From an optimization exercise on the open Yosys and OpenROAD flow, aimed at small area and a short achievable clock period; shortcuts taken in it are not production practice. At most, simulation tests tie the RTL to the original design; equivalence was not proved. Not every run is shown, and edits may drop behaviour that the tests do not exercise. For runs 2 to 4 and 8, only the layout was checked, not whether the RTL still works. Power figures rest on the tool's default switching activity, not on a simulated workload.

--- flow/run.sh ---
#!/bin/bash
# synth_recipe.tcl (not shown) runs the flow's synth.tcl, then flattens the netlist and writes it again
# the make line also repeats each setting of config.mk as NAME=value (left out here)
make -C /OpenROAD-flow-scripts/flow DESIGN_CONFIG=/design/flow/config.mk WORK_HOME=/design/flow/orfs CLKGATE_MAP_FILE= SYNTH_SCRIPT=/design/flow/synth_recipe.tcl finish
--- flow/config.mk ---
export PLATFORM = sky130hd
export DESIGN_NAME = rx_queue_map_top
export DESIGN_NICKNAME = rx_queue_map_top
export VERILOG_FILES = /design/flow/design.v
export SDC_FILE = /design/flow/constraint.sdc
export NUM_CORES = 4
export LEC_CHECK = 0
export CAP_MARGIN = 20
export CORE_MARGIN = 2
export CORE_UTILIZATION = 45
export PLACE_DENSITY = 0.6
export SLEW_MARGIN = 20
--- flow/constraint.sdc ---
create_clock -name core_clock -period 6.0 [get_ports {clk}]
set_input_delay 1.2000 -clock core_clock [delete_from_list [all_inputs] [get_ports {clk}]]
set_output_delay 1.2000 -clock core_clock [all_outputs]
set_load 0.01 [all_outputs]
--- flow/design.v ---
`resetall
`timescale 1ns / 1ps
`default_nettype none
module mqnic_rx_queue_map #
(
    parameter PORTS = 1,
    parameter QUEUE_INDEX_WIDTH = 10,
    parameter INDIR_TBL_ADDR_WIDTH = QUEUE_INDEX_WIDTH > 8 ? 8 : QUEUE_INDEX_WIDTH,
    parameter ID_WIDTH = $clog2(PORTS),
    parameter DEST_WIDTH = QUEUE_INDEX_WIDTH+1,
    parameter HASH_WIDTH = 32,
    parameter TAG_WIDTH = 8,
    parameter REG_ADDR_WIDTH = $clog2(16 + PORTS*16),
    parameter REG_DATA_WIDTH = 32,
    parameter REG_STRB_WIDTH = (REG_DATA_WIDTH/8),
    parameter RB_BASE_ADDR = 0,
    parameter RB_NEXT_PTR = 0,
    parameter AXIL_DATA_WIDTH = 32,
    parameter AXIL_ADDR_WIDTH = $clog2(PORTS)+INDIR_TBL_ADDR_WIDTH+2,
    parameter AXIL_STRB_WIDTH = (AXIL_DATA_WIDTH/8),
    parameter AXIL_BASE_ADDR = 0
)
(
    input  wire                          clk,
    input  wire                          rst,
    input  wire [REG_ADDR_WIDTH-1:0]     reg_wr_addr,
    input  wire [REG_DATA_WIDTH-1:0]     reg_wr_data,
    input  wire [REG_STRB_WIDTH-1:0]     reg_wr_strb,
    input  wire                          reg_wr_en,
    output wire                          reg_wr_wait,
    output wire                          reg_wr_ack,
    input  wire [REG_ADDR_WIDTH-1:0]     reg_rd_addr,
    input  wire                          reg_rd_en,
    output wire [REG_DATA_WIDTH-1:0]     reg_rd_data,
    output wire                          reg_rd_wait,
    output wire                          reg_rd_ack,
    input  wire [AXIL_ADDR_WIDTH-1:0]    s_axil_awaddr,
    input  wire [2:0]                    s_axil_awprot,
    input  wire                          s_axil_awvalid,
    output wire                          s_axil_awready,
    input  wire [AXIL_DATA_WIDTH-1:0]    s_axil_wdata,
    input  wire [AXIL_STRB_WIDTH-1:0]    s_axil_wstrb,
    input  wire                          s_axil_wvalid,
    output wire                          s_axil_wready,
    output wire [1:0]                    s_axil_bresp,
    output wire                          s_axil_bvalid,
    input  wire                          s_axil_bready,
    input  wire [AXIL_ADDR_WIDTH-1:0]    s_axil_araddr,
    input  wire [2:0]                    s_axil_arprot,
    input  wire                          s_axil_arvalid,
    output wire                          s_axil_arready,
    output wire [AXIL_DATA_WIDTH-1:0]    s_axil_rdata,
    output wire [1:0]                    s_axil_rresp,
    output wire                          s_axil_rvalid,
    input  wire                          s_axil_rready,
    input  wire [ID_WIDTH-1:0]           req_id,
    input  wire [DEST_WIDTH-1:0]         req_dest,
    input  wire [HASH_WIDTH-1:0]         req_hash,
    input  wire [TAG_WIDTH-1:0]          req_tag,
    input  wire                          req_valid,
    output wire [QUEUE_INDEX_WIDTH-1:0]  resp_queue,
    output wire [TAG_WIDTH-1:0]          resp_tag,
    output wire                          resp_valid
);
localparam CL_PORTS = $clog2(PORTS);
localparam FULL_TABLE_ADDR_WIDTH = CL_PORTS+INDIR_TBL_ADDR_WIDTH;
localparam RBB = RB_BASE_ADDR & {REG_ADDR_WIDTH{1'b1}};
reg [AXIL_DATA_WIDTH-1:0] indir_tbl_mem[(2**FULL_TABLE_ADDR_WIDTH)-1:0];
reg reg_wr_ack_reg;
reg [REG_DATA_WIDTH-1:0] reg_rd_data_reg;
reg reg_rd_ack_reg;
reg [QUEUE_INDEX_WIDTH-1:0] offset_reg[PORTS-1:0];
reg [PORTS-1:0] app_direct_en_reg;
reg [QUEUE_INDEX_WIDTH-1:0] hash_mask_reg[PORTS-1:0];
reg [QUEUE_INDEX_WIDTH-1:0] app_mask_reg[PORTS-1:0];
reg [FULL_TABLE_ADDR_WIDTH-1:0] indir_tbl_index_reg;
reg [QUEUE_INDEX_WIDTH-1:0] indir_tbl_queue_reg;
reg [DEST_WIDTH-1:0] req_dest_d1_reg, req_dest_d2_reg;
reg [TAG_WIDTH-1:0] req_tag_d1_reg, req_tag_d2_reg;
reg req_valid_d1_reg, req_valid_d2_reg;
reg [QUEUE_INDEX_WIDTH-1:0] resp_queue_reg;
reg [TAG_WIDTH-1:0] resp_tag_reg;
reg resp_valid_reg;
assign reg_wr_wait = 1'b0;
assign reg_wr_ack = reg_wr_ack_reg;
assign reg_rd_data = reg_rd_data_reg;
assign reg_rd_wait = 1'b0;
assign reg_rd_ack = reg_rd_ack_reg;
assign resp_queue = resp_queue_reg;
assign resp_tag = resp_tag_reg;
assign resp_valid = resp_valid_reg;
integer k;
always @(posedge clk) begin
    reg_wr_ack_reg <= 1'b0;
    reg_rd_data_reg <= 0;
    reg_rd_ack_reg <= 1'b0;
    if (reg_wr_en && !reg_wr_ack_reg) begin
        reg_wr_ack_reg <= 1'b0;
        for (k = 0; k < PORTS; k = k + 1) begin
            if ({reg_wr_addr >> 2, 2'b00} == RBB+7'h14 + k*16) begin
                hash_mask_reg[k] <= reg_wr_data;
                reg_wr_ack_reg <= 1'b1;
            end
            if ({reg_wr_addr >> 2, 2'b00} == RBB+7'h18 + k*16) begin
                app_mask_reg[k] <= reg_wr_data[30:0];
                app_direct_en_reg[k] <= reg_wr_data[31];
                reg_wr_ack_reg <= 1'b1;
            end
        end
    end
    if (reg_rd_en && !reg_rd_ack_reg) begin
        reg_rd_ack_reg <= 1'b1;
        case ({reg_rd_addr >> 2, 2'b00})
            RBB+7'h00: reg_rd_data_reg <= 32'h0000C090;   
            RBB+7'h04: reg_rd_data_reg <= 32'h00000200;   
            RBB+7'h08: reg_rd_data_reg <= RB_NEXT_PTR;    
            RBB+7'h0C: begin
                reg_rd_data_reg[7:0]  <= PORTS;
                reg_rd_data_reg[15:8] <= INDIR_TBL_ADDR_WIDTH;
            end
            default: reg_rd_ack_reg <= 1'b0;
        endcase
        for (k = 0; k < PORTS; k = k + 1) begin
            if ({reg_rd_addr >> 2, 2'b00} == RBB+7'h10 + k*16) begin
                reg_rd_data_reg <= AXIL_BASE_ADDR + 2**(INDIR_TBL_ADDR_WIDTH+2)*k;
                reg_rd_ack_reg <= 1'b1;
            end
            if ({reg_rd_addr >> 2, 2'b00} == RBB+7'h14 + k*16) begin
                reg_rd_data_reg <= hash_mask_reg[k];
                reg_rd_ack_reg <= 1'b1;
            end
            if ({reg_rd_addr >> 2, 2'b00} == RBB+7'h18 + k*16) begin
                reg_rd_data_reg[30:0] <= app_mask_reg[k];
                reg_rd_data_reg[31] <= app_direct_en_reg[k];
                reg_rd_ack_reg <= 1'b1;
            end
        end
    end
    indir_tbl_index_reg[INDIR_TBL_ADDR_WIDTH-1:0] <= (req_dest & app_mask_reg[req_id]) + (req_hash & hash_mask_reg[req_id]);
    if (PORTS > 1) begin
        indir_tbl_index_reg[FULL_TABLE_ADDR_WIDTH-1:INDIR_TBL_ADDR_WIDTH] <= req_id;
    end
    req_dest_d1_reg <= req_dest;
    req_dest_d1_reg[DEST_WIDTH-1] <= req_dest[DEST_WIDTH-1] & app_direct_en_reg[req_id];
    req_tag_d1_reg <= req_tag;
    req_valid_d1_reg <= req_valid;
    indir_tbl_queue_reg <= indir_tbl_mem[indir_tbl_index_reg];
    req_dest_d2_reg <= req_dest_d1_reg;
    req_tag_d2_reg <= req_tag_d1_reg;
    req_valid_d2_reg <= req_valid_d1_reg;
    if (req_dest_d2_reg[DEST_WIDTH-1]) begin
        resp_queue_reg <= req_dest_d2_reg;
    end else begin
        resp_queue_reg <= indir_tbl_queue_reg;
    end
    resp_tag_reg <= req_tag_d2_reg;
    resp_valid_reg <= req_valid_d2_reg;
    if (rst) begin
        reg_wr_ack_reg <= 1'b0;
        reg_rd_ack_reg <= 1'b0;
        app_direct_en_reg <= 0;
        for (k = 0; k < PORTS; k = k + 1) begin
            offset_reg[k] <= 0;
            hash_mask_reg[k] <= 0;
            app_mask_reg[k] <= 0;
        end
        req_valid_d1_reg <= 1'b0;
        req_valid_d2_reg <= 1'b0;
        resp_valid_reg <= 1'b0;
    end
end
reg read_eligible;
reg write_eligible;
reg mem_wr_en;
reg mem_rd_en;
reg last_read_reg, last_read_next;
reg s_axil_awready_reg, s_axil_awready_next;
reg s_axil_wready_reg, s_axil_wready_next;
reg s_axil_bvalid_reg, s_axil_bvalid_next;
reg s_axil_arready_reg, s_axil_arready_next;
reg [AXIL_DATA_WIDTH-1:0] s_axil_rdata_reg, s_axil_rdata_next;
reg s_axil_rvalid_reg, s_axil_rvalid_next;
reg [AXIL_DATA_WIDTH-1:0] s_axil_rdata_pipe_reg;
reg s_axil_rvalid_pipe_reg;
wire [FULL_TABLE_ADDR_WIDTH-1:0] s_axil_awaddr_valid = s_axil_awaddr >> 2;
wire [FULL_TABLE_ADDR_WIDTH-1:0] s_axil_araddr_valid = s_axil_araddr >> 2;
assign s_axil_awready = s_axil_awready_reg;
assign s_axil_wready = s_axil_wready_reg;
assign s_axil_bresp = 2'b00;
assign s_axil_bvalid = s_axil_bvalid_reg;
assign s_axil_arready = s_axil_arready_reg;
assign s_axil_rdata = s_axil_rdata_pipe_reg;
assign s_axil_rresp = 2'b00;
assign s_axil_rvalid = s_axil_rvalid_pipe_reg;
always @* begin
    mem_wr_en = 1'b0;
    mem_rd_en = 1'b0;
    last_read_next = last_read_reg;
    s_axil_awready_next = 1'b0;
    s_axil_wready_next = 1'b0;
    s_axil_bvalid_next = s_axil_bvalid_reg && !s_axil_bready;
    s_axil_arready_next = 1'b0;
    s_axil_rvalid_next = s_axil_rvalid_reg && !(s_axil_rready || !s_axil_rvalid_pipe_reg);
    write_eligible = s_axil_awvalid && s_axil_wvalid && (!s_axil_bvalid || s_axil_bready) && (!s_axil_awready && !s_axil_wready);
    read_eligible = s_axil_arvalid && (!s_axil_rvalid || s_axil_rready || !s_axil_rvalid_pipe_reg) && (!s_axil_arready);
    if (write_eligible && (!read_eligible || last_read_reg)) begin
        last_read_next = 1'b0;
        s_axil_awready_next = 1'b1;
        s_axil_wready_next = 1'b1;
        s_axil_bvalid_next = 1'b1;
        mem_wr_en = 1'b1;
    end else if (read_eligible) begin
        last_read_next = 1'b1;
        s_axil_arready_next = 1'b1;
        s_axil_rvalid_next = 1'b1;
        mem_rd_en = 1'b1;
    end
end
always @(posedge clk) begin
    last_read_reg <= last_read_next;
    s_axil_awready_reg <= s_axil_awready_next;
    s_axil_wready_reg <= s_axil_wready_next;
    s_axil_bvalid_reg <= s_axil_bvalid_next;
    s_axil_arready_reg <= s_axil_arready_next;
    s_axil_rvalid_reg <= s_axil_rvalid_next;
    if (mem_rd_en) begin
        s_axil_rdata_reg <= indir_tbl_mem[s_axil_araddr_valid];
    end else begin
        if (mem_wr_en) begin
            indir_tbl_mem[s_axil_awaddr_valid] <= s_axil_wdata;
        end
    end
    if (!s_axil_rvalid_pipe_reg || s_axil_rready) begin
        s_axil_rdata_pipe_reg <= s_axil_rdata_reg;
        s_axil_rvalid_pipe_reg <= s_axil_rvalid_reg;
    end
    if (rst) begin
        last_read_reg <= 1'b0;
        s_axil_awready_reg <= 1'b0;
        s_axil_wready_reg <= 1'b0;
        s_axil_bvalid_reg <= 1'b0;
        s_axil_arready_reg <= 1'b0;
        s_axil_rvalid_reg <= 1'b0;
        s_axil_rvalid_pipe_reg <= 1'b0;
    end
end
endmodule
`resetall
`timescale 1ns / 1ps
module rx_queue_map_top (
    input  wire        clk,
    input  wire        rst,
    input  wire [5:0]  reg_wr_addr,
    input  wire [31:0] reg_wr_data,
    input  wire [3:0]  reg_wr_strb,
    input  wire        reg_wr_en,
    output wire        reg_wr_wait,
    output wire        reg_wr_ack,
    input  wire [5:0]  reg_rd_addr,
    input  wire        reg_rd_en,
    output wire [31:0] reg_rd_data,
    output wire        reg_rd_wait,
    output wire        reg_rd_ack,
    input  wire [6:0]  s_axil_awaddr,
    input  wire [2:0]  s_axil_awprot,
    input  wire        s_axil_awvalid,
    output wire        s_axil_awready,
    input  wire [31:0] s_axil_wdata,
    input  wire [3:0]  s_axil_wstrb,
    input  wire        s_axil_wvalid,
    output wire        s_axil_wready,
    output wire [1:0]  s_axil_bresp,
    output wire        s_axil_bvalid,
    input  wire        s_axil_bready,
    input  wire [6:0]  s_axil_araddr,
    input  wire [2:0]  s_axil_arprot,
    input  wire        s_axil_arvalid,
    output wire        s_axil_arready,
    output wire [31:0] s_axil_rdata,
    output wire [1:0]  s_axil_rresp,
    output wire        s_axil_rvalid,
    input  wire        s_axil_rready,
    input  wire [0:0]  req_id,
    input  wire [8:0]  req_dest,
    input  wire [31:0] req_hash,
    input  wire [7:0]  req_tag,
    input  wire        req_valid,
    output wire [7:0]  resp_queue,
    output wire [7:0]  resp_tag,
    output wire        resp_valid
);
mqnic_rx_queue_map #(
    .PORTS(2),
    .QUEUE_INDEX_WIDTH(8),
    .INDIR_TBL_ADDR_WIDTH(4),
    .ID_WIDTH(1),
    .DEST_WIDTH(9),
    .HASH_WIDTH(32),
    .TAG_WIDTH(8),
    .REG_ADDR_WIDTH(6),
    .REG_DATA_WIDTH(32),
    .REG_STRB_WIDTH(4),
    .RB_BASE_ADDR(0),
    .RB_NEXT_PTR(32'h100),
    .AXIL_DATA_WIDTH(32),
    .AXIL_ADDR_WIDTH(7),
    .AXIL_STRB_WIDTH(4),
    .AXIL_BASE_ADDR(32'h1000)
)
mqnic_rx_queue_map_inst (
    .clk(clk), .rst(rst),
    .reg_wr_addr(reg_wr_addr), .reg_wr_data(reg_wr_data), .reg_wr_strb(reg_wr_strb),
    .reg_wr_en(reg_wr_en), .reg_wr_wait(reg_wr_wait), .reg_wr_ack(reg_wr_ack),
    .reg_rd_addr(reg_rd_addr), .reg_rd_en(reg_rd_en), .reg_rd_data(reg_rd_data),
    .reg_rd_wait(reg_rd_wait), .reg_rd_ack(reg_rd_ack),
    .s_axil_awaddr(s_axil_awaddr), .s_axil_awprot(s_axil_awprot), .s_axil_awvalid(s_axil_awvalid),
    .s_axil_awready(s_axil_awready), .s_axil_wdata(s_axil_wdata), .s_axil_wstrb(s_axil_wstrb),
    .s_axil_wvalid(s_axil_wvalid), .s_axil_wready(s_axil_wready), .s_axil_bresp(s_axil_bresp),
    .s_axil_bvalid(s_axil_bvalid), .s_axil_bready(s_axil_bready),
    .s_axil_araddr(s_axil_araddr), .s_axil_arprot(s_axil_arprot), .s_axil_arvalid(s_axil_arvalid),
    .s_axil_arready(s_axil_arready), .s_axil_rdata(s_axil_rdata), .s_axil_rresp(s_axil_rresp),
    .s_axil_rvalid(s_axil_rvalid), .s_axil_rready(s_axil_rready),
    .req_id(req_id), .req_dest(req_dest), .req_hash(req_hash), .req_tag(req_tag), .req_valid(req_valid),
    .resp_queue(resp_queue), .resp_tag(resp_tag), .resp_valid(resp_valid)
);
endmodule
run_1/class_map.png
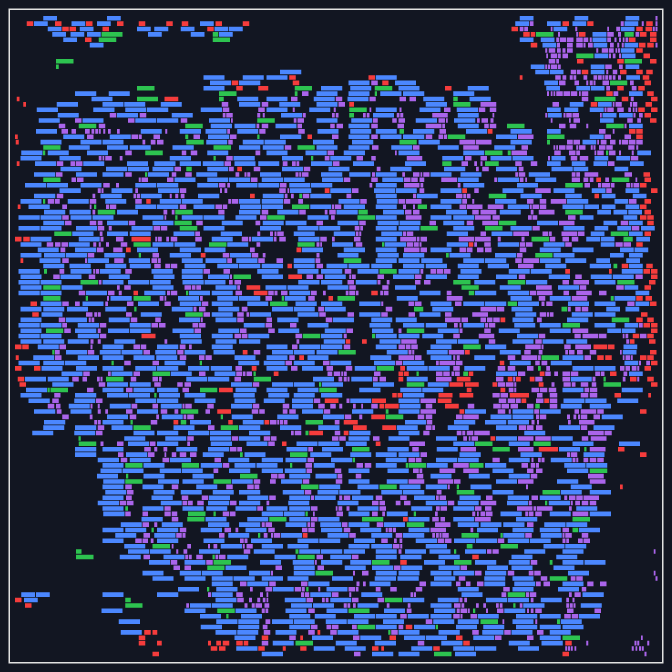
[purple] remaining logic cells | cells: 1390
[green] clock drivers and dummy loads | cells: 225
[red] remaining buffers and delay cells | cells: 248
[blue] registers | cells: 1210

run_1/clock_wires.png
Bar = 100 um.
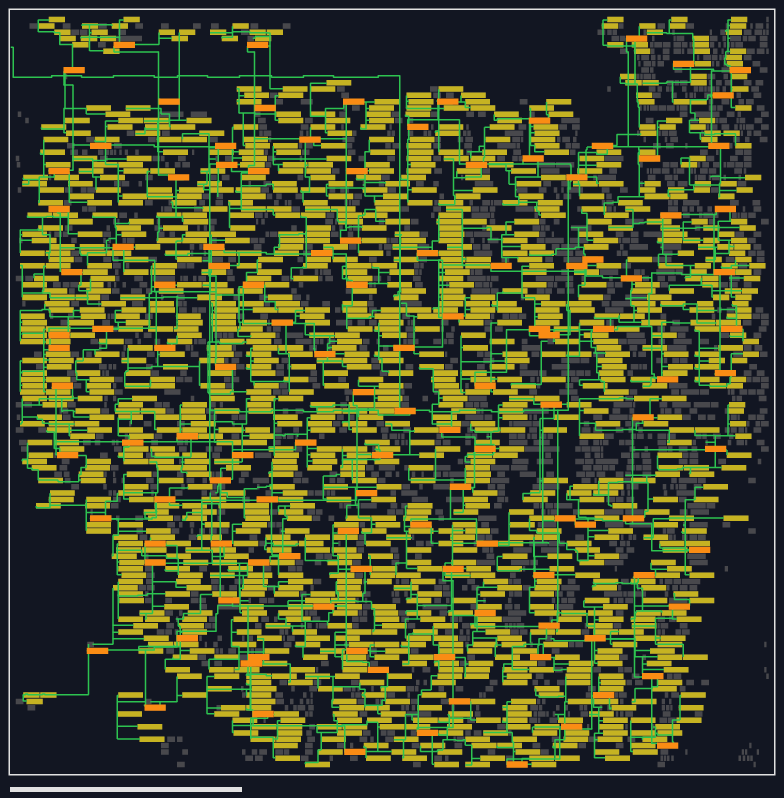
[orange] clock-net drivers | count: 121
[green] clock wires | length: 13400 um
[yellow] flip-flops | count: 1210
flops lie: all over the die

==> flow_metrics.env, run 1 <==
export IMPL_status="finished clean"
export IMPL_cts_buffers_inserted=121
export IMPL_hp_class="flip-flop to flip-flop"
export IMPL_setup_slack_ns=2.143
export IMPL_clk_pin_slew_ns=0.06
export IMPL_via_per_inst=5.826
export IMPL_syn_area_per_cell_sq_um=17.23
export IMPL_r2r_end="mqnic_rx_queue_map_inst.indir_tbl_mem[1][22]"
export IMPL_yosysWarningCount=4
export IMPL_p_int_w=0.01382
export IMPL_detail_route_antenna_nets=0
export IMPL_power_static_leakage_nw=19.25
export IMPL_multi_input_area_sq_mm=0.01195
export IMPL_crit_path_top_delay_cell="nor2_4"
export IMPL_slew_viol_final=0
export IMPL_layout_cells_non_filler=4465
export IMPL_seq_cell_power_w=0.00933
export IMPL_setup_violations=0
export IMPL_grt_usage_pct=21.96
export IMPL_pg_clk_w=0.00730
export IMPL_switching_power_w=0.003750
export IMPL_synth_cells=2761
export IMPL_holdPathStages=0
export IMPL_power_ir_vdd_worst_v=0.0002416
export IMPL_wl_per_cell_um=26.90
export IMPL_fmax_ghz=0.2593
export IMPL_synth_edf_count=1088
export IMPL_clk_latency_ns=0.71
export IMPL_dp_slack_ns=1.375
export IMPL_cts_root_buf="clkbuf_16"
export IMPL_fin_area_sq_mm=0.05523
export IMPL_grt_ovfl_total=0
export IMPL_yosysSeqAreaShare_pct=73.79
export IMPL_clk_path_buf_depth=3
export IMPL_h_tree_depth=3
export IMPL_seq_area_sq_mm=0.03512
export IMPL_comb_cell_power_w=0.000940
export IMPL_worstPathArrival_ns=4.20
export IMPL_fin_skew_ns=0.03142
export IMPL_largest_register_ffs=1024
export IMPL_start_kind="primary input"
export IMPL_r2r_start="mqnic_rx_queue_map_inst.s_axil_rvalid_pipe_reg"
export IMPL_drive_gt1_share_pct=13.83
export IMPL_ys_ff_latch=1210
export IMPL_drc=0
export IMPL_core_sq_mm=0.1051
export IMPL_finalHoldViolCount=0
export IMPL_worstSetupPathType="primary input to flip-flop"
export IMPL_synthDistinctLibCells=42
export IMPL_floorplan_initialDensity_pct=45.27
export IMPL_drv_cap=0
export IMPL_postLayoutCoreUtil_pct=52.54
export IMPL_whs_ns=0.3242
export IMPL_rows=119
export IMPL_switching_share_pct=21.34
export IMPL_grt_pass1_wl_um=173700
export IMPL_grt_max_degree=105
export IMPL_crit_chain="clkdlybuf4s50_1 > nor2b_1 > inv_2 > nand3b_1 > o21a_1 > nand3b_1 > nor2_4 > buf_4"
export IMPL_drt_total_wl_um=120100
export IMPL_min_to="mqnic_rx_queue_map_inst.resp_tag_reg[0]"
export IMPL_cp_end_kind="flip-flop"
export IMPL_grt_pass1_vias=26080
export IMPL_tritoncts="yes"
export IMPL_num_vias=26010
export IMPL_r2r_slack_ns=2.70
export IMPL_slowest_delay_ns=0.75
export IMPL_min_delay_start="mqnic_rx_queue_map_inst.req_tag_d2_reg[0]"
export IMPL_antenna_found_initial=3
export IMPL_fillers=8407
export IMPL_io_pins=258
export IMPL_syn_area_sq_mm=0.04758
export IMPL_gp_congestion=0.8050
export IMPL_synthFlopType="edfxtp_1"
export IMPL_worstMarginPinSlew_ns=1.082
export IMPL_critical_path_max_fanout=24
export IMPL_postSynth_asyncResetShare_pct=0
export IMPL_fin_nets=3139
export IMPL_power_density_mw_per_mm2=318.1
export IMPL_areaGrowthSynthToFinish_pct=16.06
export IMPL_design_die_area_sq_mm=0.1084
export IMPL_min_period_ns=3.857
export IMPL_port_buffers=161
export IMPL_drt_pass1_iterations=6
export IMPL_place_area_sq_mm=0.05141
export IMPL_power_frac_comb_pct=5.4
export IMPL_rsz0062_at_grt="false"
export IMPL_required_ns=6.34
export IMPL_dp_hpwl_um=68670
export IMPL_maxPowerGroup="registers"
run_1/port_trees.png
Bar = 100 um.
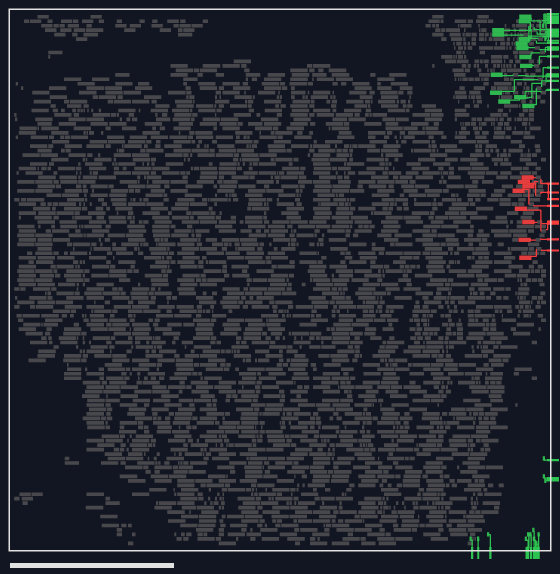
[red] `resp_queue` | direction: output | end cells: 8 | buffers: 8 | wire: 125 um
[green] `reg_rd_data` | direction: output | end cells: 31 | buffers: 15 | wire: 419 um

run 1: synth_stat cells, drive strengths merged (4+ instances only):
cell | n | area (sq um)
nand2 | 110 | 412.9
mux2i | 553 | 5535
nor3 | 38 | 190.2
nor2 | 86 | 322.8
nor2b | 21 | 131.4
a21oi | 106 | 530.5
a211oi | 4 | 30.03
buf | 99 | 550.5
edfxtp | 1088 | 32670
clkbuf | 84 | 315.3
a31oi | 33 | 206.5
a22o | 68 | 595.6
o21ai | 4 | 20.02
mux4 | 80 | 1802
a22oi | 97 | 728.2
nand3 | 101 | 505.5
dfxtp | 122 | 2442
a222oi | 4 | 40.04
nand3b | 6 | 45.04
nand2b | 9 | 56.30
mux2 | 18 | 202.7
run 1: critical path, delay by kind of cell:
family | cells | cell delay, ns
AO/OA/AOI/OAI | 1 | 0.18
buffers and inverters | 3 | 1.01
AND/OR/NAND/NOR | 4 | 1.78
run 1: cell type report:
class                      instances  share of cell area, %
antenna                            1               0.004531
clock buffer                     162                  6.140
clock inverter                    63                 0.8722
sequential                      1210                  63.59
multi-input combinational       1388                  21.64
inverter                           2                0.01359
tap                             1391                  3.151
timing repair buffer             248                  4.585
run 1: logic make-up after synthesis:
group | count (synthesis) | share of synthesized area [%]
buffers and inverters | 185 | 1.835
multiplexers | 651 | 15.84
AO/OA/AOI/OAI | 323 | 4.636
flip-flops | 1210 | 73.79
other | 1 | 0.007881
XOR/XNOR | 4 | 0.07364
AND/OR/NAND/NOR | 383 | 3.689
adder cells (fa/ha/maj) | 4 | 0.1210
run 1: layer usage:
metal / wire, um / share of wire, % / vias up / global-route usage, %
li1: - / - / 11320 / -
met1: 52130 / 43 / 13490 / 31.49
met2: 56640 / 47 / 1004 / 34.68
met3: 8337 / 6.9 / 196 / 3.475
met4: 2985 / 2.5 / 4 / 6.789
met5: 21 / 0.017 / - / 0
run 1: placed cells by master (no fill, tap or decap), drive strengths merged, types with 2 or more instances in the layout:
cell type and n:
a21oi 106, nand2b 9, nor3 38, mux4 80
nor2 86, o21ai 4, or3 2, a211oi 4
a22o 68, clkbuf 162, buf 105, mux2i 553
conb 23, o21a 2, clkinv 47, a21o 2
dfxtp 122, nand2 110, a31oi 33, edfxtp 1088
nor3b 2, a2bb2oi 2, nand3b 6, and3b 2
inv 10, nor2b 21, clkdlybuf4s50 143, clkinvlp 3
or2 2, ha 3, bufinv 5, nand3 101
xor2 3, mux2 18, a222oi 4, a22oi 97
run_1/layers.png
Bar = 100 um. Only two layers are drawn.
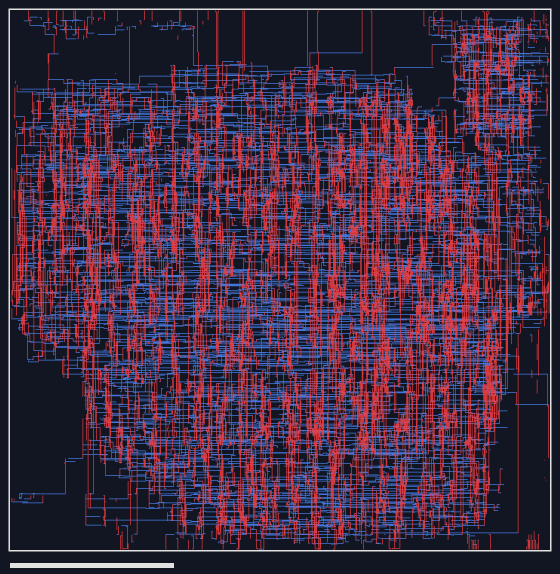

--- run 2 (changed files replaced; the others as in run 1) ---
==> flow/design.v <==
`resetall
`timescale 1ns / 1ps
`default_nettype none
module mqnic_rx_queue_map #
(
    parameter PORTS = 2,
    parameter QUEUE_INDEX_WIDTH = 8,
    parameter INDIR_TBL_ADDR_WIDTH = 4,
    parameter ID_WIDTH = 1,
    parameter DEST_WIDTH = QUEUE_INDEX_WIDTH+1,
    parameter HASH_WIDTH = 32,
    parameter TAG_WIDTH = 8,
    parameter REG_ADDR_WIDTH = 6,
    parameter REG_DATA_WIDTH = 32,
    parameter REG_STRB_WIDTH = (REG_DATA_WIDTH/8),
    parameter RB_BASE_ADDR = 0,
    parameter RB_NEXT_PTR = 0,
    parameter AXIL_DATA_WIDTH = 32,
    parameter AXIL_ADDR_WIDTH = 7,
    parameter AXIL_STRB_WIDTH = (AXIL_DATA_WIDTH/8),
    parameter AXIL_BASE_ADDR = 0
)
(
    input  wire                          clk,
    input  wire                          rst,
    input  wire [REG_ADDR_WIDTH-1:0]     reg_wr_addr,
    input  wire [REG_DATA_WIDTH-1:0]     reg_wr_data,
    input  wire [REG_STRB_WIDTH-1:0]     reg_wr_strb,
    input  wire                          reg_wr_en,
    output wire                          reg_wr_wait,
    output wire                          reg_wr_ack,
    input  wire [REG_ADDR_WIDTH-1:0]     reg_rd_addr,
    input  wire                          reg_rd_en,
    output wire [REG_DATA_WIDTH-1:0]     reg_rd_data,
    output wire                          reg_rd_wait,
    output wire                          reg_rd_ack,
    input  wire [AXIL_ADDR_WIDTH-1:0]    s_axil_awaddr,
    input  wire [2:0]                    s_axil_awprot,
    input  wire                          s_axil_awvalid,
    output wire                          s_axil_awready,
    input  wire [AXIL_DATA_WIDTH-1:0]    s_axil_wdata,
    input  wire [AXIL_STRB_WIDTH-1:0]    s_axil_wstrb,
    input  wire                          s_axil_wvalid,
    output wire                          s_axil_wready,
    output wire [1:0]                    s_axil_bresp,
    output wire                          s_axil_bvalid,
    input  wire                          s_axil_bready,
    input  wire [AXIL_ADDR_WIDTH-1:0]    s_axil_araddr,
    input  wire [2:0]                    s_axil_arprot,
    input  wire                          s_axil_arvalid,
    output wire                          s_axil_arready,
    output wire [AXIL_DATA_WIDTH-1:0]    s_axil_rdata,
    output wire [1:0]                    s_axil_rresp,
    output wire                          s_axil_rvalid,
    input  wire                          s_axil_rready,
    input  wire [ID_WIDTH-1:0]           req_id,
    input  wire [DEST_WIDTH-1:0]         req_dest,
    input  wire [HASH_WIDTH-1:0]         req_hash,
    input  wire [TAG_WIDTH-1:0]          req_tag,
    input  wire                          req_valid,
    output wire [QUEUE_INDEX_WIDTH-1:0]  resp_queue,
    output wire [TAG_WIDTH-1:0]          resp_tag,
    output wire                          resp_valid
);
reg [31:0] indir_tbl_mem[31:0];
reg reg_wr_ack_reg;
reg [31:0] reg_rd_data_reg;
reg reg_rd_ack_reg;
reg [1:0] app_direct_en_reg;
reg [7:0] hash_mask_reg[1:0];
reg [7:0] app_mask_reg[1:0];
reg       lk1_direct_reg;
reg [7:0] lk1_val_reg, lk2_queue_reg;
reg [7:0] req_tag_d1_reg, req_tag_d2_reg;
reg req_valid_d1_reg, req_valid_d2_reg;
reg [7:0] resp_queue_reg;
reg [7:0] resp_tag_reg;
reg resp_valid_reg;
assign reg_wr_wait = 1'b0;
assign reg_wr_ack = reg_wr_ack_reg;
assign reg_rd_data = reg_rd_data_reg;
assign reg_rd_wait = 1'b0;
assign reg_rd_ack = reg_rd_ack_reg;
assign resp_queue = resp_queue_reg;
assign resp_tag = resp_tag_reg;
assign resp_valid = resp_valid_reg;
wire [3:0] wr_word = reg_wr_addr[5:2];
wire [3:0] rd_word = reg_rd_addr[5:2];
wire [7:0] cur_app_mask = app_mask_reg[req_id];
wire [7:0] cur_hash_mask = hash_mask_reg[req_id];
wire [3:0] lk_index = (req_dest[3:0] & cur_app_mask[3:0]) + (req_hash[3:0] & cur_hash_mask[3:0]);
wire lk_direct = req_dest[8] & app_direct_en_reg[req_id];
reg [7:0] lk_queue;
integer i;
always @* begin
    lk_queue = lk1_direct_reg ? lk1_val_reg : 8'd0;
    for (i = 0; i < 32; i = i + 1) begin
        lk_queue = lk_queue | (indir_tbl_mem[i][7:0] & {8{!lk1_direct_reg && lk1_val_reg[4:0] == i}});
    end
end
always @(posedge clk) begin
    reg_wr_ack_reg <= 1'b0;
    reg_rd_data_reg <= 32'd0;
    reg_rd_ack_reg <= 1'b0;
    if (reg_wr_en && !reg_wr_ack_reg) begin
        case (wr_word)
            4'h5: begin
                hash_mask_reg[0] <= reg_wr_data[7:0];
                reg_wr_ack_reg <= 1'b1;
            end
            4'h6: begin
                app_mask_reg[0] <= reg_wr_data[7:0];
                app_direct_en_reg[0] <= reg_wr_data[31];
                reg_wr_ack_reg <= 1'b1;
            end
            4'h9: begin
                hash_mask_reg[1] <= reg_wr_data[7:0];
                reg_wr_ack_reg <= 1'b1;
            end
            4'hA: begin
                app_mask_reg[1] <= reg_wr_data[7:0];
                app_direct_en_reg[1] <= reg_wr_data[31];
                reg_wr_ack_reg <= 1'b1;
            end
            default: ;
        endcase
    end
    if (reg_rd_en && !reg_rd_ack_reg) begin
        reg_rd_ack_reg <= 1'b1;
        case (rd_word)
            4'h0: reg_rd_data_reg <= 32'h0000C090;
            4'h1: reg_rd_data_reg <= 32'h00000200;
            4'h2: reg_rd_data_reg <= RB_NEXT_PTR;
            4'h3: reg_rd_data_reg <= 32'h00000402;
            4'h4: reg_rd_data_reg <= AXIL_BASE_ADDR;
            4'h5: reg_rd_data_reg <= {24'd0, hash_mask_reg[0]};
            4'h6: reg_rd_data_reg <= {app_direct_en_reg[0], 23'd0, app_mask_reg[0]};
            4'h8: reg_rd_data_reg <= AXIL_BASE_ADDR + 64;
            4'h9: reg_rd_data_reg <= {24'd0, hash_mask_reg[1]};
            4'hA: reg_rd_data_reg <= {app_direct_en_reg[1], 23'd0, app_mask_reg[1]};
            default: reg_rd_ack_reg <= 1'b0;
        endcase
    end
    lk1_direct_reg <= lk_direct;
    lk1_val_reg <= lk_direct ? req_dest[7:0] : {3'b000, req_id, lk_index};
    req_tag_d1_reg <= req_tag;
    req_valid_d1_reg <= req_valid;
    lk2_queue_reg <= lk_queue;
    req_tag_d2_reg <= req_tag_d1_reg;
    req_valid_d2_reg <= req_valid_d1_reg;
    resp_queue_reg <= lk2_queue_reg;
    resp_tag_reg <= req_tag_d2_reg;
    resp_valid_reg <= req_valid_d2_reg;
    if (rst) begin
        reg_wr_ack_reg <= 1'b0;
        reg_rd_ack_reg <= 1'b0;
        app_direct_en_reg <= 2'b00;
        hash_mask_reg[0] <= 8'd0;
        hash_mask_reg[1] <= 8'd0;
        app_mask_reg[0] <= 8'd0;
        app_mask_reg[1] <= 8'd0;
        req_valid_d1_reg <= 1'b0;
        req_valid_d2_reg <= 1'b0;
        resp_valid_reg <= 1'b0;
    end
end
reg last_read_reg;
reg s_axil_awready_reg;
reg s_axil_bvalid_reg;
reg s_axil_arready_reg;
reg s_axil_rvalid_reg;
reg [31:0] s_axil_rdata_reg;
reg [31:0] s_axil_rdata_pipe_reg;
reg s_axil_rvalid_pipe_reg;
reg mem_rd_pend_reg;
reg [4:0] mem_rd_addr_reg;
assign s_axil_awready = s_axil_awready_reg;
assign s_axil_wready = s_axil_awready_reg;
assign s_axil_bresp = 2'b00;
assign s_axil_bvalid = s_axil_bvalid_reg;
assign s_axil_arready = s_axil_arready_reg;
assign s_axil_rdata = s_axil_rdata_pipe_reg;
assign s_axil_rresp = 2'b00;
assign s_axil_rvalid = s_axil_rvalid_pipe_reg;
wire pipe_ready = !s_axil_rvalid_pipe_reg || s_axil_rready;
wire write_eligible = s_axil_awvalid && s_axil_wvalid && (!s_axil_bvalid_reg || s_axil_bready) && !s_axil_awready_reg;
wire read_eligible = s_axil_arvalid && pipe_ready && !s_axil_arready_reg;
wire mem_wr_en = write_eligible && (!read_eligible || last_read_reg);
wire mem_rd_en = read_eligible && !mem_wr_en;
reg [31:0] rdata_cur;
integer j;
always @* begin
    rdata_cur = mem_rd_pend_reg ? 32'd0 : s_axil_rdata_reg;
    for (j = 0; j < 32; j = j + 1) begin
        rdata_cur = rdata_cur | (indir_tbl_mem[j] & {32{mem_rd_pend_reg && mem_rd_addr_reg == j}});
    end
end
always @(posedge clk) begin
    if (mem_wr_en) begin
        last_read_reg <= 1'b0;
    end else if (read_eligible) begin
        last_read_reg <= 1'b1;
    end
    s_axil_awready_reg <= mem_wr_en;
    s_axil_bvalid_reg <= mem_wr_en || (s_axil_bvalid_reg && !s_axil_bready);
    s_axil_arready_reg <= mem_rd_en;
    s_axil_rvalid_reg <= mem_rd_en || (s_axil_rvalid_reg && !pipe_ready);
    if (mem_wr_en) begin
        indir_tbl_mem[s_axil_awaddr[6:2]] <= s_axil_wdata;
    end
    mem_rd_pend_reg <= mem_rd_en;
    mem_rd_addr_reg <= s_axil_araddr[6:2];
    s_axil_rdata_reg <= rdata_cur;
    if (pipe_ready) begin
        s_axil_rdata_pipe_reg <= rdata_cur;
        s_axil_rvalid_pipe_reg <= s_axil_rvalid_reg;
    end
    if (rst) begin
        last_read_reg <= 1'b0;
        s_axil_awready_reg <= 1'b0;
        s_axil_bvalid_reg <= 1'b0;
        s_axil_arready_reg <= 1'b0;
        s_axil_rvalid_reg <= 1'b0;
        s_axil_rvalid_pipe_reg <= 1'b0;
    end
end
endmodule
`resetall
`timescale 1ns / 1ps
module rx_queue_map_top (
    input  wire        clk,
    input  wire        rst,
    input  wire [5:0]  reg_wr_addr,
    input  wire [31:0] reg_wr_data,
    input  wire [3:0]  reg_wr_strb,
    input  wire        reg_wr_en,
    output wire        reg_wr_wait,
    output wire        reg_wr_ack,
    input  wire [5:0]  reg_rd_addr,
    input  wire        reg_rd_en,
    output wire [31:0] reg_rd_data,
    output wire        reg_rd_wait,
    output wire        reg_rd_ack,
    input  wire [6:0]  s_axil_awaddr,
    input  wire [2:0]  s_axil_awprot,
    input  wire        s_axil_awvalid,
    output wire        s_axil_awready,
    input  wire [31:0] s_axil_wdata,
    input  wire [3:0]  s_axil_wstrb,
    input  wire        s_axil_wvalid,
    output wire        s_axil_wready,
    output wire [1:0]  s_axil_bresp,
    output wire        s_axil_bvalid,
    input  wire        s_axil_bready,
    input  wire [6:0]  s_axil_araddr,
    input  wire [2:0]  s_axil_arprot,
    input  wire        s_axil_arvalid,
    output wire        s_axil_arready,
    output wire [31:0] s_axil_rdata,
    output wire [1:0]  s_axil_rresp,
    output wire        s_axil_rvalid,
    input  wire        s_axil_rready,
    input  wire [0:0]  req_id,
    input  wire [8:0]  req_dest,
    input  wire [31:0] req_hash,
    input  wire [7:0]  req_tag,
    input  wire        req_valid,
    output wire [7:0]  resp_queue,
    output wire [7:0]  resp_tag,
    output wire        resp_valid
);
mqnic_rx_queue_map #(
    .PORTS(2),
    .QUEUE_INDEX_WIDTH(8),
    .INDIR_TBL_ADDR_WIDTH(4),
    .ID_WIDTH(1),
    .DEST_WIDTH(9),
    .HASH_WIDTH(32),
    .TAG_WIDTH(8),
    .REG_ADDR_WIDTH(6),
    .REG_DATA_WIDTH(32),
    .REG_STRB_WIDTH(4),
    .RB_BASE_ADDR(0),
    .RB_NEXT_PTR(32'h100),
    .AXIL_DATA_WIDTH(32),
    .AXIL_ADDR_WIDTH(7),
    .AXIL_STRB_WIDTH(4),
    .AXIL_BASE_ADDR(32'h1000)
)
mqnic_rx_queue_map_inst (
    .clk(clk), .rst(rst),
    .reg_wr_addr(reg_wr_addr), .reg_wr_data(reg_wr_data), .reg_wr_strb(reg_wr_strb),
    .reg_wr_en(reg_wr_en), .reg_wr_wait(reg_wr_wait), .reg_wr_ack(reg_wr_ack),
    .reg_rd_addr(reg_rd_addr), .reg_rd_en(reg_rd_en), .reg_rd_data(reg_rd_data),
    .reg_rd_wait(reg_rd_wait), .reg_rd_ack(reg_rd_ack),
    .s_axil_awaddr(s_axil_awaddr), .s_axil_awprot(s_axil_awprot), .s_axil_awvalid(s_axil_awvalid),
    .s_axil_awready(s_axil_awready), .s_axil_wdata(s_axil_wdata), .s_axil_wstrb(s_axil_wstrb),
    .s_axil_wvalid(s_axil_wvalid), .s_axil_wready(s_axil_wready), .s_axil_bresp(s_axil_bresp),
    .s_axil_bvalid(s_axil_bvalid), .s_axil_bready(s_axil_bready),
    .s_axil_araddr(s_axil_araddr), .s_axil_arprot(s_axil_arprot), .s_axil_arvalid(s_axil_arvalid),
    .s_axil_arready(s_axil_arready), .s_axil_rdata(s_axil_rdata), .s_axil_rresp(s_axil_rresp),
    .s_axil_rvalid(s_axil_rvalid), .s_axil_rready(s_axil_rready),
    .req_id(req_id), .req_dest(req_dest), .req_hash(req_hash), .req_tag(req_tag), .req_valid(req_valid),
    .resp_queue(resp_queue), .resp_tag(resp_tag), .resp_valid(resp_valid)
);
endmodule
==> flow/config.mk <==
export PLATFORM = sky130hd
export DESIGN_NAME = rx_queue_map_top
export DESIGN_NICKNAME = rx_queue_map_top
export VERILOG_FILES = /design/flow/design.v
export SDC_FILE = /design/flow/constraint.sdc
export NUM_CORES = 4
export LEC_CHECK = 0
export CAP_MARGIN = 20
export CORE_MARGIN = 2
export CORE_UTILIZATION = 45
export PLACE_DENSITY = 0.6
export SETUP_SLACK_MARGIN = 3.3
export SLEW_MARGIN = 20
run_2/layers.png
Bar = 100 um. Only two layers are drawn.
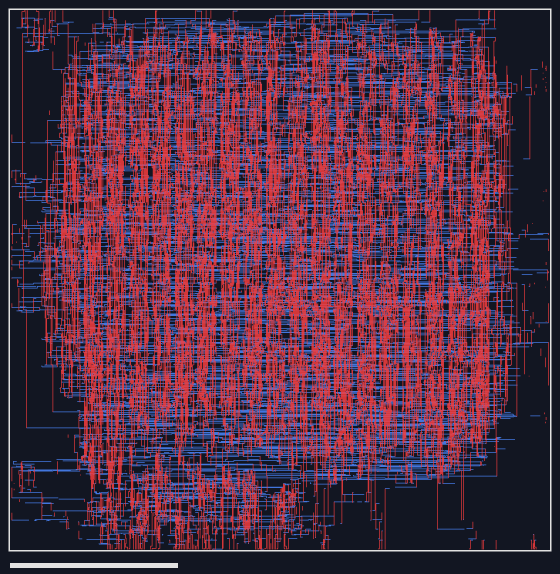
[blue] M1 | wire length: 64.7 mm
[red] M2 | wire length: 79.2 mm

==> run 2 against run 1 <==
Effect of this change: largest power group unchanged; global-route usage increased by 13 points; still clean on timing, DRC and antenna; register-to-register slack gained 0.51 ns; core utilization increased by 3.7 points; largest cell class unchanged; clock skew is 0.033 ns higher; total power up 3.8%; worst hold slack improved by 0.0015 ns.
==> flow_metrics.env, run 2 <==
export IMPL_final_common_cell="edfxtp_1"
export IMPL_num_vias=32410
export IMPL_drt_pass1_iterations=7
export IMPL_fin_skew_ns=0.06405
export IMPL_power_static_leakage_nw=19.38
export IMPL_setup_slack_ns=3.209
export IMPL_drt_total_wl_um=184700
export IMPL_fmax_ghz=0.3583
export IMPL_synthTopCellsByCount="edfxtp_1 (1056), a22oi_1 (391), dfxtp_1 (146)"
export IMPL_worstMarginPinSlew_ns=1.223
export IMPL_rows=116
export IMPL_postSynth_asyncResetShare_pct=0
export IMPL_yosysTopAreaCell="edfxtp_1"
export IMPL_synth_top_family_by_area="compound AO/OA/AOI/OAI gates"
export IMPL_yosysMostFrequentCell="edfxtp_1"
export IMPL_cts_root_buf="clkbuf_16"
export IMPL_antenna_found_initial=7
export IMPL_largest_register_ffs=1024
export IMPL_synth_compound_area_share_pct=10.36
export IMPL_h_tree_depth=3
export IMPL_dp_hpwl_um=94470
export IMPL_drc=0
export IMPL_grt_max_degree=46
export IMPL_fin_nets=3376
export IMPL_synthMuxAreaShare_pct=2.112
export IMPL_tritoncts="yes"
export IMPL_synth_adder_area_share_pct=0.1263
export IMPL_clk_path_buf_depth=3
export IMPL_port_buffers=161
export IMPL_grt_usage_pct=35.19
export IMPL_yosysSeqAreaShare_pct=76.01
export IMPL_yosysWarningCount=3
export IMPL_clk_latency_ns=0.74
export IMPL_design_die_area_sq_mm=0.1038
export IMPL_min_period_ns=2.791
export IMPL_core_sq_mm=0.1003
export IMPL_syn_area_sq_mm=0.04556
export IMPL_wl_per_cell_um=39.41
export IMPL_status="finished clean"
export IMPL_cts_buffers_inserted=120
export IMPL_grt_pass1_vias=30880
export IMPL_io_pins=258
run_2/port_trees.png
Bar = 100 um.
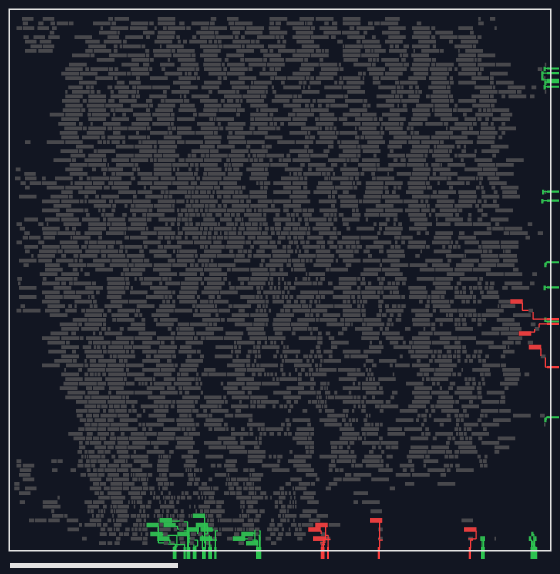
[green] `reg_rd_data` | direction: output | end cells: 31 | buffers: 15 | wire: 290 um
[red] `resp_queue` | direction: output | end cells: 8 | buffers: 8 | wire: 123 um

run 2: cell types whose count changed after synthesis, moves of 37 or more:
cell / before / now
nand4_1: 0 / 100
mux2i_1: 553 / 77
a21oi_1: 106 / 23
mux4_2: 80 / 0
a22o_1: 68 / 23
nand2_1: 110 / 25
and3_1: 0 / 140
a22oi_1: 97 / 391
or4_1: 0 / 38
nor2_1: 86 / 123
a32oi_1: 0 / 47
nand3_1: 101 / 141
run 2: cell type report:
cell class	instances	area, sq um
sequential	1202	34660
fill	7683	43930
inverter	9	35.03
clock buffer	158	3378
tap	1357	1698
antenna	14	35.03
multi-input combinational	1448	10960
timing repair buffer	427	4767
clock inverter	72	837.1
run 2: path summary, 6_finish.rpt:
kind                                                                 from                                                 to  slack (ns)  cells past startpoint
worst max-delay path              mqnic_rx_queue_map_inst.mem_rd_pend_reg  mqnic_rx_queue_map_inst.s_axil_rdata_pipe_reg[31]        3.21                      7
worst min-delay path            mqnic_rx_queue_map_inst.req_tag_d2_reg[0]            mqnic_rx_queue_map_inst.resp_tag_reg[0]        0.33                      0
worst max register to register    mqnic_rx_queue_map_inst.mem_rd_pend_reg  mqnic_rx_queue_map_inst.s_axil_rdata_pipe_reg[31]        3.21                      7
worst min register to register  mqnic_rx_queue_map_inst.req_tag_d2_reg[0]            mqnic_rx_queue_map_inst.resp_tag_reg[0]        0.33                      0
run 2: logic make-up after synthesis:
family	after synthesis
xor gates and xnor gates	2
DFF	1202
AOI/OAI and AO/OA	606
other	1
and+or+nand+nor	712
buffers and inverters	218
adders and majority gates	4
muxes	94
run 2: worst max-delay path: stages (launching register included):
cell and delay (ns):
dfxtp_4 0.42, buf_6 0.21, and4b_4 0.30, and2_4 0.22, buf_6 0.20, a2111oi_2 0.40, nand3_1 0.15, or4_4 0.60
run 2: per-stage QoR:
stage          cells  hold WS [ns]  instance area, sq um
2_1_floorplan   2861        0.3096                 45950
3_3_place_gp    4282        0.3106                 49310
3_5_place_dp    4283        0.3121                 49320
4_1_cts         4651        0.3269                 56000
5_1_grt         4674        0.3291                 56330
6_report        4687        0.3257                 56360
run 2: where the power goes:
part           switching [W]  internal (W)
logic               0.000617      0.000350
clock network        0.00332       0.00462
registers          0.0000656       0.00928
run 2: routing by layer:
layer,vias up,track usage (%),part of all wire [%]
met5,-,0,0.049
met4,8,19.30,6.8
met3,734,10.72,15
met2,3037,51.56,43
met1,16230,47.01,35
li1,12400,-,-
run_2/class_map.png
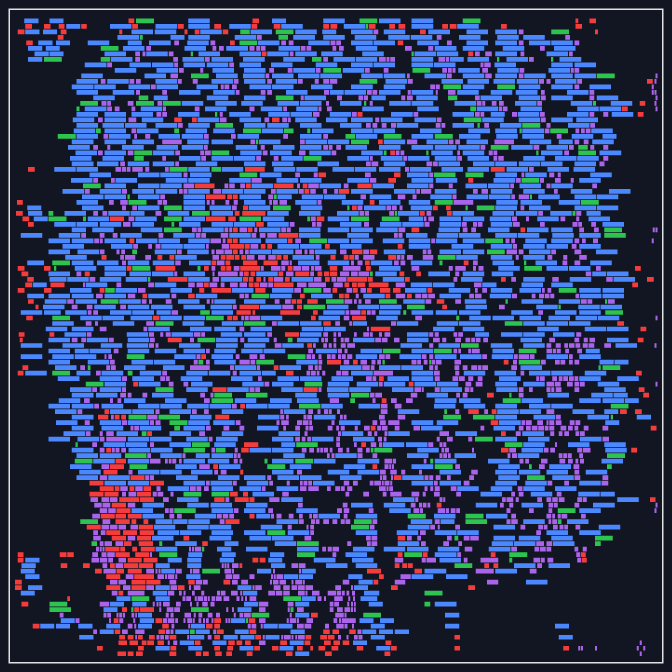

==> run 3: changes to the inputs <==
--- a/flow/design.v
+++ b/flow/design.v
@@ -71,5 +71,8 @@
 reg [7:0] app_mask_reg[1:0];
 reg       lk1_direct_reg;
-reg [7:0] lk1_val_reg, lk2_queue_reg;
+reg [7:0] lk1_dest_reg;
+reg [3:0] lk1_lo_reg;
+reg [7:0] lk1_hi_reg;
+reg [7:0] lk2_queue_reg;
 reg [7:0] req_tag_d1_reg, req_tag_d2_reg;
 reg req_valid_d1_reg, req_valid_d2_reg;
@@ -94,7 +97,7 @@
 integer i;
 always @* begin
-    lk_queue = lk1_direct_reg ? lk1_val_reg : 8'd0;
+    lk_queue = lk1_direct_reg ? lk1_dest_reg : 8'd0;
     for (i = 0; i < 32; i = i + 1) begin
-        lk_queue = lk_queue | (indir_tbl_mem[i][7:0] & {8{!lk1_direct_reg && lk1_val_reg[4:0] == i}});
+        lk_queue = lk_queue | (indir_tbl_mem[i][7:0] & {8{lk1_lo_reg[i%4] && lk1_hi_reg[i/4]}});
     end
 end
@@ -143,5 +146,7 @@
     end
     lk1_direct_reg <= lk_direct;
-    lk1_val_reg <= lk_direct ? req_dest[7:0] : {3'b000, req_id, lk_index};
+    lk1_dest_reg <= req_dest[7:0];
+    lk1_lo_reg <= 4'b0001 << lk_index[1:0];
+    lk1_hi_reg <= lk_direct ? 8'd0 : 8'b00000001 << {req_id, lk_index[3:2]};
     req_tag_d1_reg <= req_tag;
     req_valid_d1_reg <= req_valid;
@@ -174,5 +179,6 @@
 reg s_axil_rvalid_pipe_reg;
 reg mem_rd_pend_reg;
-reg [4:0] mem_rd_addr_reg;
+reg [3:0] mem_rd_lo_reg;
+reg [7:0] mem_rd_hi_reg;
 assign s_axil_awready = s_axil_awready_reg;
 assign s_axil_wready = s_axil_awready_reg;
@@ -193,5 +199,5 @@
     rdata_cur = mem_rd_pend_reg ? 32'd0 : s_axil_rdata_reg;
     for (j = 0; j < 32; j = j + 1) begin
-        rdata_cur = rdata_cur | (indir_tbl_mem[j] & {32{mem_rd_pend_reg && mem_rd_addr_reg == j}});
+        rdata_cur = rdata_cur | (indir_tbl_mem[j] & {32{mem_rd_lo_reg[j%4] && mem_rd_hi_reg[j/4]}});
     end
 end
@@ -210,5 +216,6 @@
     end
     mem_rd_pend_reg <= mem_rd_en;
-    mem_rd_addr_reg <= s_axil_araddr[6:2];
+    mem_rd_lo_reg <= 4'b0001 << s_axil_araddr[3:2];
+    mem_rd_hi_reg <= mem_rd_en ? 8'b00000001 << s_axil_araddr[6:4] : 8'd0;
     s_axil_rdata_reg <= rdata_cur;
     if (pipe_ready) begin
--- a/flow/config.mk
+++ b/flow/config.mk
@@ -10,4 +10,4 @@
 export CORE_UTILIZATION = 45
 export PLACE_DENSITY = 0.6
-export SETUP_SLACK_MARGIN = 3.3
+export SETUP_SLACK_MARGIN = 3.5
 export SLEW_MARGIN = 20
run_3/class_map.png
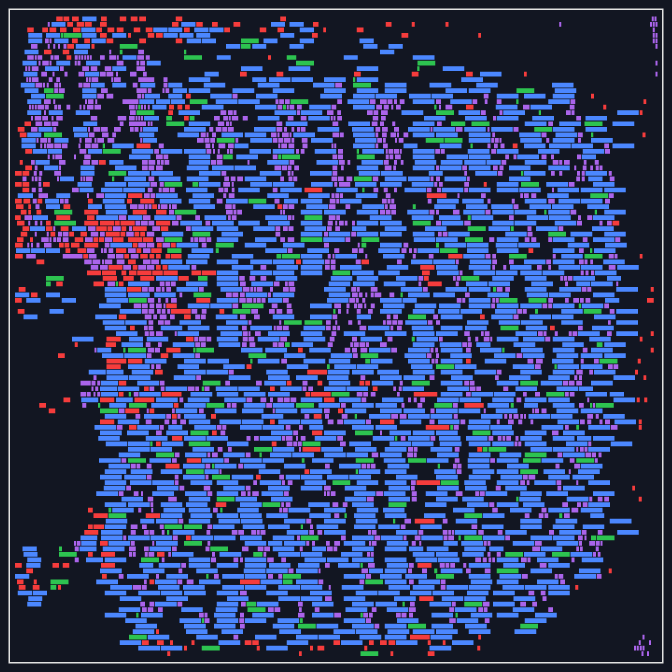
[blue] registers | cells: 1221
[green] clock drivers and dummy loads | cells: 221
[red] remaining buffers and delay cells | cells: 338
[purple] remaining logic cells | cells: 1375

run_3/clock_wires.png
Bar = 100 um.
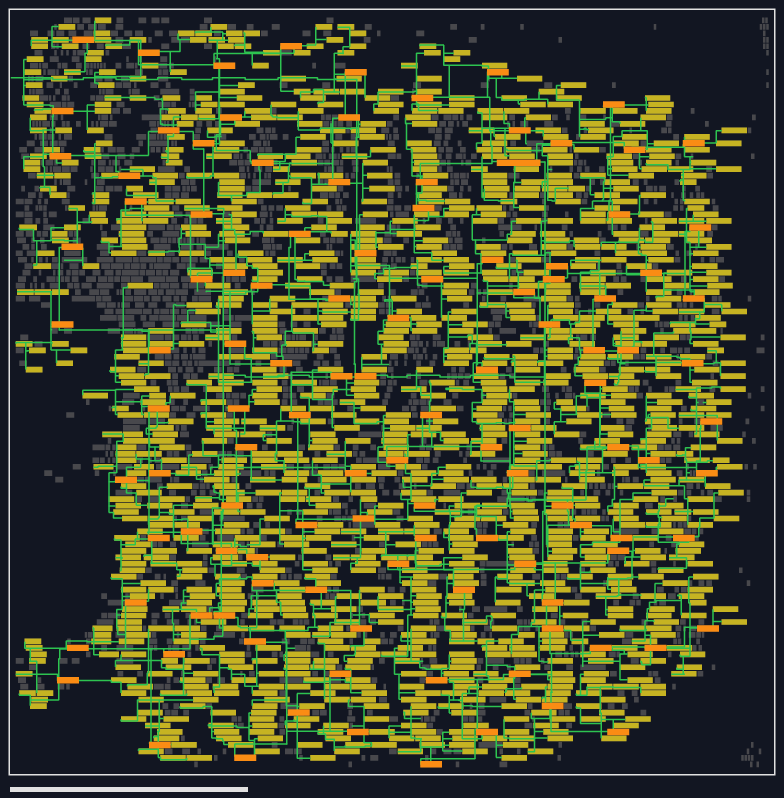
[yellow] flip-flops | count: 1221
[green] clock wires | length: 13200 um
[orange] clock-net drivers | count: 117
flops lie: all over the die

==> run 3 against run 2 <==
Effect of this change: register-to-register slack better by 0.27 ns; critical path type unchanged; worst setup slack improved by 0.27 ns; sequential power is 1% higher; first-iteration DRC count decreased by 15%; routed wire length fell by 17%; global-route usage decreased by 5.9 points; largest power group unchanged; non-clock buffer count fell by 89; cell count decreased by 4.9%; combinational power shrank 2.3%; core utilization fell by 2.3 points; via count fell by 7.1%; maximum frequency increased by 11%.
==> flow_metrics.env, run 3 <==
export IMPL_postSynth_asyncResetShare_pct=0
export IMPL_ys_ff_latch=1221
export IMPL_drt_total_wl_um=154100
export IMPL_fin_area_sq_mm=0.05386
export IMPL_power_density_mw_per_mm2=327.7
export IMPL_dp_hpwl_um=74310
export IMPL_detail_route_antenna_nets=0
export IMPL_final_cell_mix="edfxtp_1 (1056), a22oi_1 (402), nand3_1 (150)"
export IMPL_areaGrowthSynthToFinish_pct=18.93
export IMPL_grt_max_degree=56
export IMPL_grt_pass1_wl_um=213900
export IMPL_antenna_found_initial=4
export IMPL_yosysMostFrequentCell="edfxtp_1"
export IMPL_drt_pass1_iterations=7
export IMPL_cts_buffers_inserted=117
export IMPL_min_period_ns=2.525
export IMPL_setup_violations=0
export IMPL_yosysWarningCount=3
export IMPL_wl_per_cell_um=34.57
export IMPL_status="finished clean"
export IMPL_final_common_cell="edfxtp_1"
export IMPL_dp_slack_ns=1.167
export IMPL_synth_area_leaders="edfxtp_1 (70%), dfxtp_1 (7.3%), a22oi_1 (6.7%)"
export IMPL_synthTopCellsByCount="edfxtp_1 (1056), a22oi_1 (402), dfxtp_1 (165)"
export IMPL_critical_path_max_fanout=19
export IMPL_clk_pin_slew_ns=0.06
export IMPL_floorplan_initialDensity_pct=45.29
export IMPL_grt_pass1_vias=29470
export IMPL_rows=116
export IMPL_fin_skew_ns=0.03362
export IMPL_synth_top_area_share_pct=70.01
export IMPL_yosysTopAreaCell="edfxtp_1"
export IMPL_crit_start="mqnic_rx_queue_map_inst.mem_rd_hi_reg[5]"
export IMPL_min_delay_start="mqnic_rx_queue_map_inst.req_tag_d2_reg[6]"
export IMPL_fin_nets=3221
export IMPL_place_inst=4134
export IMPL_finalHoldViolCount=0
export IMPL_synth_edf_count=1056
export IMPL_tritoncts="yes"
export IMPL_cts_root_buf="clkbuf_16"
export IMPL_clk_path_buf_depth=3
export IMPL_start_kind="flip-flop"
export IMPL_setup_slack_ns=3.475
export IMPL_whs_ns=0.3248
export IMPL_postLayoutCoreUtil_pct=53.86
export IMPL_drv_cap=0
export IMPL_worstPathArrival_ns=2.95
export IMPL_syn_area_per_cell_sq_um=16.19
export IMPL_design_die_area_sq_mm=0.1032
export IMPL_largest_register_ffs=1024
export IMPL_h_tree_depth=3
export IMPL_drive_gt1_share_pct=15.50
export IMPL_rsz0062_at_grt="true"
export IMPL_num_vias=30110
export IMPL_gp_congestion=0.8686
export IMPL_grt_usage_pct=29.27
export IMPL_worstMarginPinSlew_ns=1.136
export IMPL_worstSetupPathType="flip-flop to flip-flop"
export IMPL_port_buffers=161
export IMPL_place_area_sq_mm=0.04849
export IMPL_r2r_start="mqnic_rx_queue_map_inst.mem_rd_hi_reg[5]"
==> run 3: worst paths after layout <==
check / endpoint / slack, ns / cells after the start
max reg2reg: mqnic_rx_queue_map_inst.s_axil_rdata_pipe_reg[16] / 3.48 / 4
max: mqnic_rx_queue_map_inst.s_axil_rdata_pipe_reg[16] / 3.48 / 4
min: mqnic_rx_queue_map_inst.resp_tag_reg[6] / 0.32 / 0
min reg2reg: mqnic_rx_queue_map_inst.resp_tag_reg[6] / 0.32 / 0
==> run 3: what timing repair did <==
| action | 4_1_cts | 5_1_grt |
|---|---|---|
| cloned | 9 | 2 |
| pin swaps | 20 | 5 |
| setup buffers | 64 | 23 |
| resized for setup | 338 | 39 |
| endpoints found under the setup margin | 1172 | 713 |
==> run 3: logic make-up (layout without fill, tap and decap cells) <==
family                     Yosys count  in the layout  share of synthesized area [%]
adders and majority gates            4              4                         0.1271
buffers and inverters              256            591                          2.569
other                                1             28                       0.008280
xor gates and xnor gates             4              4                         0.1409
and+or+nand+nor                    458            458                          5.078
muxes                               43             43                         0.9503
DFF                               1221           1221                          77.31
AOI/OAI and AO/OA                  811            811                          13.82
==> run 3: power breakdown <==
group / switching, W / leakage [nW] / internal [W]
clock: 0.00317 / 1.82 / 0.00405
sequential: 0.0000924 / 10.9 / 0.00939
combinational: 0.000623 / 4.72 / 0.000322
total: 0.00389 / 17.5 / 0.0138
==> run 3: cell type report <==
class / instances / area (sq um) / share of cell area, %
clock inverters: 63 / 523.0 / 0.9710
well taps: 1298 / 1624 / 3.015
diodes: 5 / 12.51 / 0.02323
multi-input cells: 1343 / 9499 / 17.64
repair buffers: 338 / 3772 / 7.004
flip-flops and latches: 1221 / 35070 / 65.10
inverters: 32 / 153.9 / 0.2857
clock buffers: 158 / 3211 / 5.961
==> run 3: routing by layer <==
layer	vias up	part of all wire [%]
li1	12020	-
met1	15070	37
met2	2601	44
met3	415	15
met4	2	4.1
met5	-	0.013
==> run 3: worst max-delay path: stages, from the launching register on <==
cell and delay [ns]:
dfxtp_4 0.50, clkinvlp_4 0.40, o22ai_1 0.20, or4_1 0.54, or4_1 0.58
run_3/layers.png
Bar = 100 um. Only two layers are drawn.
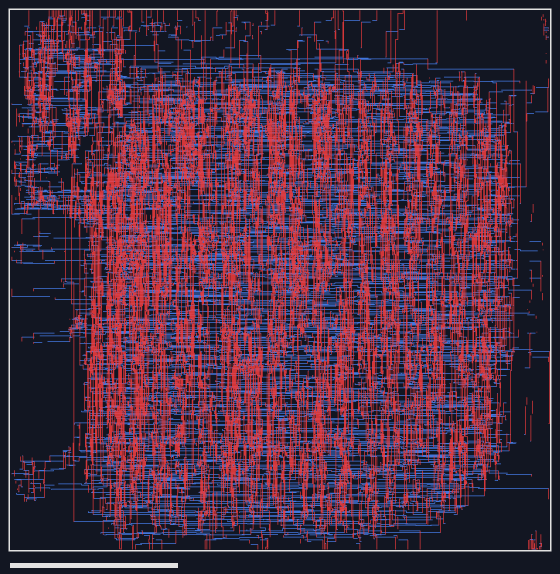

==> run 4: changes to the inputs <==
==> flow/flow/run.sh (new file) <==
#!/bin/bash
# Standard ORFS layout (standard.sh, unchanged synthesis) with:
#  - port buffers made of buf_2 instead of the resizer's default pick
#  - repair allowed to change cell footprints (so port buffers can be resized)
# The make output goes to flow_make.log; every ORFS step keeps its own log
# under orfs/logs/.
set -euo pipefail
bash standard.sh \
  MATCH_CELL_FOOTPRINT=0 \
  "BUFFER_PORTS_ARGS=-buffer_cell sky130_fd_sc_hd__buf_2" \
  finish > flow_make.log 2>&1
==> flow/standard.sh (new file) <==
#!/bin/bash
# synth_recipe.tcl (not shown) runs the flow's synth.tcl, then flattens the netlist and writes it again
# the make line also repeats each setting of config.mk as NAME=value (left out here)
make -C /OpenROAD-flow-scripts/flow DESIGN_CONFIG=/design/flow/config.mk WORK_HOME=/design/flow/orfs CLKGATE_MAP_FILE= SYNTH_SCRIPT=/design/flow/synth_recipe.tcl "${@:-finish}"
removed: flow/run.sh
run_4/layers.png
Bar = 100 um. Only two layers are drawn.
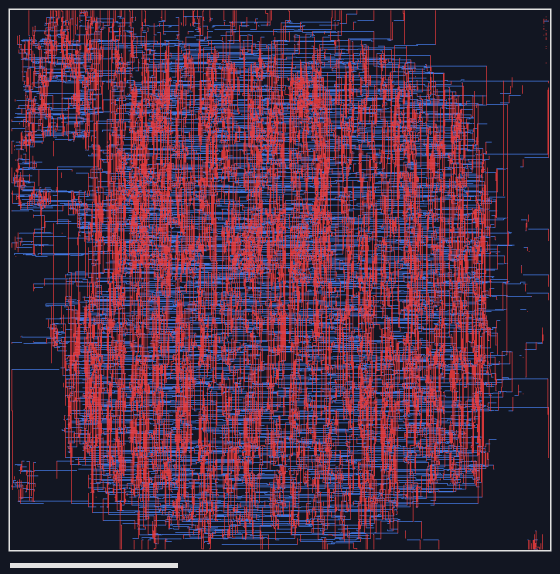
[blue] M1 | wire length: 56.6 mm
[red] M2 | wire length: 68.2 mm

run_4/class_map.png
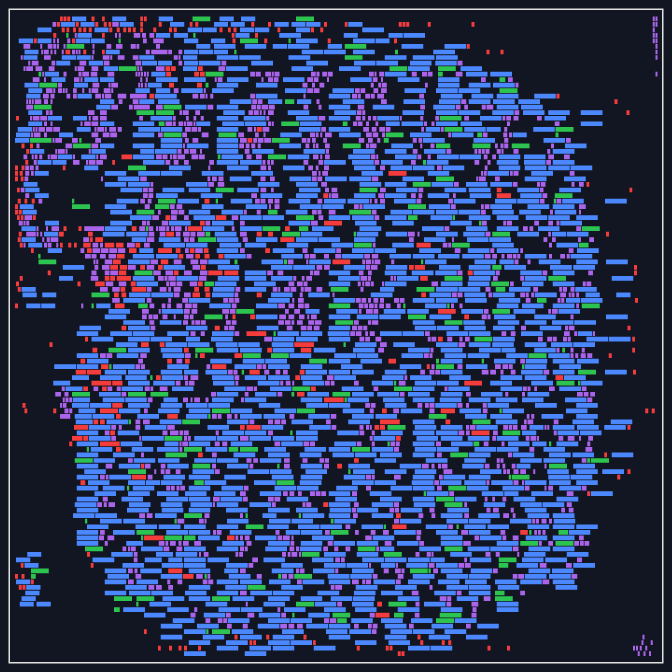
[blue] registers | cells: 1221
[purple] remaining logic cells | cells: 1376
[green] clock drivers and dummy loads | cells: 229
[red] remaining buffers and delay cells | cells: 317

==> run 4 against run 3 <==
Effect of this change: still clean on timing, DRC and antenna; cell area shrank 1.7%; clock skew is 0.0028 ns lower; synthesized cell count unchanged; register-to-register slack gained 0.02 ns; first-iteration DRC count down 4.6%; die area stayed put; critical path type unchanged; largest cell class unchanged; highest routed layer unchanged.
==> flow_metrics.env, run 4 <==
export IMPL_setup_tns_final_ns=0
export IMPL_areaGrowthSynthToFinish_pct=16.91
export IMPL_detail_route_antenna_nets=0
export IMPL_fin_skew_ns=0.03077
export IMPL_cp_end_kind="flip-flop"
export IMPL_multi_input_cells=1344
export IMPL_grt_ovfl_total=0
export IMPL_postSynth_asyncResetShare_pct=0
export IMPL_switching_power_w=0.003906
export IMPL_design_die_area_sq_mm=0.1032
export IMPL_hp_class="flip-flop to flip-flop"
export IMPL_final_cell_mix="edfxtp_1 (1056), a22oi_1 (402), buf_2 (161)"
export IMPL_h_tree_depth=3
export IMPL_clk_pin_slew_ns=0.06
export IMPL_antennaDiodeCount=2
export IMPL_clk_latency_ns=0.72
export IMPL_postLayoutCoreUtil_pct=52.95
export IMPL_drive_gt1_share_pct=18.10
export IMPL_fin_crit_sh_pct=41.78
export IMPL_cts_buffers_inserted=120
export IMPL_fillers=7921
export IMPL_worstSetupPathType="flip-flop to flip-flop"
export IMPL_nFlopsAndLatches=1221
export IMPL_synthFlopType="edfxtp_1"
export IMPL_power_ir_vdd_worst_v=0.0002664
export IMPL_gp_congestion=0.9000
export IMPL_power_density_mw_per_mm2=337.6
export IMPL_largest_register_ffs=1024
export IMPL_rsz0062_at_grt="true"
export IMPL_synth_top_area_share_pct=70.01
export IMPL_num_vias=29730
export IMPL_seq_area_share_pct=66.22
export IMPL_n_all_inverters=32
export IMPL_p_int_w=0.01397
export IMPL_p_clk_share_pct=41.9
export IMPL_dp_hpwl_um=74900
export IMPL_power_static_leakage_nw=17.32
export IMPL_setup_violations=0
export IMPL_fin_nets=3204
export IMPL_start_kind="flip-flop"
export IMPL_drt_total_wl_um=151600
export IMPL_drc=0
export IMPL_drt_pass1_iterations=9
export IMPL_rows=116
export IMPL_yosysWarningCount=3
export IMPL_clkbuf_count=175
export IMPL_syn_area_per_cell_sq_um=16.19
export IMPL_clk_path_buf_depth=3
export IMPL_synth_edf_count=1056
export IMPL_crit_chain="inv_8 > buf_8 > o22ai_1 > or4_1 > or3_1"
export IMPL_slowest_delay_ns=0.49
export IMPL_synth_cells=2798
export IMPL_crit_path_top_delay_cell="dfxtp_4"
export IMPL_grt_pass1_wl_um=211400
export IMPL_core_sq_mm=0.1000
export IMPL_floorplan_initialDensity_pct=45.29
export IMPL_multi_input_area_share_pct=17.95
export IMPL_largest_class="sequential cells"
export IMPL_synth_area_leaders="edfxtp_1 (70%), dfxtp_1 (7.3%), a22oi_1 (6.7%)"
export IMPL_seq_area_sq_mm=0.03506
export IMPL_worstMarginPinSlew_ns=1.047
export IMPL_status="finished clean"
export IMPL_clock_cell_area_share_pct=7.472
export IMPL_worstPathArrival_ns=2.91
export IMPL_tritoncts="yes"
export IMPL_nWellTaps=1298
export IMPL_critPathTopFamily="simple AND/OR/NAND/NOR gates"
export IMPL_required_ns=6.40
export IMPL_seqPwrFrac_pct=53.0
export IMPL_drv_cap=0
export IMPL_power_frac_comb_pct=5.1
export IMPL_r2r_slack_ns=3.49
export IMPL_io_pins=258
export IMPL_critPathBufInv=2
export IMPL_multi_input_area_sq_mm=0.009503
export IMPL_ys_ff_latch=1221
export IMPL_cts_root_buf="clkbuf_16"
export IMPL_fmax_ghz=0.3989
export IMPL_grt_usage_pct=28.66
export IMPL_synthTopCellsByCount="edfxtp_1 (1056), a22oi_1 (402), dfxtp_1 (165)"
export IMPL_die_h_um=321.3
export IMPL_via_per_inst=6.692
export IMPL_final_common_cell="edfxtp_1"
export IMPL_yosysSeqAreaShare_pct=77.31
export IMPL_n_all_buffers=317
export IMPL_min_period_ns=2.507
export IMPL_switching_share_pct=21.85
export IMPL_yosysTopAreaCell="edfxtp_1"
export IMPL_antenna_found_initial=5
export IMPL_wl_per_cell_um=34.12
export IMPL_finalHoldViolCount=0
export IMPL_grt_pass1_vias=29190
export IMPL_critical_path_max_fanout=27
export IMPL_grt_max_degree=63
-- run 4: cell counts after synthesis --
Identical to the previous run, type by type.
-- run 4: per-layer routing --
| metal | up-vias | GRT usage, % | part of all wire (%) |
|---|---|---|---|
| met5 | - | 0 | 0.016 |
| met4 | 4 | 10.85 | 4.1 |
| met3 | 422 | 7.373 | 14 |
| met2 | 2319 | 44.32 | 45 |
| met1 | 14980 | 39.13 | 37 |
| li1 | 12010 | - | - |
-- run 4: power groups by stage --
stage / clock (W) / sequential [W] / combinational (W)
floorplan: 0 / 0.00965 / 0.000390
global placement: 0 / 0.00966 / 0.000799
detailed placement: 0 / 0.00966 / 0.000816
CTS: 0.00757 / 0.00948 / 0.000867
global route: 0.00792 / 0.00948 / 0.000950
finish: 0.00750 / 0.00947 / 0.000905
-- run 4: final timing paths --
check                                             from                                                end  cells after the start
max           mqnic_rx_queue_map_inst.mem_rd_lo_reg[1]  mqnic_rx_queue_map_inst.s_axil_rdata_pipe_reg[29]                      5
min          mqnic_rx_queue_map_inst.req_tag_d2_reg[4]            mqnic_rx_queue_map_inst.resp_tag_reg[4]                      0
max reg2reg   mqnic_rx_queue_map_inst.mem_rd_lo_reg[1]  mqnic_rx_queue_map_inst.s_axil_rdata_pipe_reg[29]                      5
min reg2reg  mqnic_rx_queue_map_inst.req_tag_d2_reg[4]            mqnic_rx_queue_map_inst.resp_tag_reg[4]                      0
-- run 4: logic make-up (layout without fill, tap and decap cells) --
family | after synthesis | after routing | synth area share [%]
flops | 1221 | 1221 | 77.31
compound gates | 811 | 811 | 13.82
mux | 43 | 43 | 0.9503
fa+ha+maj | 4 | 4 | 0.1271
other cells | 1 | 25 | 0.008280
xor+xnor | 4 | 4 | 0.1409
simple gates | 458 | 459 | 5.078
buf+inv | 256 | 578 | 2.569
-- run 4: per-stage QoR --
stage / hold WS (ns) / setup WS, ns / instances / area (sq um)
floorplan: 0.3096 / 2.597 / 2820 / 45590
detailed placement: 0.3121 / 1.541 / 4136 / 47730
CTS: 0.3262 / 3.448 / 4428 / 52680
global placement: 0.3097 / 1.586 / 4136 / 47730
global route: 0.3332 / 3.484 / 4441 / 52940
finish: 0.3248 / 3.493 / 4443 / 52950
-- run 4: repair_timing --
item,4_1_cts,5_1_grt
resized for setup,75,25
gates cloned,4,3
pin swaps,17,3
endpoints found under the setup margin,1083,283
buffers inserted,59,10
run_4/port_trees.png
Bar = 100 um.
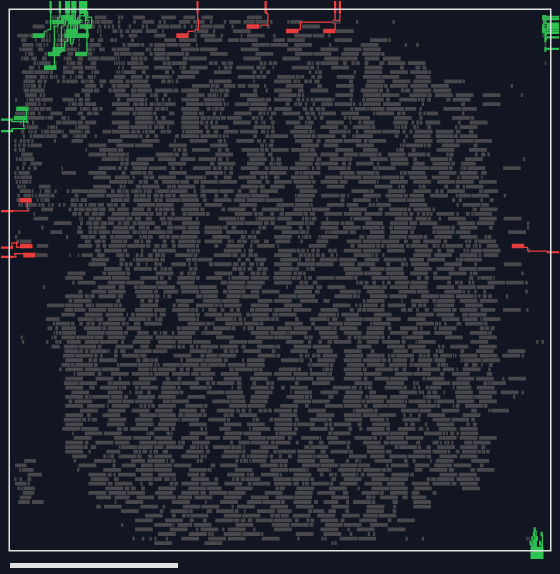

==> run 5: changes to the inputs <==
--- a/flow/design.v
+++ b/flow/design.v
@@ -70,9 +70,6 @@
 reg [7:0] hash_mask_reg[1:0];
 reg [7:0] app_mask_reg[1:0];
-reg       lk1_direct_reg;
-reg [7:0] lk1_dest_reg;
-reg [3:0] lk1_lo_reg;
-reg [7:0] lk1_hi_reg;
-reg [7:0] lk2_queue_reg;
+reg       lk1_direct_reg, lk2_direct_reg;
+reg [7:0] lk1_val_reg, lk2_val_reg;
 reg [7:0] req_tag_d1_reg, req_tag_d2_reg;
 reg req_valid_d1_reg, req_valid_d2_reg;
@@ -94,12 +91,4 @@
 wire [3:0] lk_index = (req_dest[3:0] & cur_app_mask[3:0]) + (req_hash[3:0] & cur_hash_mask[3:0]);
 wire lk_direct = req_dest[8] & app_direct_en_reg[req_id];
-reg [7:0] lk_queue;
-integer i;
-always @* begin
-    lk_queue = lk1_direct_reg ? lk1_dest_reg : 8'd0;
-    for (i = 0; i < 32; i = i + 1) begin
-        lk_queue = lk_queue | (indir_tbl_mem[i][7:0] & {8{lk1_lo_reg[i%4] && lk1_hi_reg[i/4]}});
-    end
-end
 always @(posedge clk) begin
     reg_wr_ack_reg <= 1'b0;
@@ -146,13 +135,12 @@
     end
     lk1_direct_reg <= lk_direct;
-    lk1_dest_reg <= req_dest[7:0];
-    lk1_lo_reg <= 4'b0001 << lk_index[1:0];
-    lk1_hi_reg <= lk_direct ? 8'd0 : 8'b00000001 << {req_id, lk_index[3:2]};
+    lk1_val_reg <= lk_direct ? req_dest[7:0] : {3'b000, req_id, lk_index};
     req_tag_d1_reg <= req_tag;
     req_valid_d1_reg <= req_valid;
-    lk2_queue_reg <= lk_queue;
+    lk2_direct_reg <= lk1_direct_reg;
+    lk2_val_reg <= lk1_val_reg;
     req_tag_d2_reg <= req_tag_d1_reg;
     req_valid_d2_reg <= req_valid_d1_reg;
-    resp_queue_reg <= lk2_queue_reg;
+    resp_queue_reg <= lk2_direct_reg ? lk2_val_reg : indir_tbl_mem[lk2_val_reg[4:0]][7:0];
     resp_tag_reg <= req_tag_d2_reg;
     resp_valid_reg <= req_valid_d2_reg;
@@ -178,7 +166,9 @@
 reg [31:0] s_axil_rdata_pipe_reg;
 reg s_axil_rvalid_pipe_reg;
+reg mem_wr_pend_reg;
+reg [4:0] mem_wr_addr_reg;
+reg [31:0] mem_wr_data_reg;
 reg mem_rd_pend_reg;
-reg [3:0] mem_rd_lo_reg;
-reg [7:0] mem_rd_hi_reg;
+reg [4:0] mem_rd_addr_reg;
 assign s_axil_awready = s_axil_awready_reg;
 assign s_axil_wready = s_axil_awready_reg;
@@ -194,12 +184,5 @@
 wire mem_wr_en = write_eligible && (!read_eligible || last_read_reg);
 wire mem_rd_en = read_eligible && !mem_wr_en;
-reg [31:0] rdata_cur;
-integer j;
-always @* begin
-    rdata_cur = mem_rd_pend_reg ? 32'd0 : s_axil_rdata_reg;
-    for (j = 0; j < 32; j = j + 1) begin
-        rdata_cur = rdata_cur | (indir_tbl_mem[j] & {32{mem_rd_lo_reg[j%4] && mem_rd_hi_reg[j/4]}});
-    end
-end
+wire [31:0] rdata_cur = mem_rd_pend_reg ? indir_tbl_mem[mem_rd_addr_reg] : s_axil_rdata_reg;
 always @(posedge clk) begin
     if (mem_wr_en) begin
@@ -212,10 +195,12 @@
     s_axil_arready_reg <= mem_rd_en;
     s_axil_rvalid_reg <= mem_rd_en || (s_axil_rvalid_reg && !pipe_ready);
-    if (mem_wr_en) begin
-        indir_tbl_mem[s_axil_awaddr[6:2]] <= s_axil_wdata;
+    mem_wr_pend_reg <= mem_wr_en;
+    mem_wr_addr_reg <= s_axil_awaddr[6:2];
+    mem_wr_data_reg <= s_axil_wdata;
+    if (mem_wr_pend_reg) begin
+        indir_tbl_mem[mem_wr_addr_reg] <= mem_wr_data_reg;
     end
     mem_rd_pend_reg <= mem_rd_en;
-    mem_rd_lo_reg <= 4'b0001 << s_axil_araddr[3:2];
-    mem_rd_hi_reg <= mem_rd_en ? 8'b00000001 << s_axil_araddr[6:4] : 8'd0;
+    mem_rd_addr_reg <= s_axil_araddr[6:2];
     s_axil_rdata_reg <= rdata_cur;
     if (pipe_ready) begin
==> flow/run.sh (new file) <==
#!/bin/bash
# synth_recipe.tcl (not shown) runs the flow's synth.tcl, then flattens the netlist and writes it again
# the make line also repeats each setting of config.mk as NAME=value (left out here)
make -C /OpenROAD-flow-scripts/flow DESIGN_CONFIG=/design/flow/config.mk WORK_HOME=/design/flow/orfs CLKGATE_MAP_FILE= SYNTH_SCRIPT=/design/flow/synth_recipe.tcl finish
--- a/flow/config.mk
+++ b/flow/config.mk
@@ -10,4 +10,3 @@
 export CORE_UTILIZATION = 45
 export PLACE_DENSITY = 0.6
-export SETUP_SLACK_MARGIN = 3.5
 export SLEW_MARGIN = 20
removed: flow/flow/run.sh
removed: flow/standard.sh
run_5/port_trees.png
Bar = 100 um.
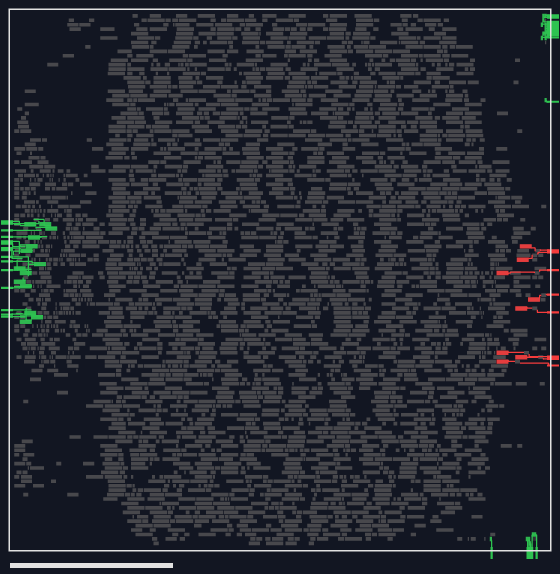
[green] `reg_rd_data` | direction: output | end cells: 31 | buffers: 15 | wire: 416 um
[red] `resp_queue` | direction: output | end cells: 8 | buffers: 8 | wire: 123 um

run_5/class_map.png
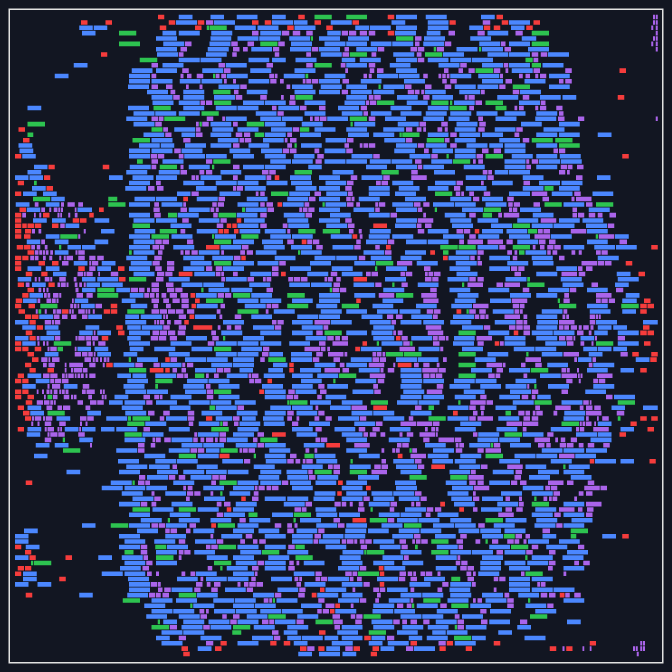
[red] remaining buffers and delay cells | cells: 231
[blue] registers | cells: 1241
[green] clock drivers and dummy loads | cells: 248
[purple] remaining logic cells | cells: 1383

==> run 5 against run 4 <==
Effect of this change: register-to-register slack worse by 1.1 ns; cell count up 1.4%; core utilization down 0.38 points; first-iteration DRC count down 52%; sequential power up 2.3%; cell area up 6.0%; critical path type unchanged; highest routed layer unchanged.
==> flow_metrics.env, run 5 <==
export IMPL_io_pins=258
export IMPL_synthTopCellsByCount="edfxtp_1 (1056), mux2i_1 (573), a22oi_1 (262)"
export IMPL_wl_met2_um=60730
export IMPL_worstPathArrival_ns=4.20
export IMPL_wl_per_cell_um=27.96
export IMPL_setup_slack_ns=2.394
export IMPL_top_layer="met5"
export IMPL_areaGrowthSynthToFinish_pct=16.36
export IMPL_postLayoutCoreUtil_pct=52.57
export IMPL_detail_route_antenna_nets=0
export IMPL_fmax_ghz=0.2773
export IMPL_port_buffers=161
export IMPL_power_ir_vdd_worst_v=0.0002095
export IMPL_core_sq_mm=0.1068
export IMPL_drive_gt1_share_pct=13.57
export IMPL_postSynth_asyncResetShare_pct=0
export IMPL_clk_path_buf_depth=3
export IMPL_place_area_sq_mm=0.05167
export IMPL_status="finished clean"
export IMPL_floorplan_initialDensity_pct=45.17
export IMPL_die_h_um=331.4
export IMPL_rsz0062_at_grt="false"
export IMPL_synthDistinctLibCells=44
export IMPL_fin_nets=3158
export IMPL_cts_root_buf="clkbuf_16"
export IMPL_fin_area_sq_mm=0.05612
export IMPL_final_common_cell="edfxtp_1"
export IMPL_rows=120
export IMPL_ys_ff_latch=1241
export IMPL_place_inst=4257
export IMPL_h_tree_depth=4
export IMPL_cts_setup_buffers=0
export IMPL_clk_latency_ns=0.73
export IMPL_fillers=8429
export IMPL_grt_usage_pct=22.81
export IMPL_drc=0
export IMPL_syn_area_sq_mm=0.04823
export IMPL_antenna_found_initial=7
export IMPL_grt_pass1_wl_um=182100
export IMPL_via_per_inst=5.856
export IMPL_worstSetupPathType="flip-flop to flip-flop"
export IMPL_gp_congestion=0.7986
export IMPL_cts_buffers_inserted=133
export IMPL_wl_met1_um=52830
export IMPL_power_density_mw_per_mm2=335.0
export IMPL_wl_met3_um=9344
export IMPL_power_static_leakage_nw=19.39
export IMPL_largest_register_ffs=1024
export IMPL_setup_violations=0
export IMPL_final_cell_mix="edfxtp_1 (1056), mux2i_1 (573), a22oi_1 (262)"
export IMPL_fin_crit_sh_pct=60.11
export IMPL_synth_area_leaders="edfxtp_1 (66%), mux2i_1 (12%), dfxtp_1 (7.7%)"
export IMPL_synthFlopType="edfxtp_1"
export IMPL_post_cts_resized=0
export IMPL_tritoncts="yes"
export IMPL_slew_viol_final=0
export IMPL_syn_area_per_cell_sq_um=17.27
==> run 5: area by class of cell <==
class	instances	area, sq um	share of cell area, %
timing repair buffer	231	2302	4.103
clock inverter	47	531.8	0.9476
inverter	10	37.54	0.06689
clock buffer	201	3882	6.919
sequential	1241	35430	63.14
tap	1403	1755	3.128
antenna	1	2.502	0.004459
multi-input combinational	1373	12170	21.69
==> run 5: power by group <==
part | switching [W] | internal, W | leakage, nW
sequential | 0.000157 | 0.00953 | 11.1
clock | 0.00328 | 0.00488 | 2.15
combinational | 0.000515 | 0.000434 | 6.18
==> run 5: worst max-delay path, cell delays in order, from the launching register on <==
cell and delay, ns:
dfxtp_4 1.05, buf_4 0.76, mux2i_1 0.18, a22oi_1 0.25, a21oi_1 0.15, nor4_1 0.65
mux2_2 0.29
==> run 5: metal layers <==
metal  GRT usage [%]  vias to the layer above
li1                -                    11490
met3           4.613                      209
met1           30.93                    13640
met5               0                        -
met4           7.034                       10
met2           37.21                     1043
==> run 5: stage by stage <==
step,total power [W],hold slack [ns]
6_report,0.01880,0.3238
4_1_cts,0.01896,0.3255
3_5_place_dp,0.01082,0.3132
3_3_place_gp,0.01080,0.3112
2_1_floorplan,0.01037,0.3096
5_1_grt,0.01939,0.3333
==> run 5: kinds of logic after synthesis <==
group           count (synthesis)  synth area share [%]
buf+inv                       200                 2.065
xor+xnor                        2               0.03633
flops                        1241                 73.43
mux                           681                 16.00
simple gates                  211                 2.081
compound gates                452                 6.253
fa+ha+maj                       4                0.1194
other cells                     1              0.007776
==> run 5: path summary, 6_finish.rpt <==
check | to | from | cells past startpoint
max | mqnic_rx_queue_map_inst.s_axil_rdata_pipe_reg[4] | flip-flop | 6
min | mqnic_rx_queue_map_inst.resp_tag_reg[3] | mqnic_rx_queue_map_inst.req_tag_d2_reg[3] | 0
max reg2reg | mqnic_rx_queue_map_inst.s_axil_rdata_pipe_reg[4] | flip-flop | 6
min reg2reg | mqnic_rx_queue_map_inst.resp_tag_reg[3] | mqnic_rx_queue_map_inst.req_tag_d2_reg[3] | 0
run_5/clock_wires.png
Bar = 100 um.
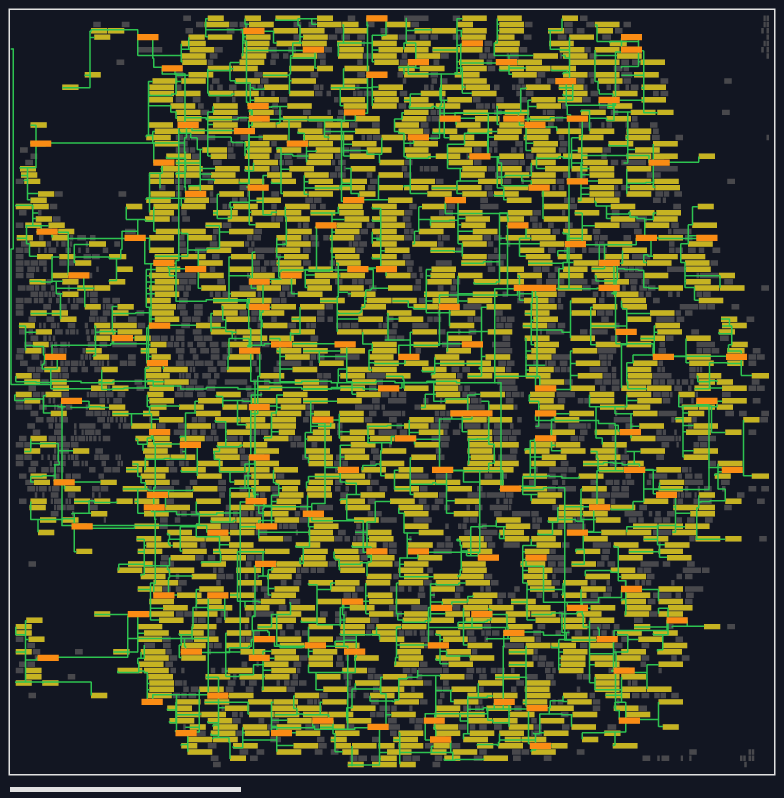

==> run 6: changes to the inputs <==
--- a/flow/design.v
+++ b/flow/design.v
@@ -70,6 +70,9 @@
 reg [7:0] hash_mask_reg[1:0];
 reg [7:0] app_mask_reg[1:0];
-reg       lk1_direct_reg, lk2_direct_reg;
-reg [7:0] lk1_val_reg, lk2_val_reg;
+reg       lk1_direct_reg;
+reg [7:0] lk1_dest_reg;
+reg [3:0] lk1_lo_reg;
+reg [7:0] lk1_hi_reg;
+reg [7:0] lk2_queue_reg;
 reg [7:0] req_tag_d1_reg, req_tag_d2_reg;
 reg req_valid_d1_reg, req_valid_d2_reg;
@@ -91,4 +94,16 @@
 wire [3:0] lk_index = (req_dest[3:0] & cur_app_mask[3:0]) + (req_hash[3:0] & cur_hash_mask[3:0]);
 wire lk_direct = req_dest[8] & app_direct_en_reg[req_id];
+wire [7:0] lk_queue;
+genvar lb, lw;
+generate
+    for (lb = 0; lb < 8; lb = lb + 1) begin : lk_bit
+        wire [32:0] terms;
+        for (lw = 0; lw < 32; lw = lw + 1) begin : lk_word
+            assign terms[lw] = indir_tbl_mem[lw][lb] & lk1_lo_reg[lw%4] & lk1_hi_reg[lw/4];
+        end
+        assign terms[32] = lk1_dest_reg[lb] & lk1_direct_reg;
+        assign lk_queue[lb] = |terms;
+    end
+endgenerate
 always @(posedge clk) begin
     reg_wr_ack_reg <= 1'b0;
@@ -135,12 +150,13 @@
     end
     lk1_direct_reg <= lk_direct;
-    lk1_val_reg <= lk_direct ? req_dest[7:0] : {3'b000, req_id, lk_index};
+    lk1_dest_reg <= req_dest[7:0];
+    lk1_lo_reg <= 4'b0001 << lk_index[1:0];
+    lk1_hi_reg <= lk_direct ? 8'd0 : 8'b00000001 << {req_id, lk_index[3:2]};
     req_tag_d1_reg <= req_tag;
     req_valid_d1_reg <= req_valid;
-    lk2_direct_reg <= lk1_direct_reg;
-    lk2_val_reg <= lk1_val_reg;
+    lk2_queue_reg <= lk_queue;
     req_tag_d2_reg <= req_tag_d1_reg;
     req_valid_d2_reg <= req_valid_d1_reg;
-    resp_queue_reg <= lk2_direct_reg ? lk2_val_reg : indir_tbl_mem[lk2_val_reg[4:0]][7:0];
+    resp_queue_reg <= lk2_queue_reg;
     resp_tag_reg <= req_tag_d2_reg;
     resp_valid_reg <= req_valid_d2_reg;
@@ -166,9 +182,6 @@
 reg [31:0] s_axil_rdata_pipe_reg;
 reg s_axil_rvalid_pipe_reg;
-reg mem_wr_pend_reg;
-reg [4:0] mem_wr_addr_reg;
-reg [31:0] mem_wr_data_reg;
 reg mem_rd_pend_reg;
-reg [4:0] mem_rd_addr_reg;
+reg [31:0] mem_rd_sel_reg;
 assign s_axil_awready = s_axil_awready_reg;
 assign s_axil_wready = s_axil_awready_reg;
@@ -184,5 +197,16 @@
 wire mem_wr_en = write_eligible && (!read_eligible || last_read_reg);
 wire mem_rd_en = read_eligible && !mem_wr_en;
-wire [31:0] rdata_cur = mem_rd_pend_reg ? indir_tbl_mem[mem_rd_addr_reg] : s_axil_rdata_reg;
+wire [31:0] rdata_cur;
+genvar gb, gw;
+generate
+    for (gb = 0; gb < 32; gb = gb + 1) begin : rd_bit
+        wire [32:0] terms;
+        for (gw = 0; gw < 32; gw = gw + 1) begin : rd_word
+            assign terms[gw] = indir_tbl_mem[gw][gb] & mem_rd_sel_reg[gw];
+        end
+        assign terms[32] = s_axil_rdata_reg[gb] & !mem_rd_pend_reg;
+        assign rdata_cur[gb] = |terms;
+    end
+endgenerate
 always @(posedge clk) begin
     if (mem_wr_en) begin
@@ -195,12 +219,9 @@
     s_axil_arready_reg <= mem_rd_en;
     s_axil_rvalid_reg <= mem_rd_en || (s_axil_rvalid_reg && !pipe_ready);
-    mem_wr_pend_reg <= mem_wr_en;
-    mem_wr_addr_reg <= s_axil_awaddr[6:2];
-    mem_wr_data_reg <= s_axil_wdata;
-    if (mem_wr_pend_reg) begin
-        indir_tbl_mem[mem_wr_addr_reg] <= mem_wr_data_reg;
+    if (mem_wr_en) begin
+        indir_tbl_mem[s_axil_awaddr[6:2]] <= s_axil_wdata;
     end
     mem_rd_pend_reg <= mem_rd_en;
-    mem_rd_addr_reg <= s_axil_araddr[6:2];
+    mem_rd_sel_reg <= mem_rd_en ? 32'd1 << s_axil_araddr[6:2] : 32'd0;
     s_axil_rdata_reg <= rdata_cur;
     if (pipe_ready) begin
==> flow/flow/run.sh (new file) <==
#!/bin/bash
# Layout flow: standard.sh (ORFS, the standard flow's synthesis script) with
#  - an area-recovering ABC mapping script (combinational logic only; the
#    registers are mapped by dfflibmap before ABC, exactly as in the
#    standard synthesis),
#  - buf_2 port buffers, repair free to change cell footprints,
#  - a clock tree with larger sink clusters and no dummy loads.
# make's output goes to flow_make.log; each ORFS step keeps its own log under
# orfs/logs/.
set -euo pipefail
W=$PWD
rm -rf "$W/scripts_abc"
cp -r "$FLOW_HOME/scripts" "$W/scripts_abc"
cp "$W/flow/abc_speed.script" "$W/scripts_abc/abc_speed.script"
bash standard.sh \
  "SCRIPTS_DIR=$W/scripts_abc" \
  MATCH_CELL_FOOTPRINT=0 \
  "BUFFER_PORTS_ARGS=-buffer_cell sky130_fd_sc_hd__buf_2" \
  "CTS_ARGS=-sink_clustering_enable -repair_clock_nets -dont_use_dummy_load -sink_clustering_size 20 -sink_clustering_max_diameter 100" \
  finish > flow_make.log 2>&1
==> flow/flow/abc_speed.script (new file) <==
&get -n
&st
&dch
&nf -R 1000
&put
==> flow/standard.sh (new file) <==
#!/bin/bash
# synth_recipe.tcl (not shown) runs the flow's synth.tcl, then flattens the netlist and writes it again
# the make line also repeats each setting of config.mk as NAME=value (left out here)
make -C /OpenROAD-flow-scripts/flow DESIGN_CONFIG=/design/flow/config.mk WORK_HOME=/design/flow/orfs CLKGATE_MAP_FILE= SYNTH_SCRIPT=/design/flow/synth_recipe.tcl "${@:-finish}"
--- a/flow/config.mk
+++ b/flow/config.mk
@@ -10,3 +10,4 @@
 export CORE_UTILIZATION = 45
 export PLACE_DENSITY = 0.6
+export SETUP_SLACK_MARGIN = 3.6
 export SLEW_MARGIN = 20
removed: flow/run.sh
run_6/clock_wires.png
Bar = 100 um.
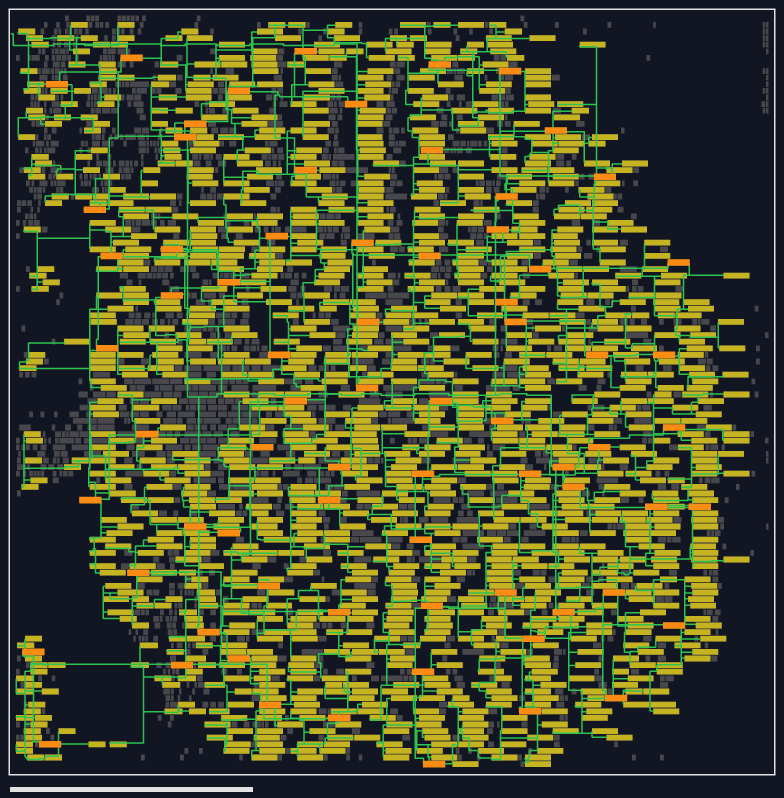
[orange] clock-net drivers | count: 72
[yellow] flip-flops | count: 1241
[green] clock wires | length: 12200 um
routed clock nets: 73
flops lie: all over the die

==> run 6 against run 5 <==
Effect of this change: largest power group unchanged; clock power shrank 42%; register-to-register slack gained 1.3 ns; worst setup slack improved by 1.1 ns; highest routed layer unchanged.
==> flow_metrics.env, run 6 <==
export IMPL_status="finished clean"
export IMPL_clk_path_buf_depth=3
export IMPL_setup_tns_final_ns=0
export IMPL_tritoncts="yes"
export IMPL_fin_crit_sh_pct=42.40
export IMPL_worstPathArrival_ns=2.88
export IMPL_synthDistinctLibCells=35
export IMPL_die_h_um=314.9
export IMPL_wl_met3_um=18410
export IMPL_multi_input_area_sq_mm=0.008342
export IMPL_power_density_mw_per_mm2=295.6
export IMPL_port_buffers=161
export IMPL_power_static_leakage_nw=16.95
export IMPL_whs_ns=0.2793
export IMPL_worstMarginPinSlew_ns=0.9845
export IMPL_grt_usage_pct=26.75
export IMPL_finalHoldViolCount=0
export IMPL_clk_pin_slew_ns=0.08
export IMPL_fmax_ghz=0.3931
export IMPL_synthFlopType="edfxtp_1"
export IMPL_gp_congestion=0.8480
export IMPL_areaGrowthSynthToFinish_pct=18.29
export IMPL_num_vias=27580
export IMPL_io_pins=258
export IMPL_h_tree_depth=3
export IMPL_antennaDiodeCount=0
export IMPL_yosysMostFrequentCell="edfxtp_1"
export IMPL_total_power_w=0.01521
export IMPL_cts_buffers_inserted=72
export IMPL_power_ir_vdd_worst_v=0.0002479
export IMPL_antenna_found_initial=2
export IMPL_postLayoutCoreUtil_pct=53.43
export IMPL_rsz0062_at_grt="true"
export IMPL_cp_end_kind="flip-flop"
export IMPL_drc=0
export IMPL_yosysTopAreaCell="edfxtp_1"
export IMPL_fin_nets=3062
export IMPL_grt_ovfl_total=0
export IMPL_top_layer="met5"
export IMPL_ys_ff_latch=1241
export IMPL_via_per_inst=6.617
export IMPL_worstSetupPathType="primary input to flip-flop"
export IMPL_synth_cells=2431
export IMPL_layout_cells_non_filler=4168
export IMPL_fin_skew_ns=0.04954
export IMPL_detail_route_antenna_nets=0
export IMPL_grt_pass1_wl_um=187800
export IMPL_postSynth_asyncResetShare_pct=0
export IMPL_start_kind="primary input"
export IMPL_wl_per_cell_um=33.37
export IMPL_dp_hpwl_um=68200
export IMPL_place_inst=3932
export IMPL_floorplan_initialDensity_pct=45.17
export IMPL_synth_edf_count=1056
export IMPL_drive_gt1_share_pct=18.36
export IMPL_r2r_slack_ns=3.67
export IMPL_yosysWarningCount=3
run_6/placed.png
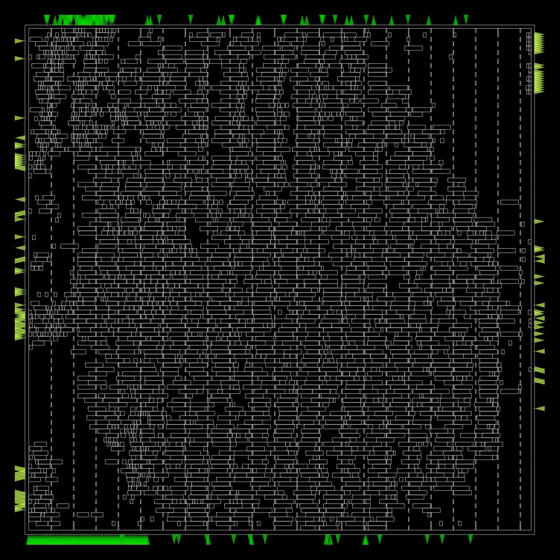
# rows: 114
# fillers: 7535
core area: 0.09628 sq mm

==> run 6: logic make-up (layout without fill, tap and decap cells) <==
family          after synthesis  after routing  share of synthesized area, %
compound gates              629            629                         12.04
xor+xnor                      5              5                        0.1007
fa+ha+maj                     4              4                        0.1324
buf+inv                      35            465                        0.5179
flops                      1241           1241                         81.43
mux                          13             13                        0.2992
other cells                   1             23                      0.008623
simple gates                503            512                         5.469
==> run 6: where the power goes <==
| part | switching (W) | internal [W] | total (W) | leakage (nW) |
|---|---|---|---|---|
| clock network | 0.00259 | 0.00214 | 0.00473 | 0.887 |
| registers | 0.0000731 | 0.00954 | 0.00962 | 11.1 |
| logic | 0.000578 | 0.000283 | 0.000861 | 4.97 |
| total | 0.00324 | 0.0120 | 0.0152 | 17.0 |
==> run 6: worst max-delay path: stages <==
cell and delay, ns:
buf_6 0.10, nor2b_4 0.13, clkinvlp_4 0.09, nand3b_1 0.11, buf_4 0.13, o21a_4 0.14, nand3b_1 0.12, buf_12 0.16
buf_12 0.14, nor2_4 0.10, buf_6 0.15, buf_8 0.15, buf_12 0.14
==> run 6: final cells by class <==
cell class,instances,area share [%]
clock buffer,72,3.502
inverter,10,0.08026
multi-input combinational,1186,16.22
sequential,1241,68.91
tap,1276,3.104
timing repair buffer,383,8.187
==> run 6: worst paths after layout <==
kind	from	end	cells after the start
setup / recovery	s_axil_rready	mqnic_rx_queue_map_inst.indir_tbl_mem[30][27]	13
hold / removal	mqnic_rx_queue_map_inst.req_tag_d1_reg[6]	mqnic_rx_queue_map_inst.req_tag_d2_reg[6]	0
setup reg to reg	mqnic_rx_queue_map_inst.mem_rd_sel_reg[30]	mqnic_rx_queue_map_inst.s_axil_rdata_pipe_reg[16]	4
hold reg to reg	mqnic_rx_queue_map_inst.req_tag_d1_reg[6]	mqnic_rx_queue_map_inst.req_tag_d2_reg[6]	0
==> run 6: repair_timing <==
item	4_1_cts	5_1_grt
setup endpoints to repair	1032	922
pin swaps	45	22
gates cloned	24	18
gates resized for setup	154	66
buffers inserted	106	16
hold endpoints to repair	0	0
==> run 6: layer usage <==
metal | GRT usage (%) | vias to the layer above
met4 | 9.740 | 2
met2 | 41.46 | 2073
li1 | - | 11320
met1 | 37.36 | 13920
met3 | 5.894 | 265
met5 | 0 | -
run_6/class_map.png
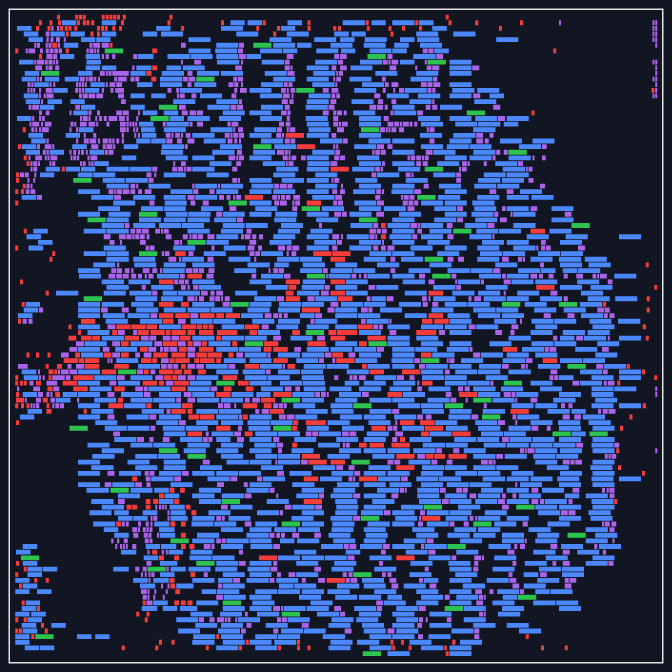

==> run 7: changes to the inputs <==
--- a/flow/config.mk
+++ b/flow/config.mk
@@ -12,2 +12,3 @@
 export SETUP_SLACK_MARGIN = 3.6
 export SLEW_MARGIN = 20
+export TNS_END_PERCENT = 5
run_7/class_map.png
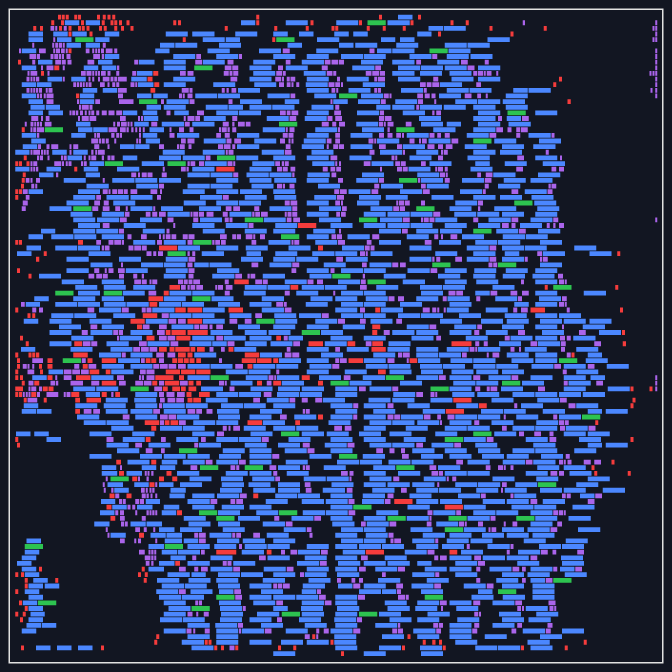
[purple] remaining logic cells | cells: 1194
[red] remaining buffers and delay cells | cells: 298
[green] clock-net drivers | cells: 72
[blue] registers | cells: 1241

run_7/port_trees.png
Bar = 100 um.
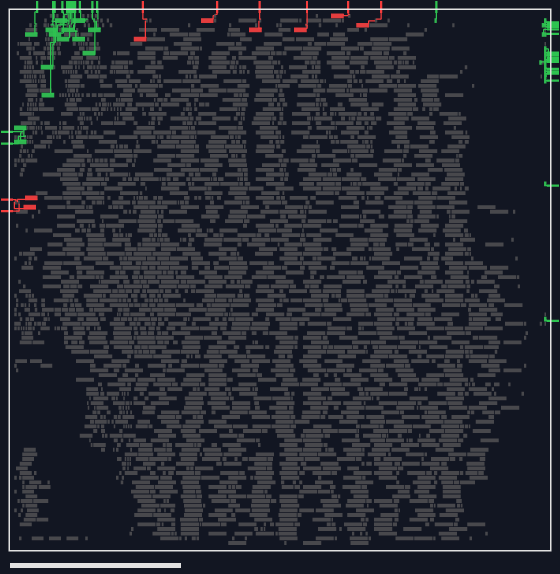
[red] `resp_queue` | direction: output | end cells: 8 | buffers: 8 | wire: 107 um
[green] `reg_rd_data` | direction: output | end cells: 31 | buffers: 15 | wire: 340 um

==> run 7 against run 6 <==
Effect of this change: still clean; routed wire length is 8.4% lower; worst hold slack better by 0.0034 ns; clock power hardly changed; count of clock-buffer cells in the layout stayed put; first-iteration DRC count is 16% lower; total power is 0.22% lower; worst setup slack worse by 0.017 ns; global-route usage is 1.7 points lower; critical endpoint is now mqnic_rx_queue_map_inst.indir_tbl_mem[26][27]; largest cell class unchanged; highest routed layer unchanged.
==> flow_metrics.env, run 7 <==
export IMPL_yosysTopAreaCell="edfxtp_1"
export IMPL_die_h_um=314.9
export IMPL_tritoncts="yes"
export IMPL_ys_ff_latch=1241
export IMPL_endpoint="mqnic_rx_queue_map_inst.indir_tbl_mem[26][27]"
export IMPL_layout_cells_non_filler=4082
export IMPL_synthTopCellsByCount="edfxtp_1 (1056), a22oi_1 (256), a222oi_1 (237)"
export IMPL_dp_hpwl_um=69050
export IMPL_largest_register_ffs=1024
export IMPL_crit_chain="buf_6 > nor2b_4 > clkinvlp_4 > nand3b_1 > o21a_4 > nand3b_1 > buf_6 > buf_12 > nor2_4 > buf_6"
export IMPL_status="finished clean"
export IMPL_whs_ns=0.2827
export IMPL_power_frac_comb_pct=5.5
export IMPL_grtUsageMet3_pct=5.216
export IMPL_r2r_cells=3
export IMPL_crit_start="s_axil_rready"
export IMPL_r2r_start="mqnic_rx_queue_map_inst.mem_rd_sel_reg[23]"
export IMPL_synth_edf_count=1056
export IMPL_io_pins=258
export IMPL_start_kind="primary input"
export IMPL_cts_root_buf="clkbuf_16"
export IMPL_syn_area_sq_mm=0.04349
export IMPL_floorplan_initialDensity_pct=45.17
export IMPL_clk_path_buf_depth=3
export IMPL_drt_total_wl_um=127400
export IMPL_postSynth_asyncResetShare_pct=0
export IMPL_fmax_ghz=0.3905
export IMPL_wl_per_cell_um=31.20
export IMPL_slowest_delay_ns=0.27
export IMPL_r2r_end="mqnic_rx_queue_map_inst.s_axil_rdata_pipe_reg[26]"
export IMPL_switching_share_pct=21.22
export IMPL_worstSetupPathType="primary input to flip-flop"
export IMPL_synth_cells=2431
export IMPL_core_sq_mm=0.09628
export IMPL_fin_crit_sh_pct=42.68
export IMPL_seqPwrFrac_pct=63.5
export IMPL_finalHoldViolCount=0
export IMPL_critPathBufInv=5
export IMPL_min_period_ns=2.561
export IMPL_areaGrowthSynthToFinish_pct=14.35
export IMPL_cp_end_kind="flip-flop"
export IMPL_postLayoutCoreUtil_pct=51.65
export IMPL_place_inst=3921
export IMPL_synth_area_leaders="edfxtp_1 (73%), dfxtp_1 (8.5%), a222oi_1 (5.5%)"
export IMPL_fin_skew_ns=0.04091
export IMPL_slew_viol_final=0
export IMPL_drive_gt1_share_pct=15.86
export IMPL_gp_congestion=0.8577
export IMPL_fin_nets=2975
[run 7: worst min-delay path by stage]
stage | from | end | slack [ns] | cells after the start
2_1_floorplan | mqnic_rx_queue_map_inst.req_tag_d1_reg[0] | mqnic_rx_queue_map_inst.req_tag_d2_reg[0] | 0.31 | 0
3_3_place_gp | mqnic_rx_queue_map_inst.lk2_queue_reg[4] | mqnic_rx_queue_map_inst.resp_queue_reg[4] | 0.31 | 0
3_5_place_dp | mqnic_rx_queue_map_inst.req_tag_d2_reg[3] | mqnic_rx_queue_map_inst.resp_tag_reg[3] | 0.31 | 0
4_1_cts | mqnic_rx_queue_map_inst.req_tag_d2_reg[7] | mqnic_rx_queue_map_inst.resp_tag_reg[7] | 0.28 | 0
5_1_grt | mqnic_rx_queue_map_inst.req_tag_d2_reg[7] | mqnic_rx_queue_map_inst.resp_tag_reg[7] | 0.29 | 0
6_report | mqnic_rx_queue_map_inst.req_tag_d2_reg[7] | mqnic_rx_queue_map_inst.resp_tag_reg[7] | 0.28 | 0
[run 7: layout make-up]
| cell class | count | area (sq um) | area share, % |
|---|---|---|---|
| repair buffers | 298 | 2520 | 5.067 |
| diodes | 1 | 2.502 | 0.005032 |
| multi-input cells | 1184 | 8317 | 16.72 |
| inverters | 10 | 41.29 | 0.08303 |
| flip-flops and latches | 1241 | 35450 | 71.29 |
| well taps | 1276 | 1597 | 3.211 |
| clock buffers | 72 | 1802 | 3.623 |
[run 7: power by group through the flow]
stage	combinational (W)	sequential [W]	clock [W]
floorplan	0.000311	0.00988	0
global placement	0.000773	0.00982	0
detailed placement	0.000793	0.00983	0
CTS	0.000815	0.00963	0.00480
global route	0.000894	0.00965	0.00508
finish	0.000827	0.00963	0.00472
[run 7: cells by family after synthesis]
| group | Yosys count | share of synthesized area (%) |
|---|---|---|
| and+or+nand+nor | 503 | 5.469 |
| other | 1 | 0.008623 |
| muxes | 13 | 0.2992 |
| buffers and inverters | 35 | 0.5179 |
| adders and majority gates | 4 | 0.1324 |
| DFF | 1241 | 81.43 |
| AOI/OAI and AO/OA | 629 | 12.04 |
| xor gates and xnor gates | 5 | 0.1007 |
[run 7: what timing repair did]
item	4_1_cts	5_1_grt
gates cloned	10	7
endpoints found under the setup margin	1031	1036
buffers inserted	62	8
pin swaps	38	10
resized for setup	66	23
run_7/layers.png
Bar = 100 um. Only two layers are drawn.
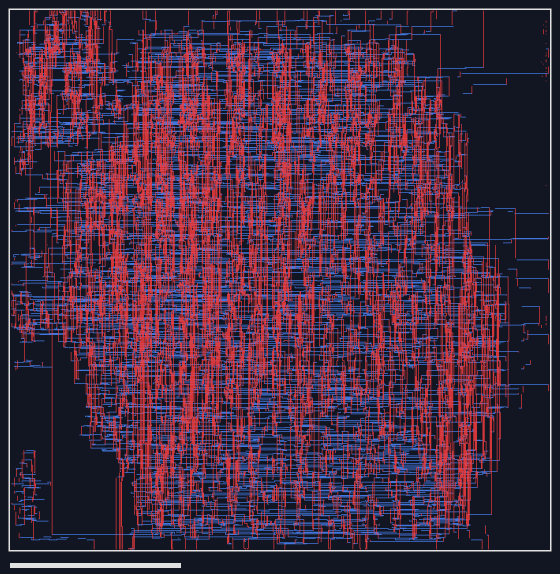

==> run 8: changes to the inputs <==
--- a/flow/design.v
+++ b/flow/design.v
@@ -74,5 +74,8 @@
 reg [3:0] lk1_lo_reg;
 reg [7:0] lk1_hi_reg;
-reg [7:0] lk2_queue_reg;
+reg       lk2_direct_reg;
+reg [7:0] lk2_dest_reg;
+reg [3:0] lk2_lo_reg;
+reg [7:0] lk2_hi_reg;
 reg [7:0] req_tag_d1_reg, req_tag_d2_reg;
 reg req_valid_d1_reg, req_valid_d2_reg;
@@ -100,7 +103,7 @@
         wire [32:0] terms;
         for (lw = 0; lw < 32; lw = lw + 1) begin : lk_word
-            assign terms[lw] = indir_tbl_mem[lw][lb] & lk1_lo_reg[lw%4] & lk1_hi_reg[lw/4];
+            assign terms[lw] = indir_tbl_mem[lw][lb] & lk2_lo_reg[lw%4] & lk2_hi_reg[lw/4];
         end
-        assign terms[32] = lk1_dest_reg[lb] & lk1_direct_reg;
+        assign terms[32] = lk2_dest_reg[lb] & lk2_direct_reg;
         assign lk_queue[lb] = |terms;
     end
@@ -155,8 +158,11 @@
     req_tag_d1_reg <= req_tag;
     req_valid_d1_reg <= req_valid;
-    lk2_queue_reg <= lk_queue;
+    lk2_direct_reg <= lk1_direct_reg;
+    lk2_dest_reg <= lk1_dest_reg;
+    lk2_lo_reg <= lk1_lo_reg;
+    lk2_hi_reg <= lk1_hi_reg;
     req_tag_d2_reg <= req_tag_d1_reg;
     req_valid_d2_reg <= req_valid_d1_reg;
-    resp_queue_reg <= lk2_queue_reg;
+    resp_queue_reg <= lk_queue;
     resp_tag_reg <= req_tag_d2_reg;
     resp_valid_reg <= req_valid_d2_reg;
@@ -182,4 +188,7 @@
 reg [31:0] s_axil_rdata_pipe_reg;
 reg s_axil_rvalid_pipe_reg;
+reg mem_wr_pend_reg;
+reg [4:0] mem_wr_addr_reg;
+reg [31:0] mem_wr_data_reg;
 reg mem_rd_pend_reg;
 reg [31:0] mem_rd_sel_reg;
@@ -219,6 +228,9 @@
     s_axil_arready_reg <= mem_rd_en;
     s_axil_rvalid_reg <= mem_rd_en || (s_axil_rvalid_reg && !pipe_ready);
-    if (mem_wr_en) begin
-        indir_tbl_mem[s_axil_awaddr[6:2]] <= s_axil_wdata;
+    mem_wr_pend_reg <= mem_wr_en;
+    mem_wr_addr_reg <= s_axil_awaddr[6:2];
+    mem_wr_data_reg <= s_axil_wdata;
+    if (mem_wr_pend_reg) begin
+        indir_tbl_mem[mem_wr_addr_reg] <= mem_wr_data_reg;
     end
     mem_rd_pend_reg <= mem_rd_en;
run_8/layers.png
Bar = 100 um. Only two layers are drawn.
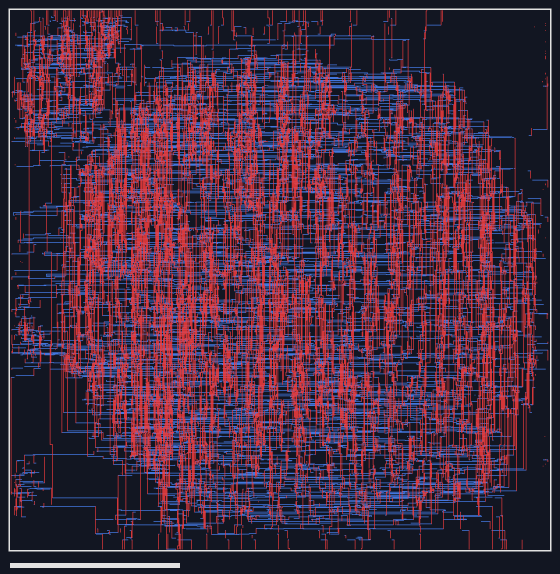
[red] M2 | wire length: 61.5 mm
[blue] M1 | wire length: 49.0 mm

run_8/class_map.png
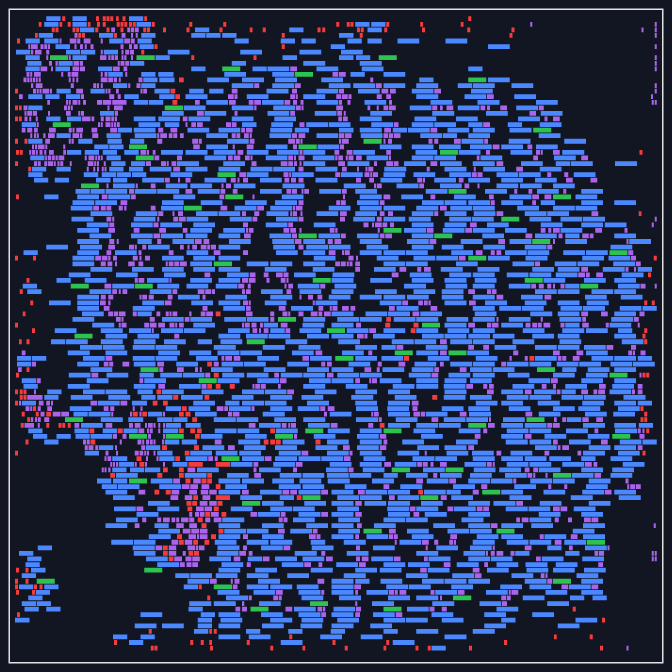
[green] clock-net drivers | cells: 74
[purple] remaining logic cells | cells: 1178
[blue] registers | cells: 1292
[red] remaining buffers and delay cells | cells: 247

==> run 8 against run 7 <==
Effect of this change: clock skew grew 0.018 ns; largest cell class unchanged; worst setup slack worse by 0.37 ns; total power up 3.2%; sequential share of layout area rose by 2.2 points; critical path type is now flip-flop to flip-flop; still clean; sequential power up 5%; cell count barely moved; core utilization fell by 1.1 points.
==> flow_metrics.env, run 8 <==
export IMPL_whs_ns=0.3148
export IMPL_status="finished clean"
export IMPL_gp_congestion=0.8228
export IMPL_grt_max_degree=65
export IMPL_die_h_um=318.4
export IMPL_clk_path_buf_depth=3
export IMPL_fin_nets=2961
export IMPL_synthMuxAreaShare_pct=0.2925
export IMPL_synth_compound_area_share_pct=11.81
export IMPL_grt_pass1_wl_um=183000
export IMPL_r2r_end="mqnic_rx_queue_map_inst.indir_tbl_mem[31][30]"
export IMPL_drive_gt1_share_pct=13.65
export IMPL_min_period_ns=2.927
export IMPL_port_buffers=161
export IMPL_place_area_sq_mm=0.04762
export IMPL_critical_path_max_fanout=20
export IMPL_synth_adder_area_share_pct=0.1294
export IMPL_clk_latency_ns=0.67
export IMPL_yosys_area_share_simple_pct=5.254
export IMPL_synth_edf_count=1056
export IMPL_postSynth_asyncResetShare_pct=0
export IMPL_cp_end_kind="flip-flop"
export IMPL_io_pins=258
export IMPL_synth_xor_area_share_pct=0.09844
export IMPL_design_die_area_sq_mm=0.1014
export IMPL_synthDistinctLibCells=35
export IMPL_final_cell_mix="edfxtp_1 (1056), a22oi_1 (260), a222oi_1 (245)"
export IMPL_grt_ovfl_total=0
export IMPL_cts_buffers_inserted=74
export IMPL_slowest_delay_ns=0.92
export IMPL_syn_area_sq_mm=0.04449
export IMPL_crit_chain="nand3_1 > nor2_4 > buf_4"
export IMPL_finalHoldViolCount=0
export IMPL_wl_met2_um=61510
export IMPL_synthTopCellsByCount="edfxtp_1 (1056), a22oi_1 (260), a222oi_1 (245)"
export IMPL_worstPathArrival_ns=3.22
export IMPL_power_static_leakage_nw=16.25
export IMPL_crit_path_top_delay_cell="nor2_4"
export IMPL_r2r_start="mqnic_rx_queue_map_inst.mem_wr_pend_reg"
export IMPL_final_common_cell="edfxtp_1"
export IMPL_fillers=7963
export IMPL_synth_cells=2473
export IMPL_tritoncts="yes"
export IMPL_worstMarginPinSlew_ns=1.209
export IMPL_drv_cap=0
export IMPL_setup_violations=0
export IMPL_areaGrowthSynthToFinish_pct=11.60
export IMPL_power_density_mw_per_mm2=315.5
export IMPL_synth_top_family_by_area="compound AO/OA/AOI/OAI gates"
export IMPL_holdPathStages=0
export IMPL_setup_slack_ns=3.073
export IMPL_place_inst=3986
export IMPL_total_power_w=0.01566
export IMPL_wl_met3_um=14810
export IMPL_h_tree_depth=3
export IMPL_antenna_found_initial=4
export IMPL_required_ns=6.29
export IMPL_min_to="mqnic_rx_queue_map_inst.lk2_dest_reg[4]"
export IMPL_r2r_slack_ns=3.07
==> run 8: cell types whose count changed in the layout (fill, tap and decap cells not counted), sizes merged, moves of 2 or more <==
cell,before,now
a21oi,41,47
a221oi,26,21
a222oi,237,245
a22o,34,28
a22oi,256,260
a31oi,3,1
buf,288,247
clkbuf,82,74
dfxtp,185,236
nand2,151,137
nand3,24,33
nand4,86,77
nor2,147,138
nor4,4,6
==> run 8: area by class of cell <==
class / count / area [sq um] / area share, %
sequential: 1292 / 36460 / 73.44
multi-input combinational: 1168 / 8189 / 16.49
clock buffer: 74 / 1852 / 3.730
tap: 1287 / 1610 / 3.243
timing repair buffer: 247 / 1489 / 2.999
inverter: 10 / 41.29 / 0.08317
antenna: 2 / 5.005 / 0.01008
==> run 8: worst register-to-register path, delay by kind of cell, from the launching register on <==
kind / cells / cell delay, ns
simple gates: 2 / 1.54
buf+inv: 1 / 0.56
flops: 1 / 0.49
==> run 8: how the worst max path moves through the flow <==
stage	startpoint	end	slack (ns)	cells past startpoint
final	mqnic_rx_queue_map_inst.mem_wr_pend_reg	mqnic_rx_queue_map_inst.indir_tbl_mem[31][30]	3.07	3
after detailed placement	req_id[0]	mqnic_rx_queue_map_inst.lk1_hi_reg[1]	2.93	9
after global placement	req_id[0]	mqnic_rx_queue_map_inst.lk1_hi_reg[1]	2.91	9
after floorplan	s_axil_rready	mqnic_rx_queue_map_inst.mem_rd_sel_reg[3]	3.10	7
after global routing	mqnic_rx_queue_map_inst.mem_wr_pend_reg	mqnic_rx_queue_map_inst.indir_tbl_mem[31][14]	3.01	3
after CTS	mqnic_rx_queue_map_inst.mem_wr_pend_reg	mqnic_rx_queue_map_inst.indir_tbl_mem[14][22]	3.01	3
==> run 8: where the power goes <==
| group | internal (W) | switching, W |
|---|---|---|
| Clock | 0.00220 | 0.00269 |
| Combinational | 0.000257 | 0.000457 |
| Sequential | 0.00989 | 0.000170 |
| Total | 0.0123 | 0.00332 |
==> run 8: cell families after synthesis <==
family | count (synthesis)
fa+ha+maj | 4
compound gates | 632
mux | 13
simple gates | 491
other cells | 1
xor+xnor | 5
buf+inv | 35
flops | 1292
==> run 8: timing repair <==
item	4_1_cts	5_1_grt
buffers inserted	4	13
pin swaps	2	4
setup endpoints to repair	607	775
==> run 8: layer usage <==
metal	GRT usage [%]	vias up
li1	-	11120
met1	33.78	13630
met2	40.53	1813
met3	5.209	299
met4	9.036	2
met5	0	-

## Gallery

Placement view.
(a)
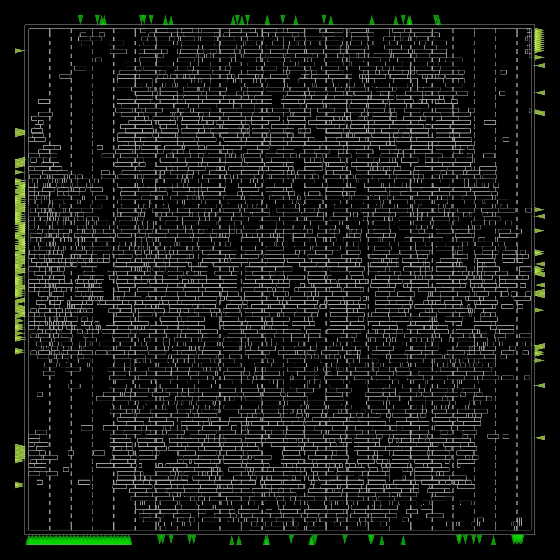
(b)
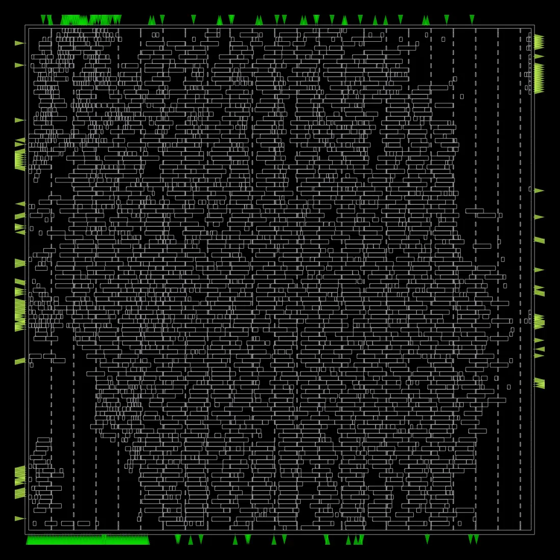
- run 5 = (a)
- run 7 = (b)

## afterwards: timing with drivers on the ports
Ports are ideal in the flow. The routed layouts listed here were re-timed in OpenROAD.
Step 1: set_driving_cell puts a clkbuf_16 on clk and a buf_2 on each other input, an assumption about the parent block.
Step 2 moves the port delays by t, midway between the first and last clock arrival at a register: inputs arrive t later, outputs are due t later. That takes back most of the time a late clock gives input paths.
a / b / c = no drivers / after step 1 / after step 2; a / b = the first two.
| run | t, ns | setup slack, ns | hold WS [ns] | latest minus earliest clock arrival (ns) |
|---|---|---|---|---|
| run 1 | 0.771 | 2.143 / 2.186 / 1.415 | 0.324 / 0.324 / 0.324 | 0.033 / 0.034 |
| run 2 | 0.789 | 3.209 / 3.209 / 2.557 | 0.326 / 0.326 / 0.326 | 0.068 / 0.068 |
| run 3 | 0.767 | 3.475 / 3.448 / 2.789 | 0.325 / 0.325 / 0.325 | 0.042 / 0.042 |
| run 4 | 0.768 | 3.493 / 3.456 / 2.786 | 0.325 / 0.325 / 0.325 | 0.033 / 0.033 |
| run 5 | 0.796 | 2.393 / 2.393 / 2.031 | 0.324 / 0.324 / 0.324 | 0.026 / 0.025 |
| run 6 | 0.711 | 3.456 / 3.500 / 2.789 | 0.279 / 0.279 / 0.279 | 0.053 / 0.053 |
| run 7 | 0.690 | 3.439 / 3.480 / 2.790 | 0.283 / 0.283 / 0.283 | 0.078 / 0.079 |
| run 8 | 0.713 | 3.073 / 3.073 / 2.967 | 0.315 / 0.315 / 0.315 | 0.068 / 0.068 |
After both steps setup and hold are still met in every run listed. For run 1, which loses most, drivers alone change the setup slack by +0.043 ns; drivers and shift together by -0.728 ns.
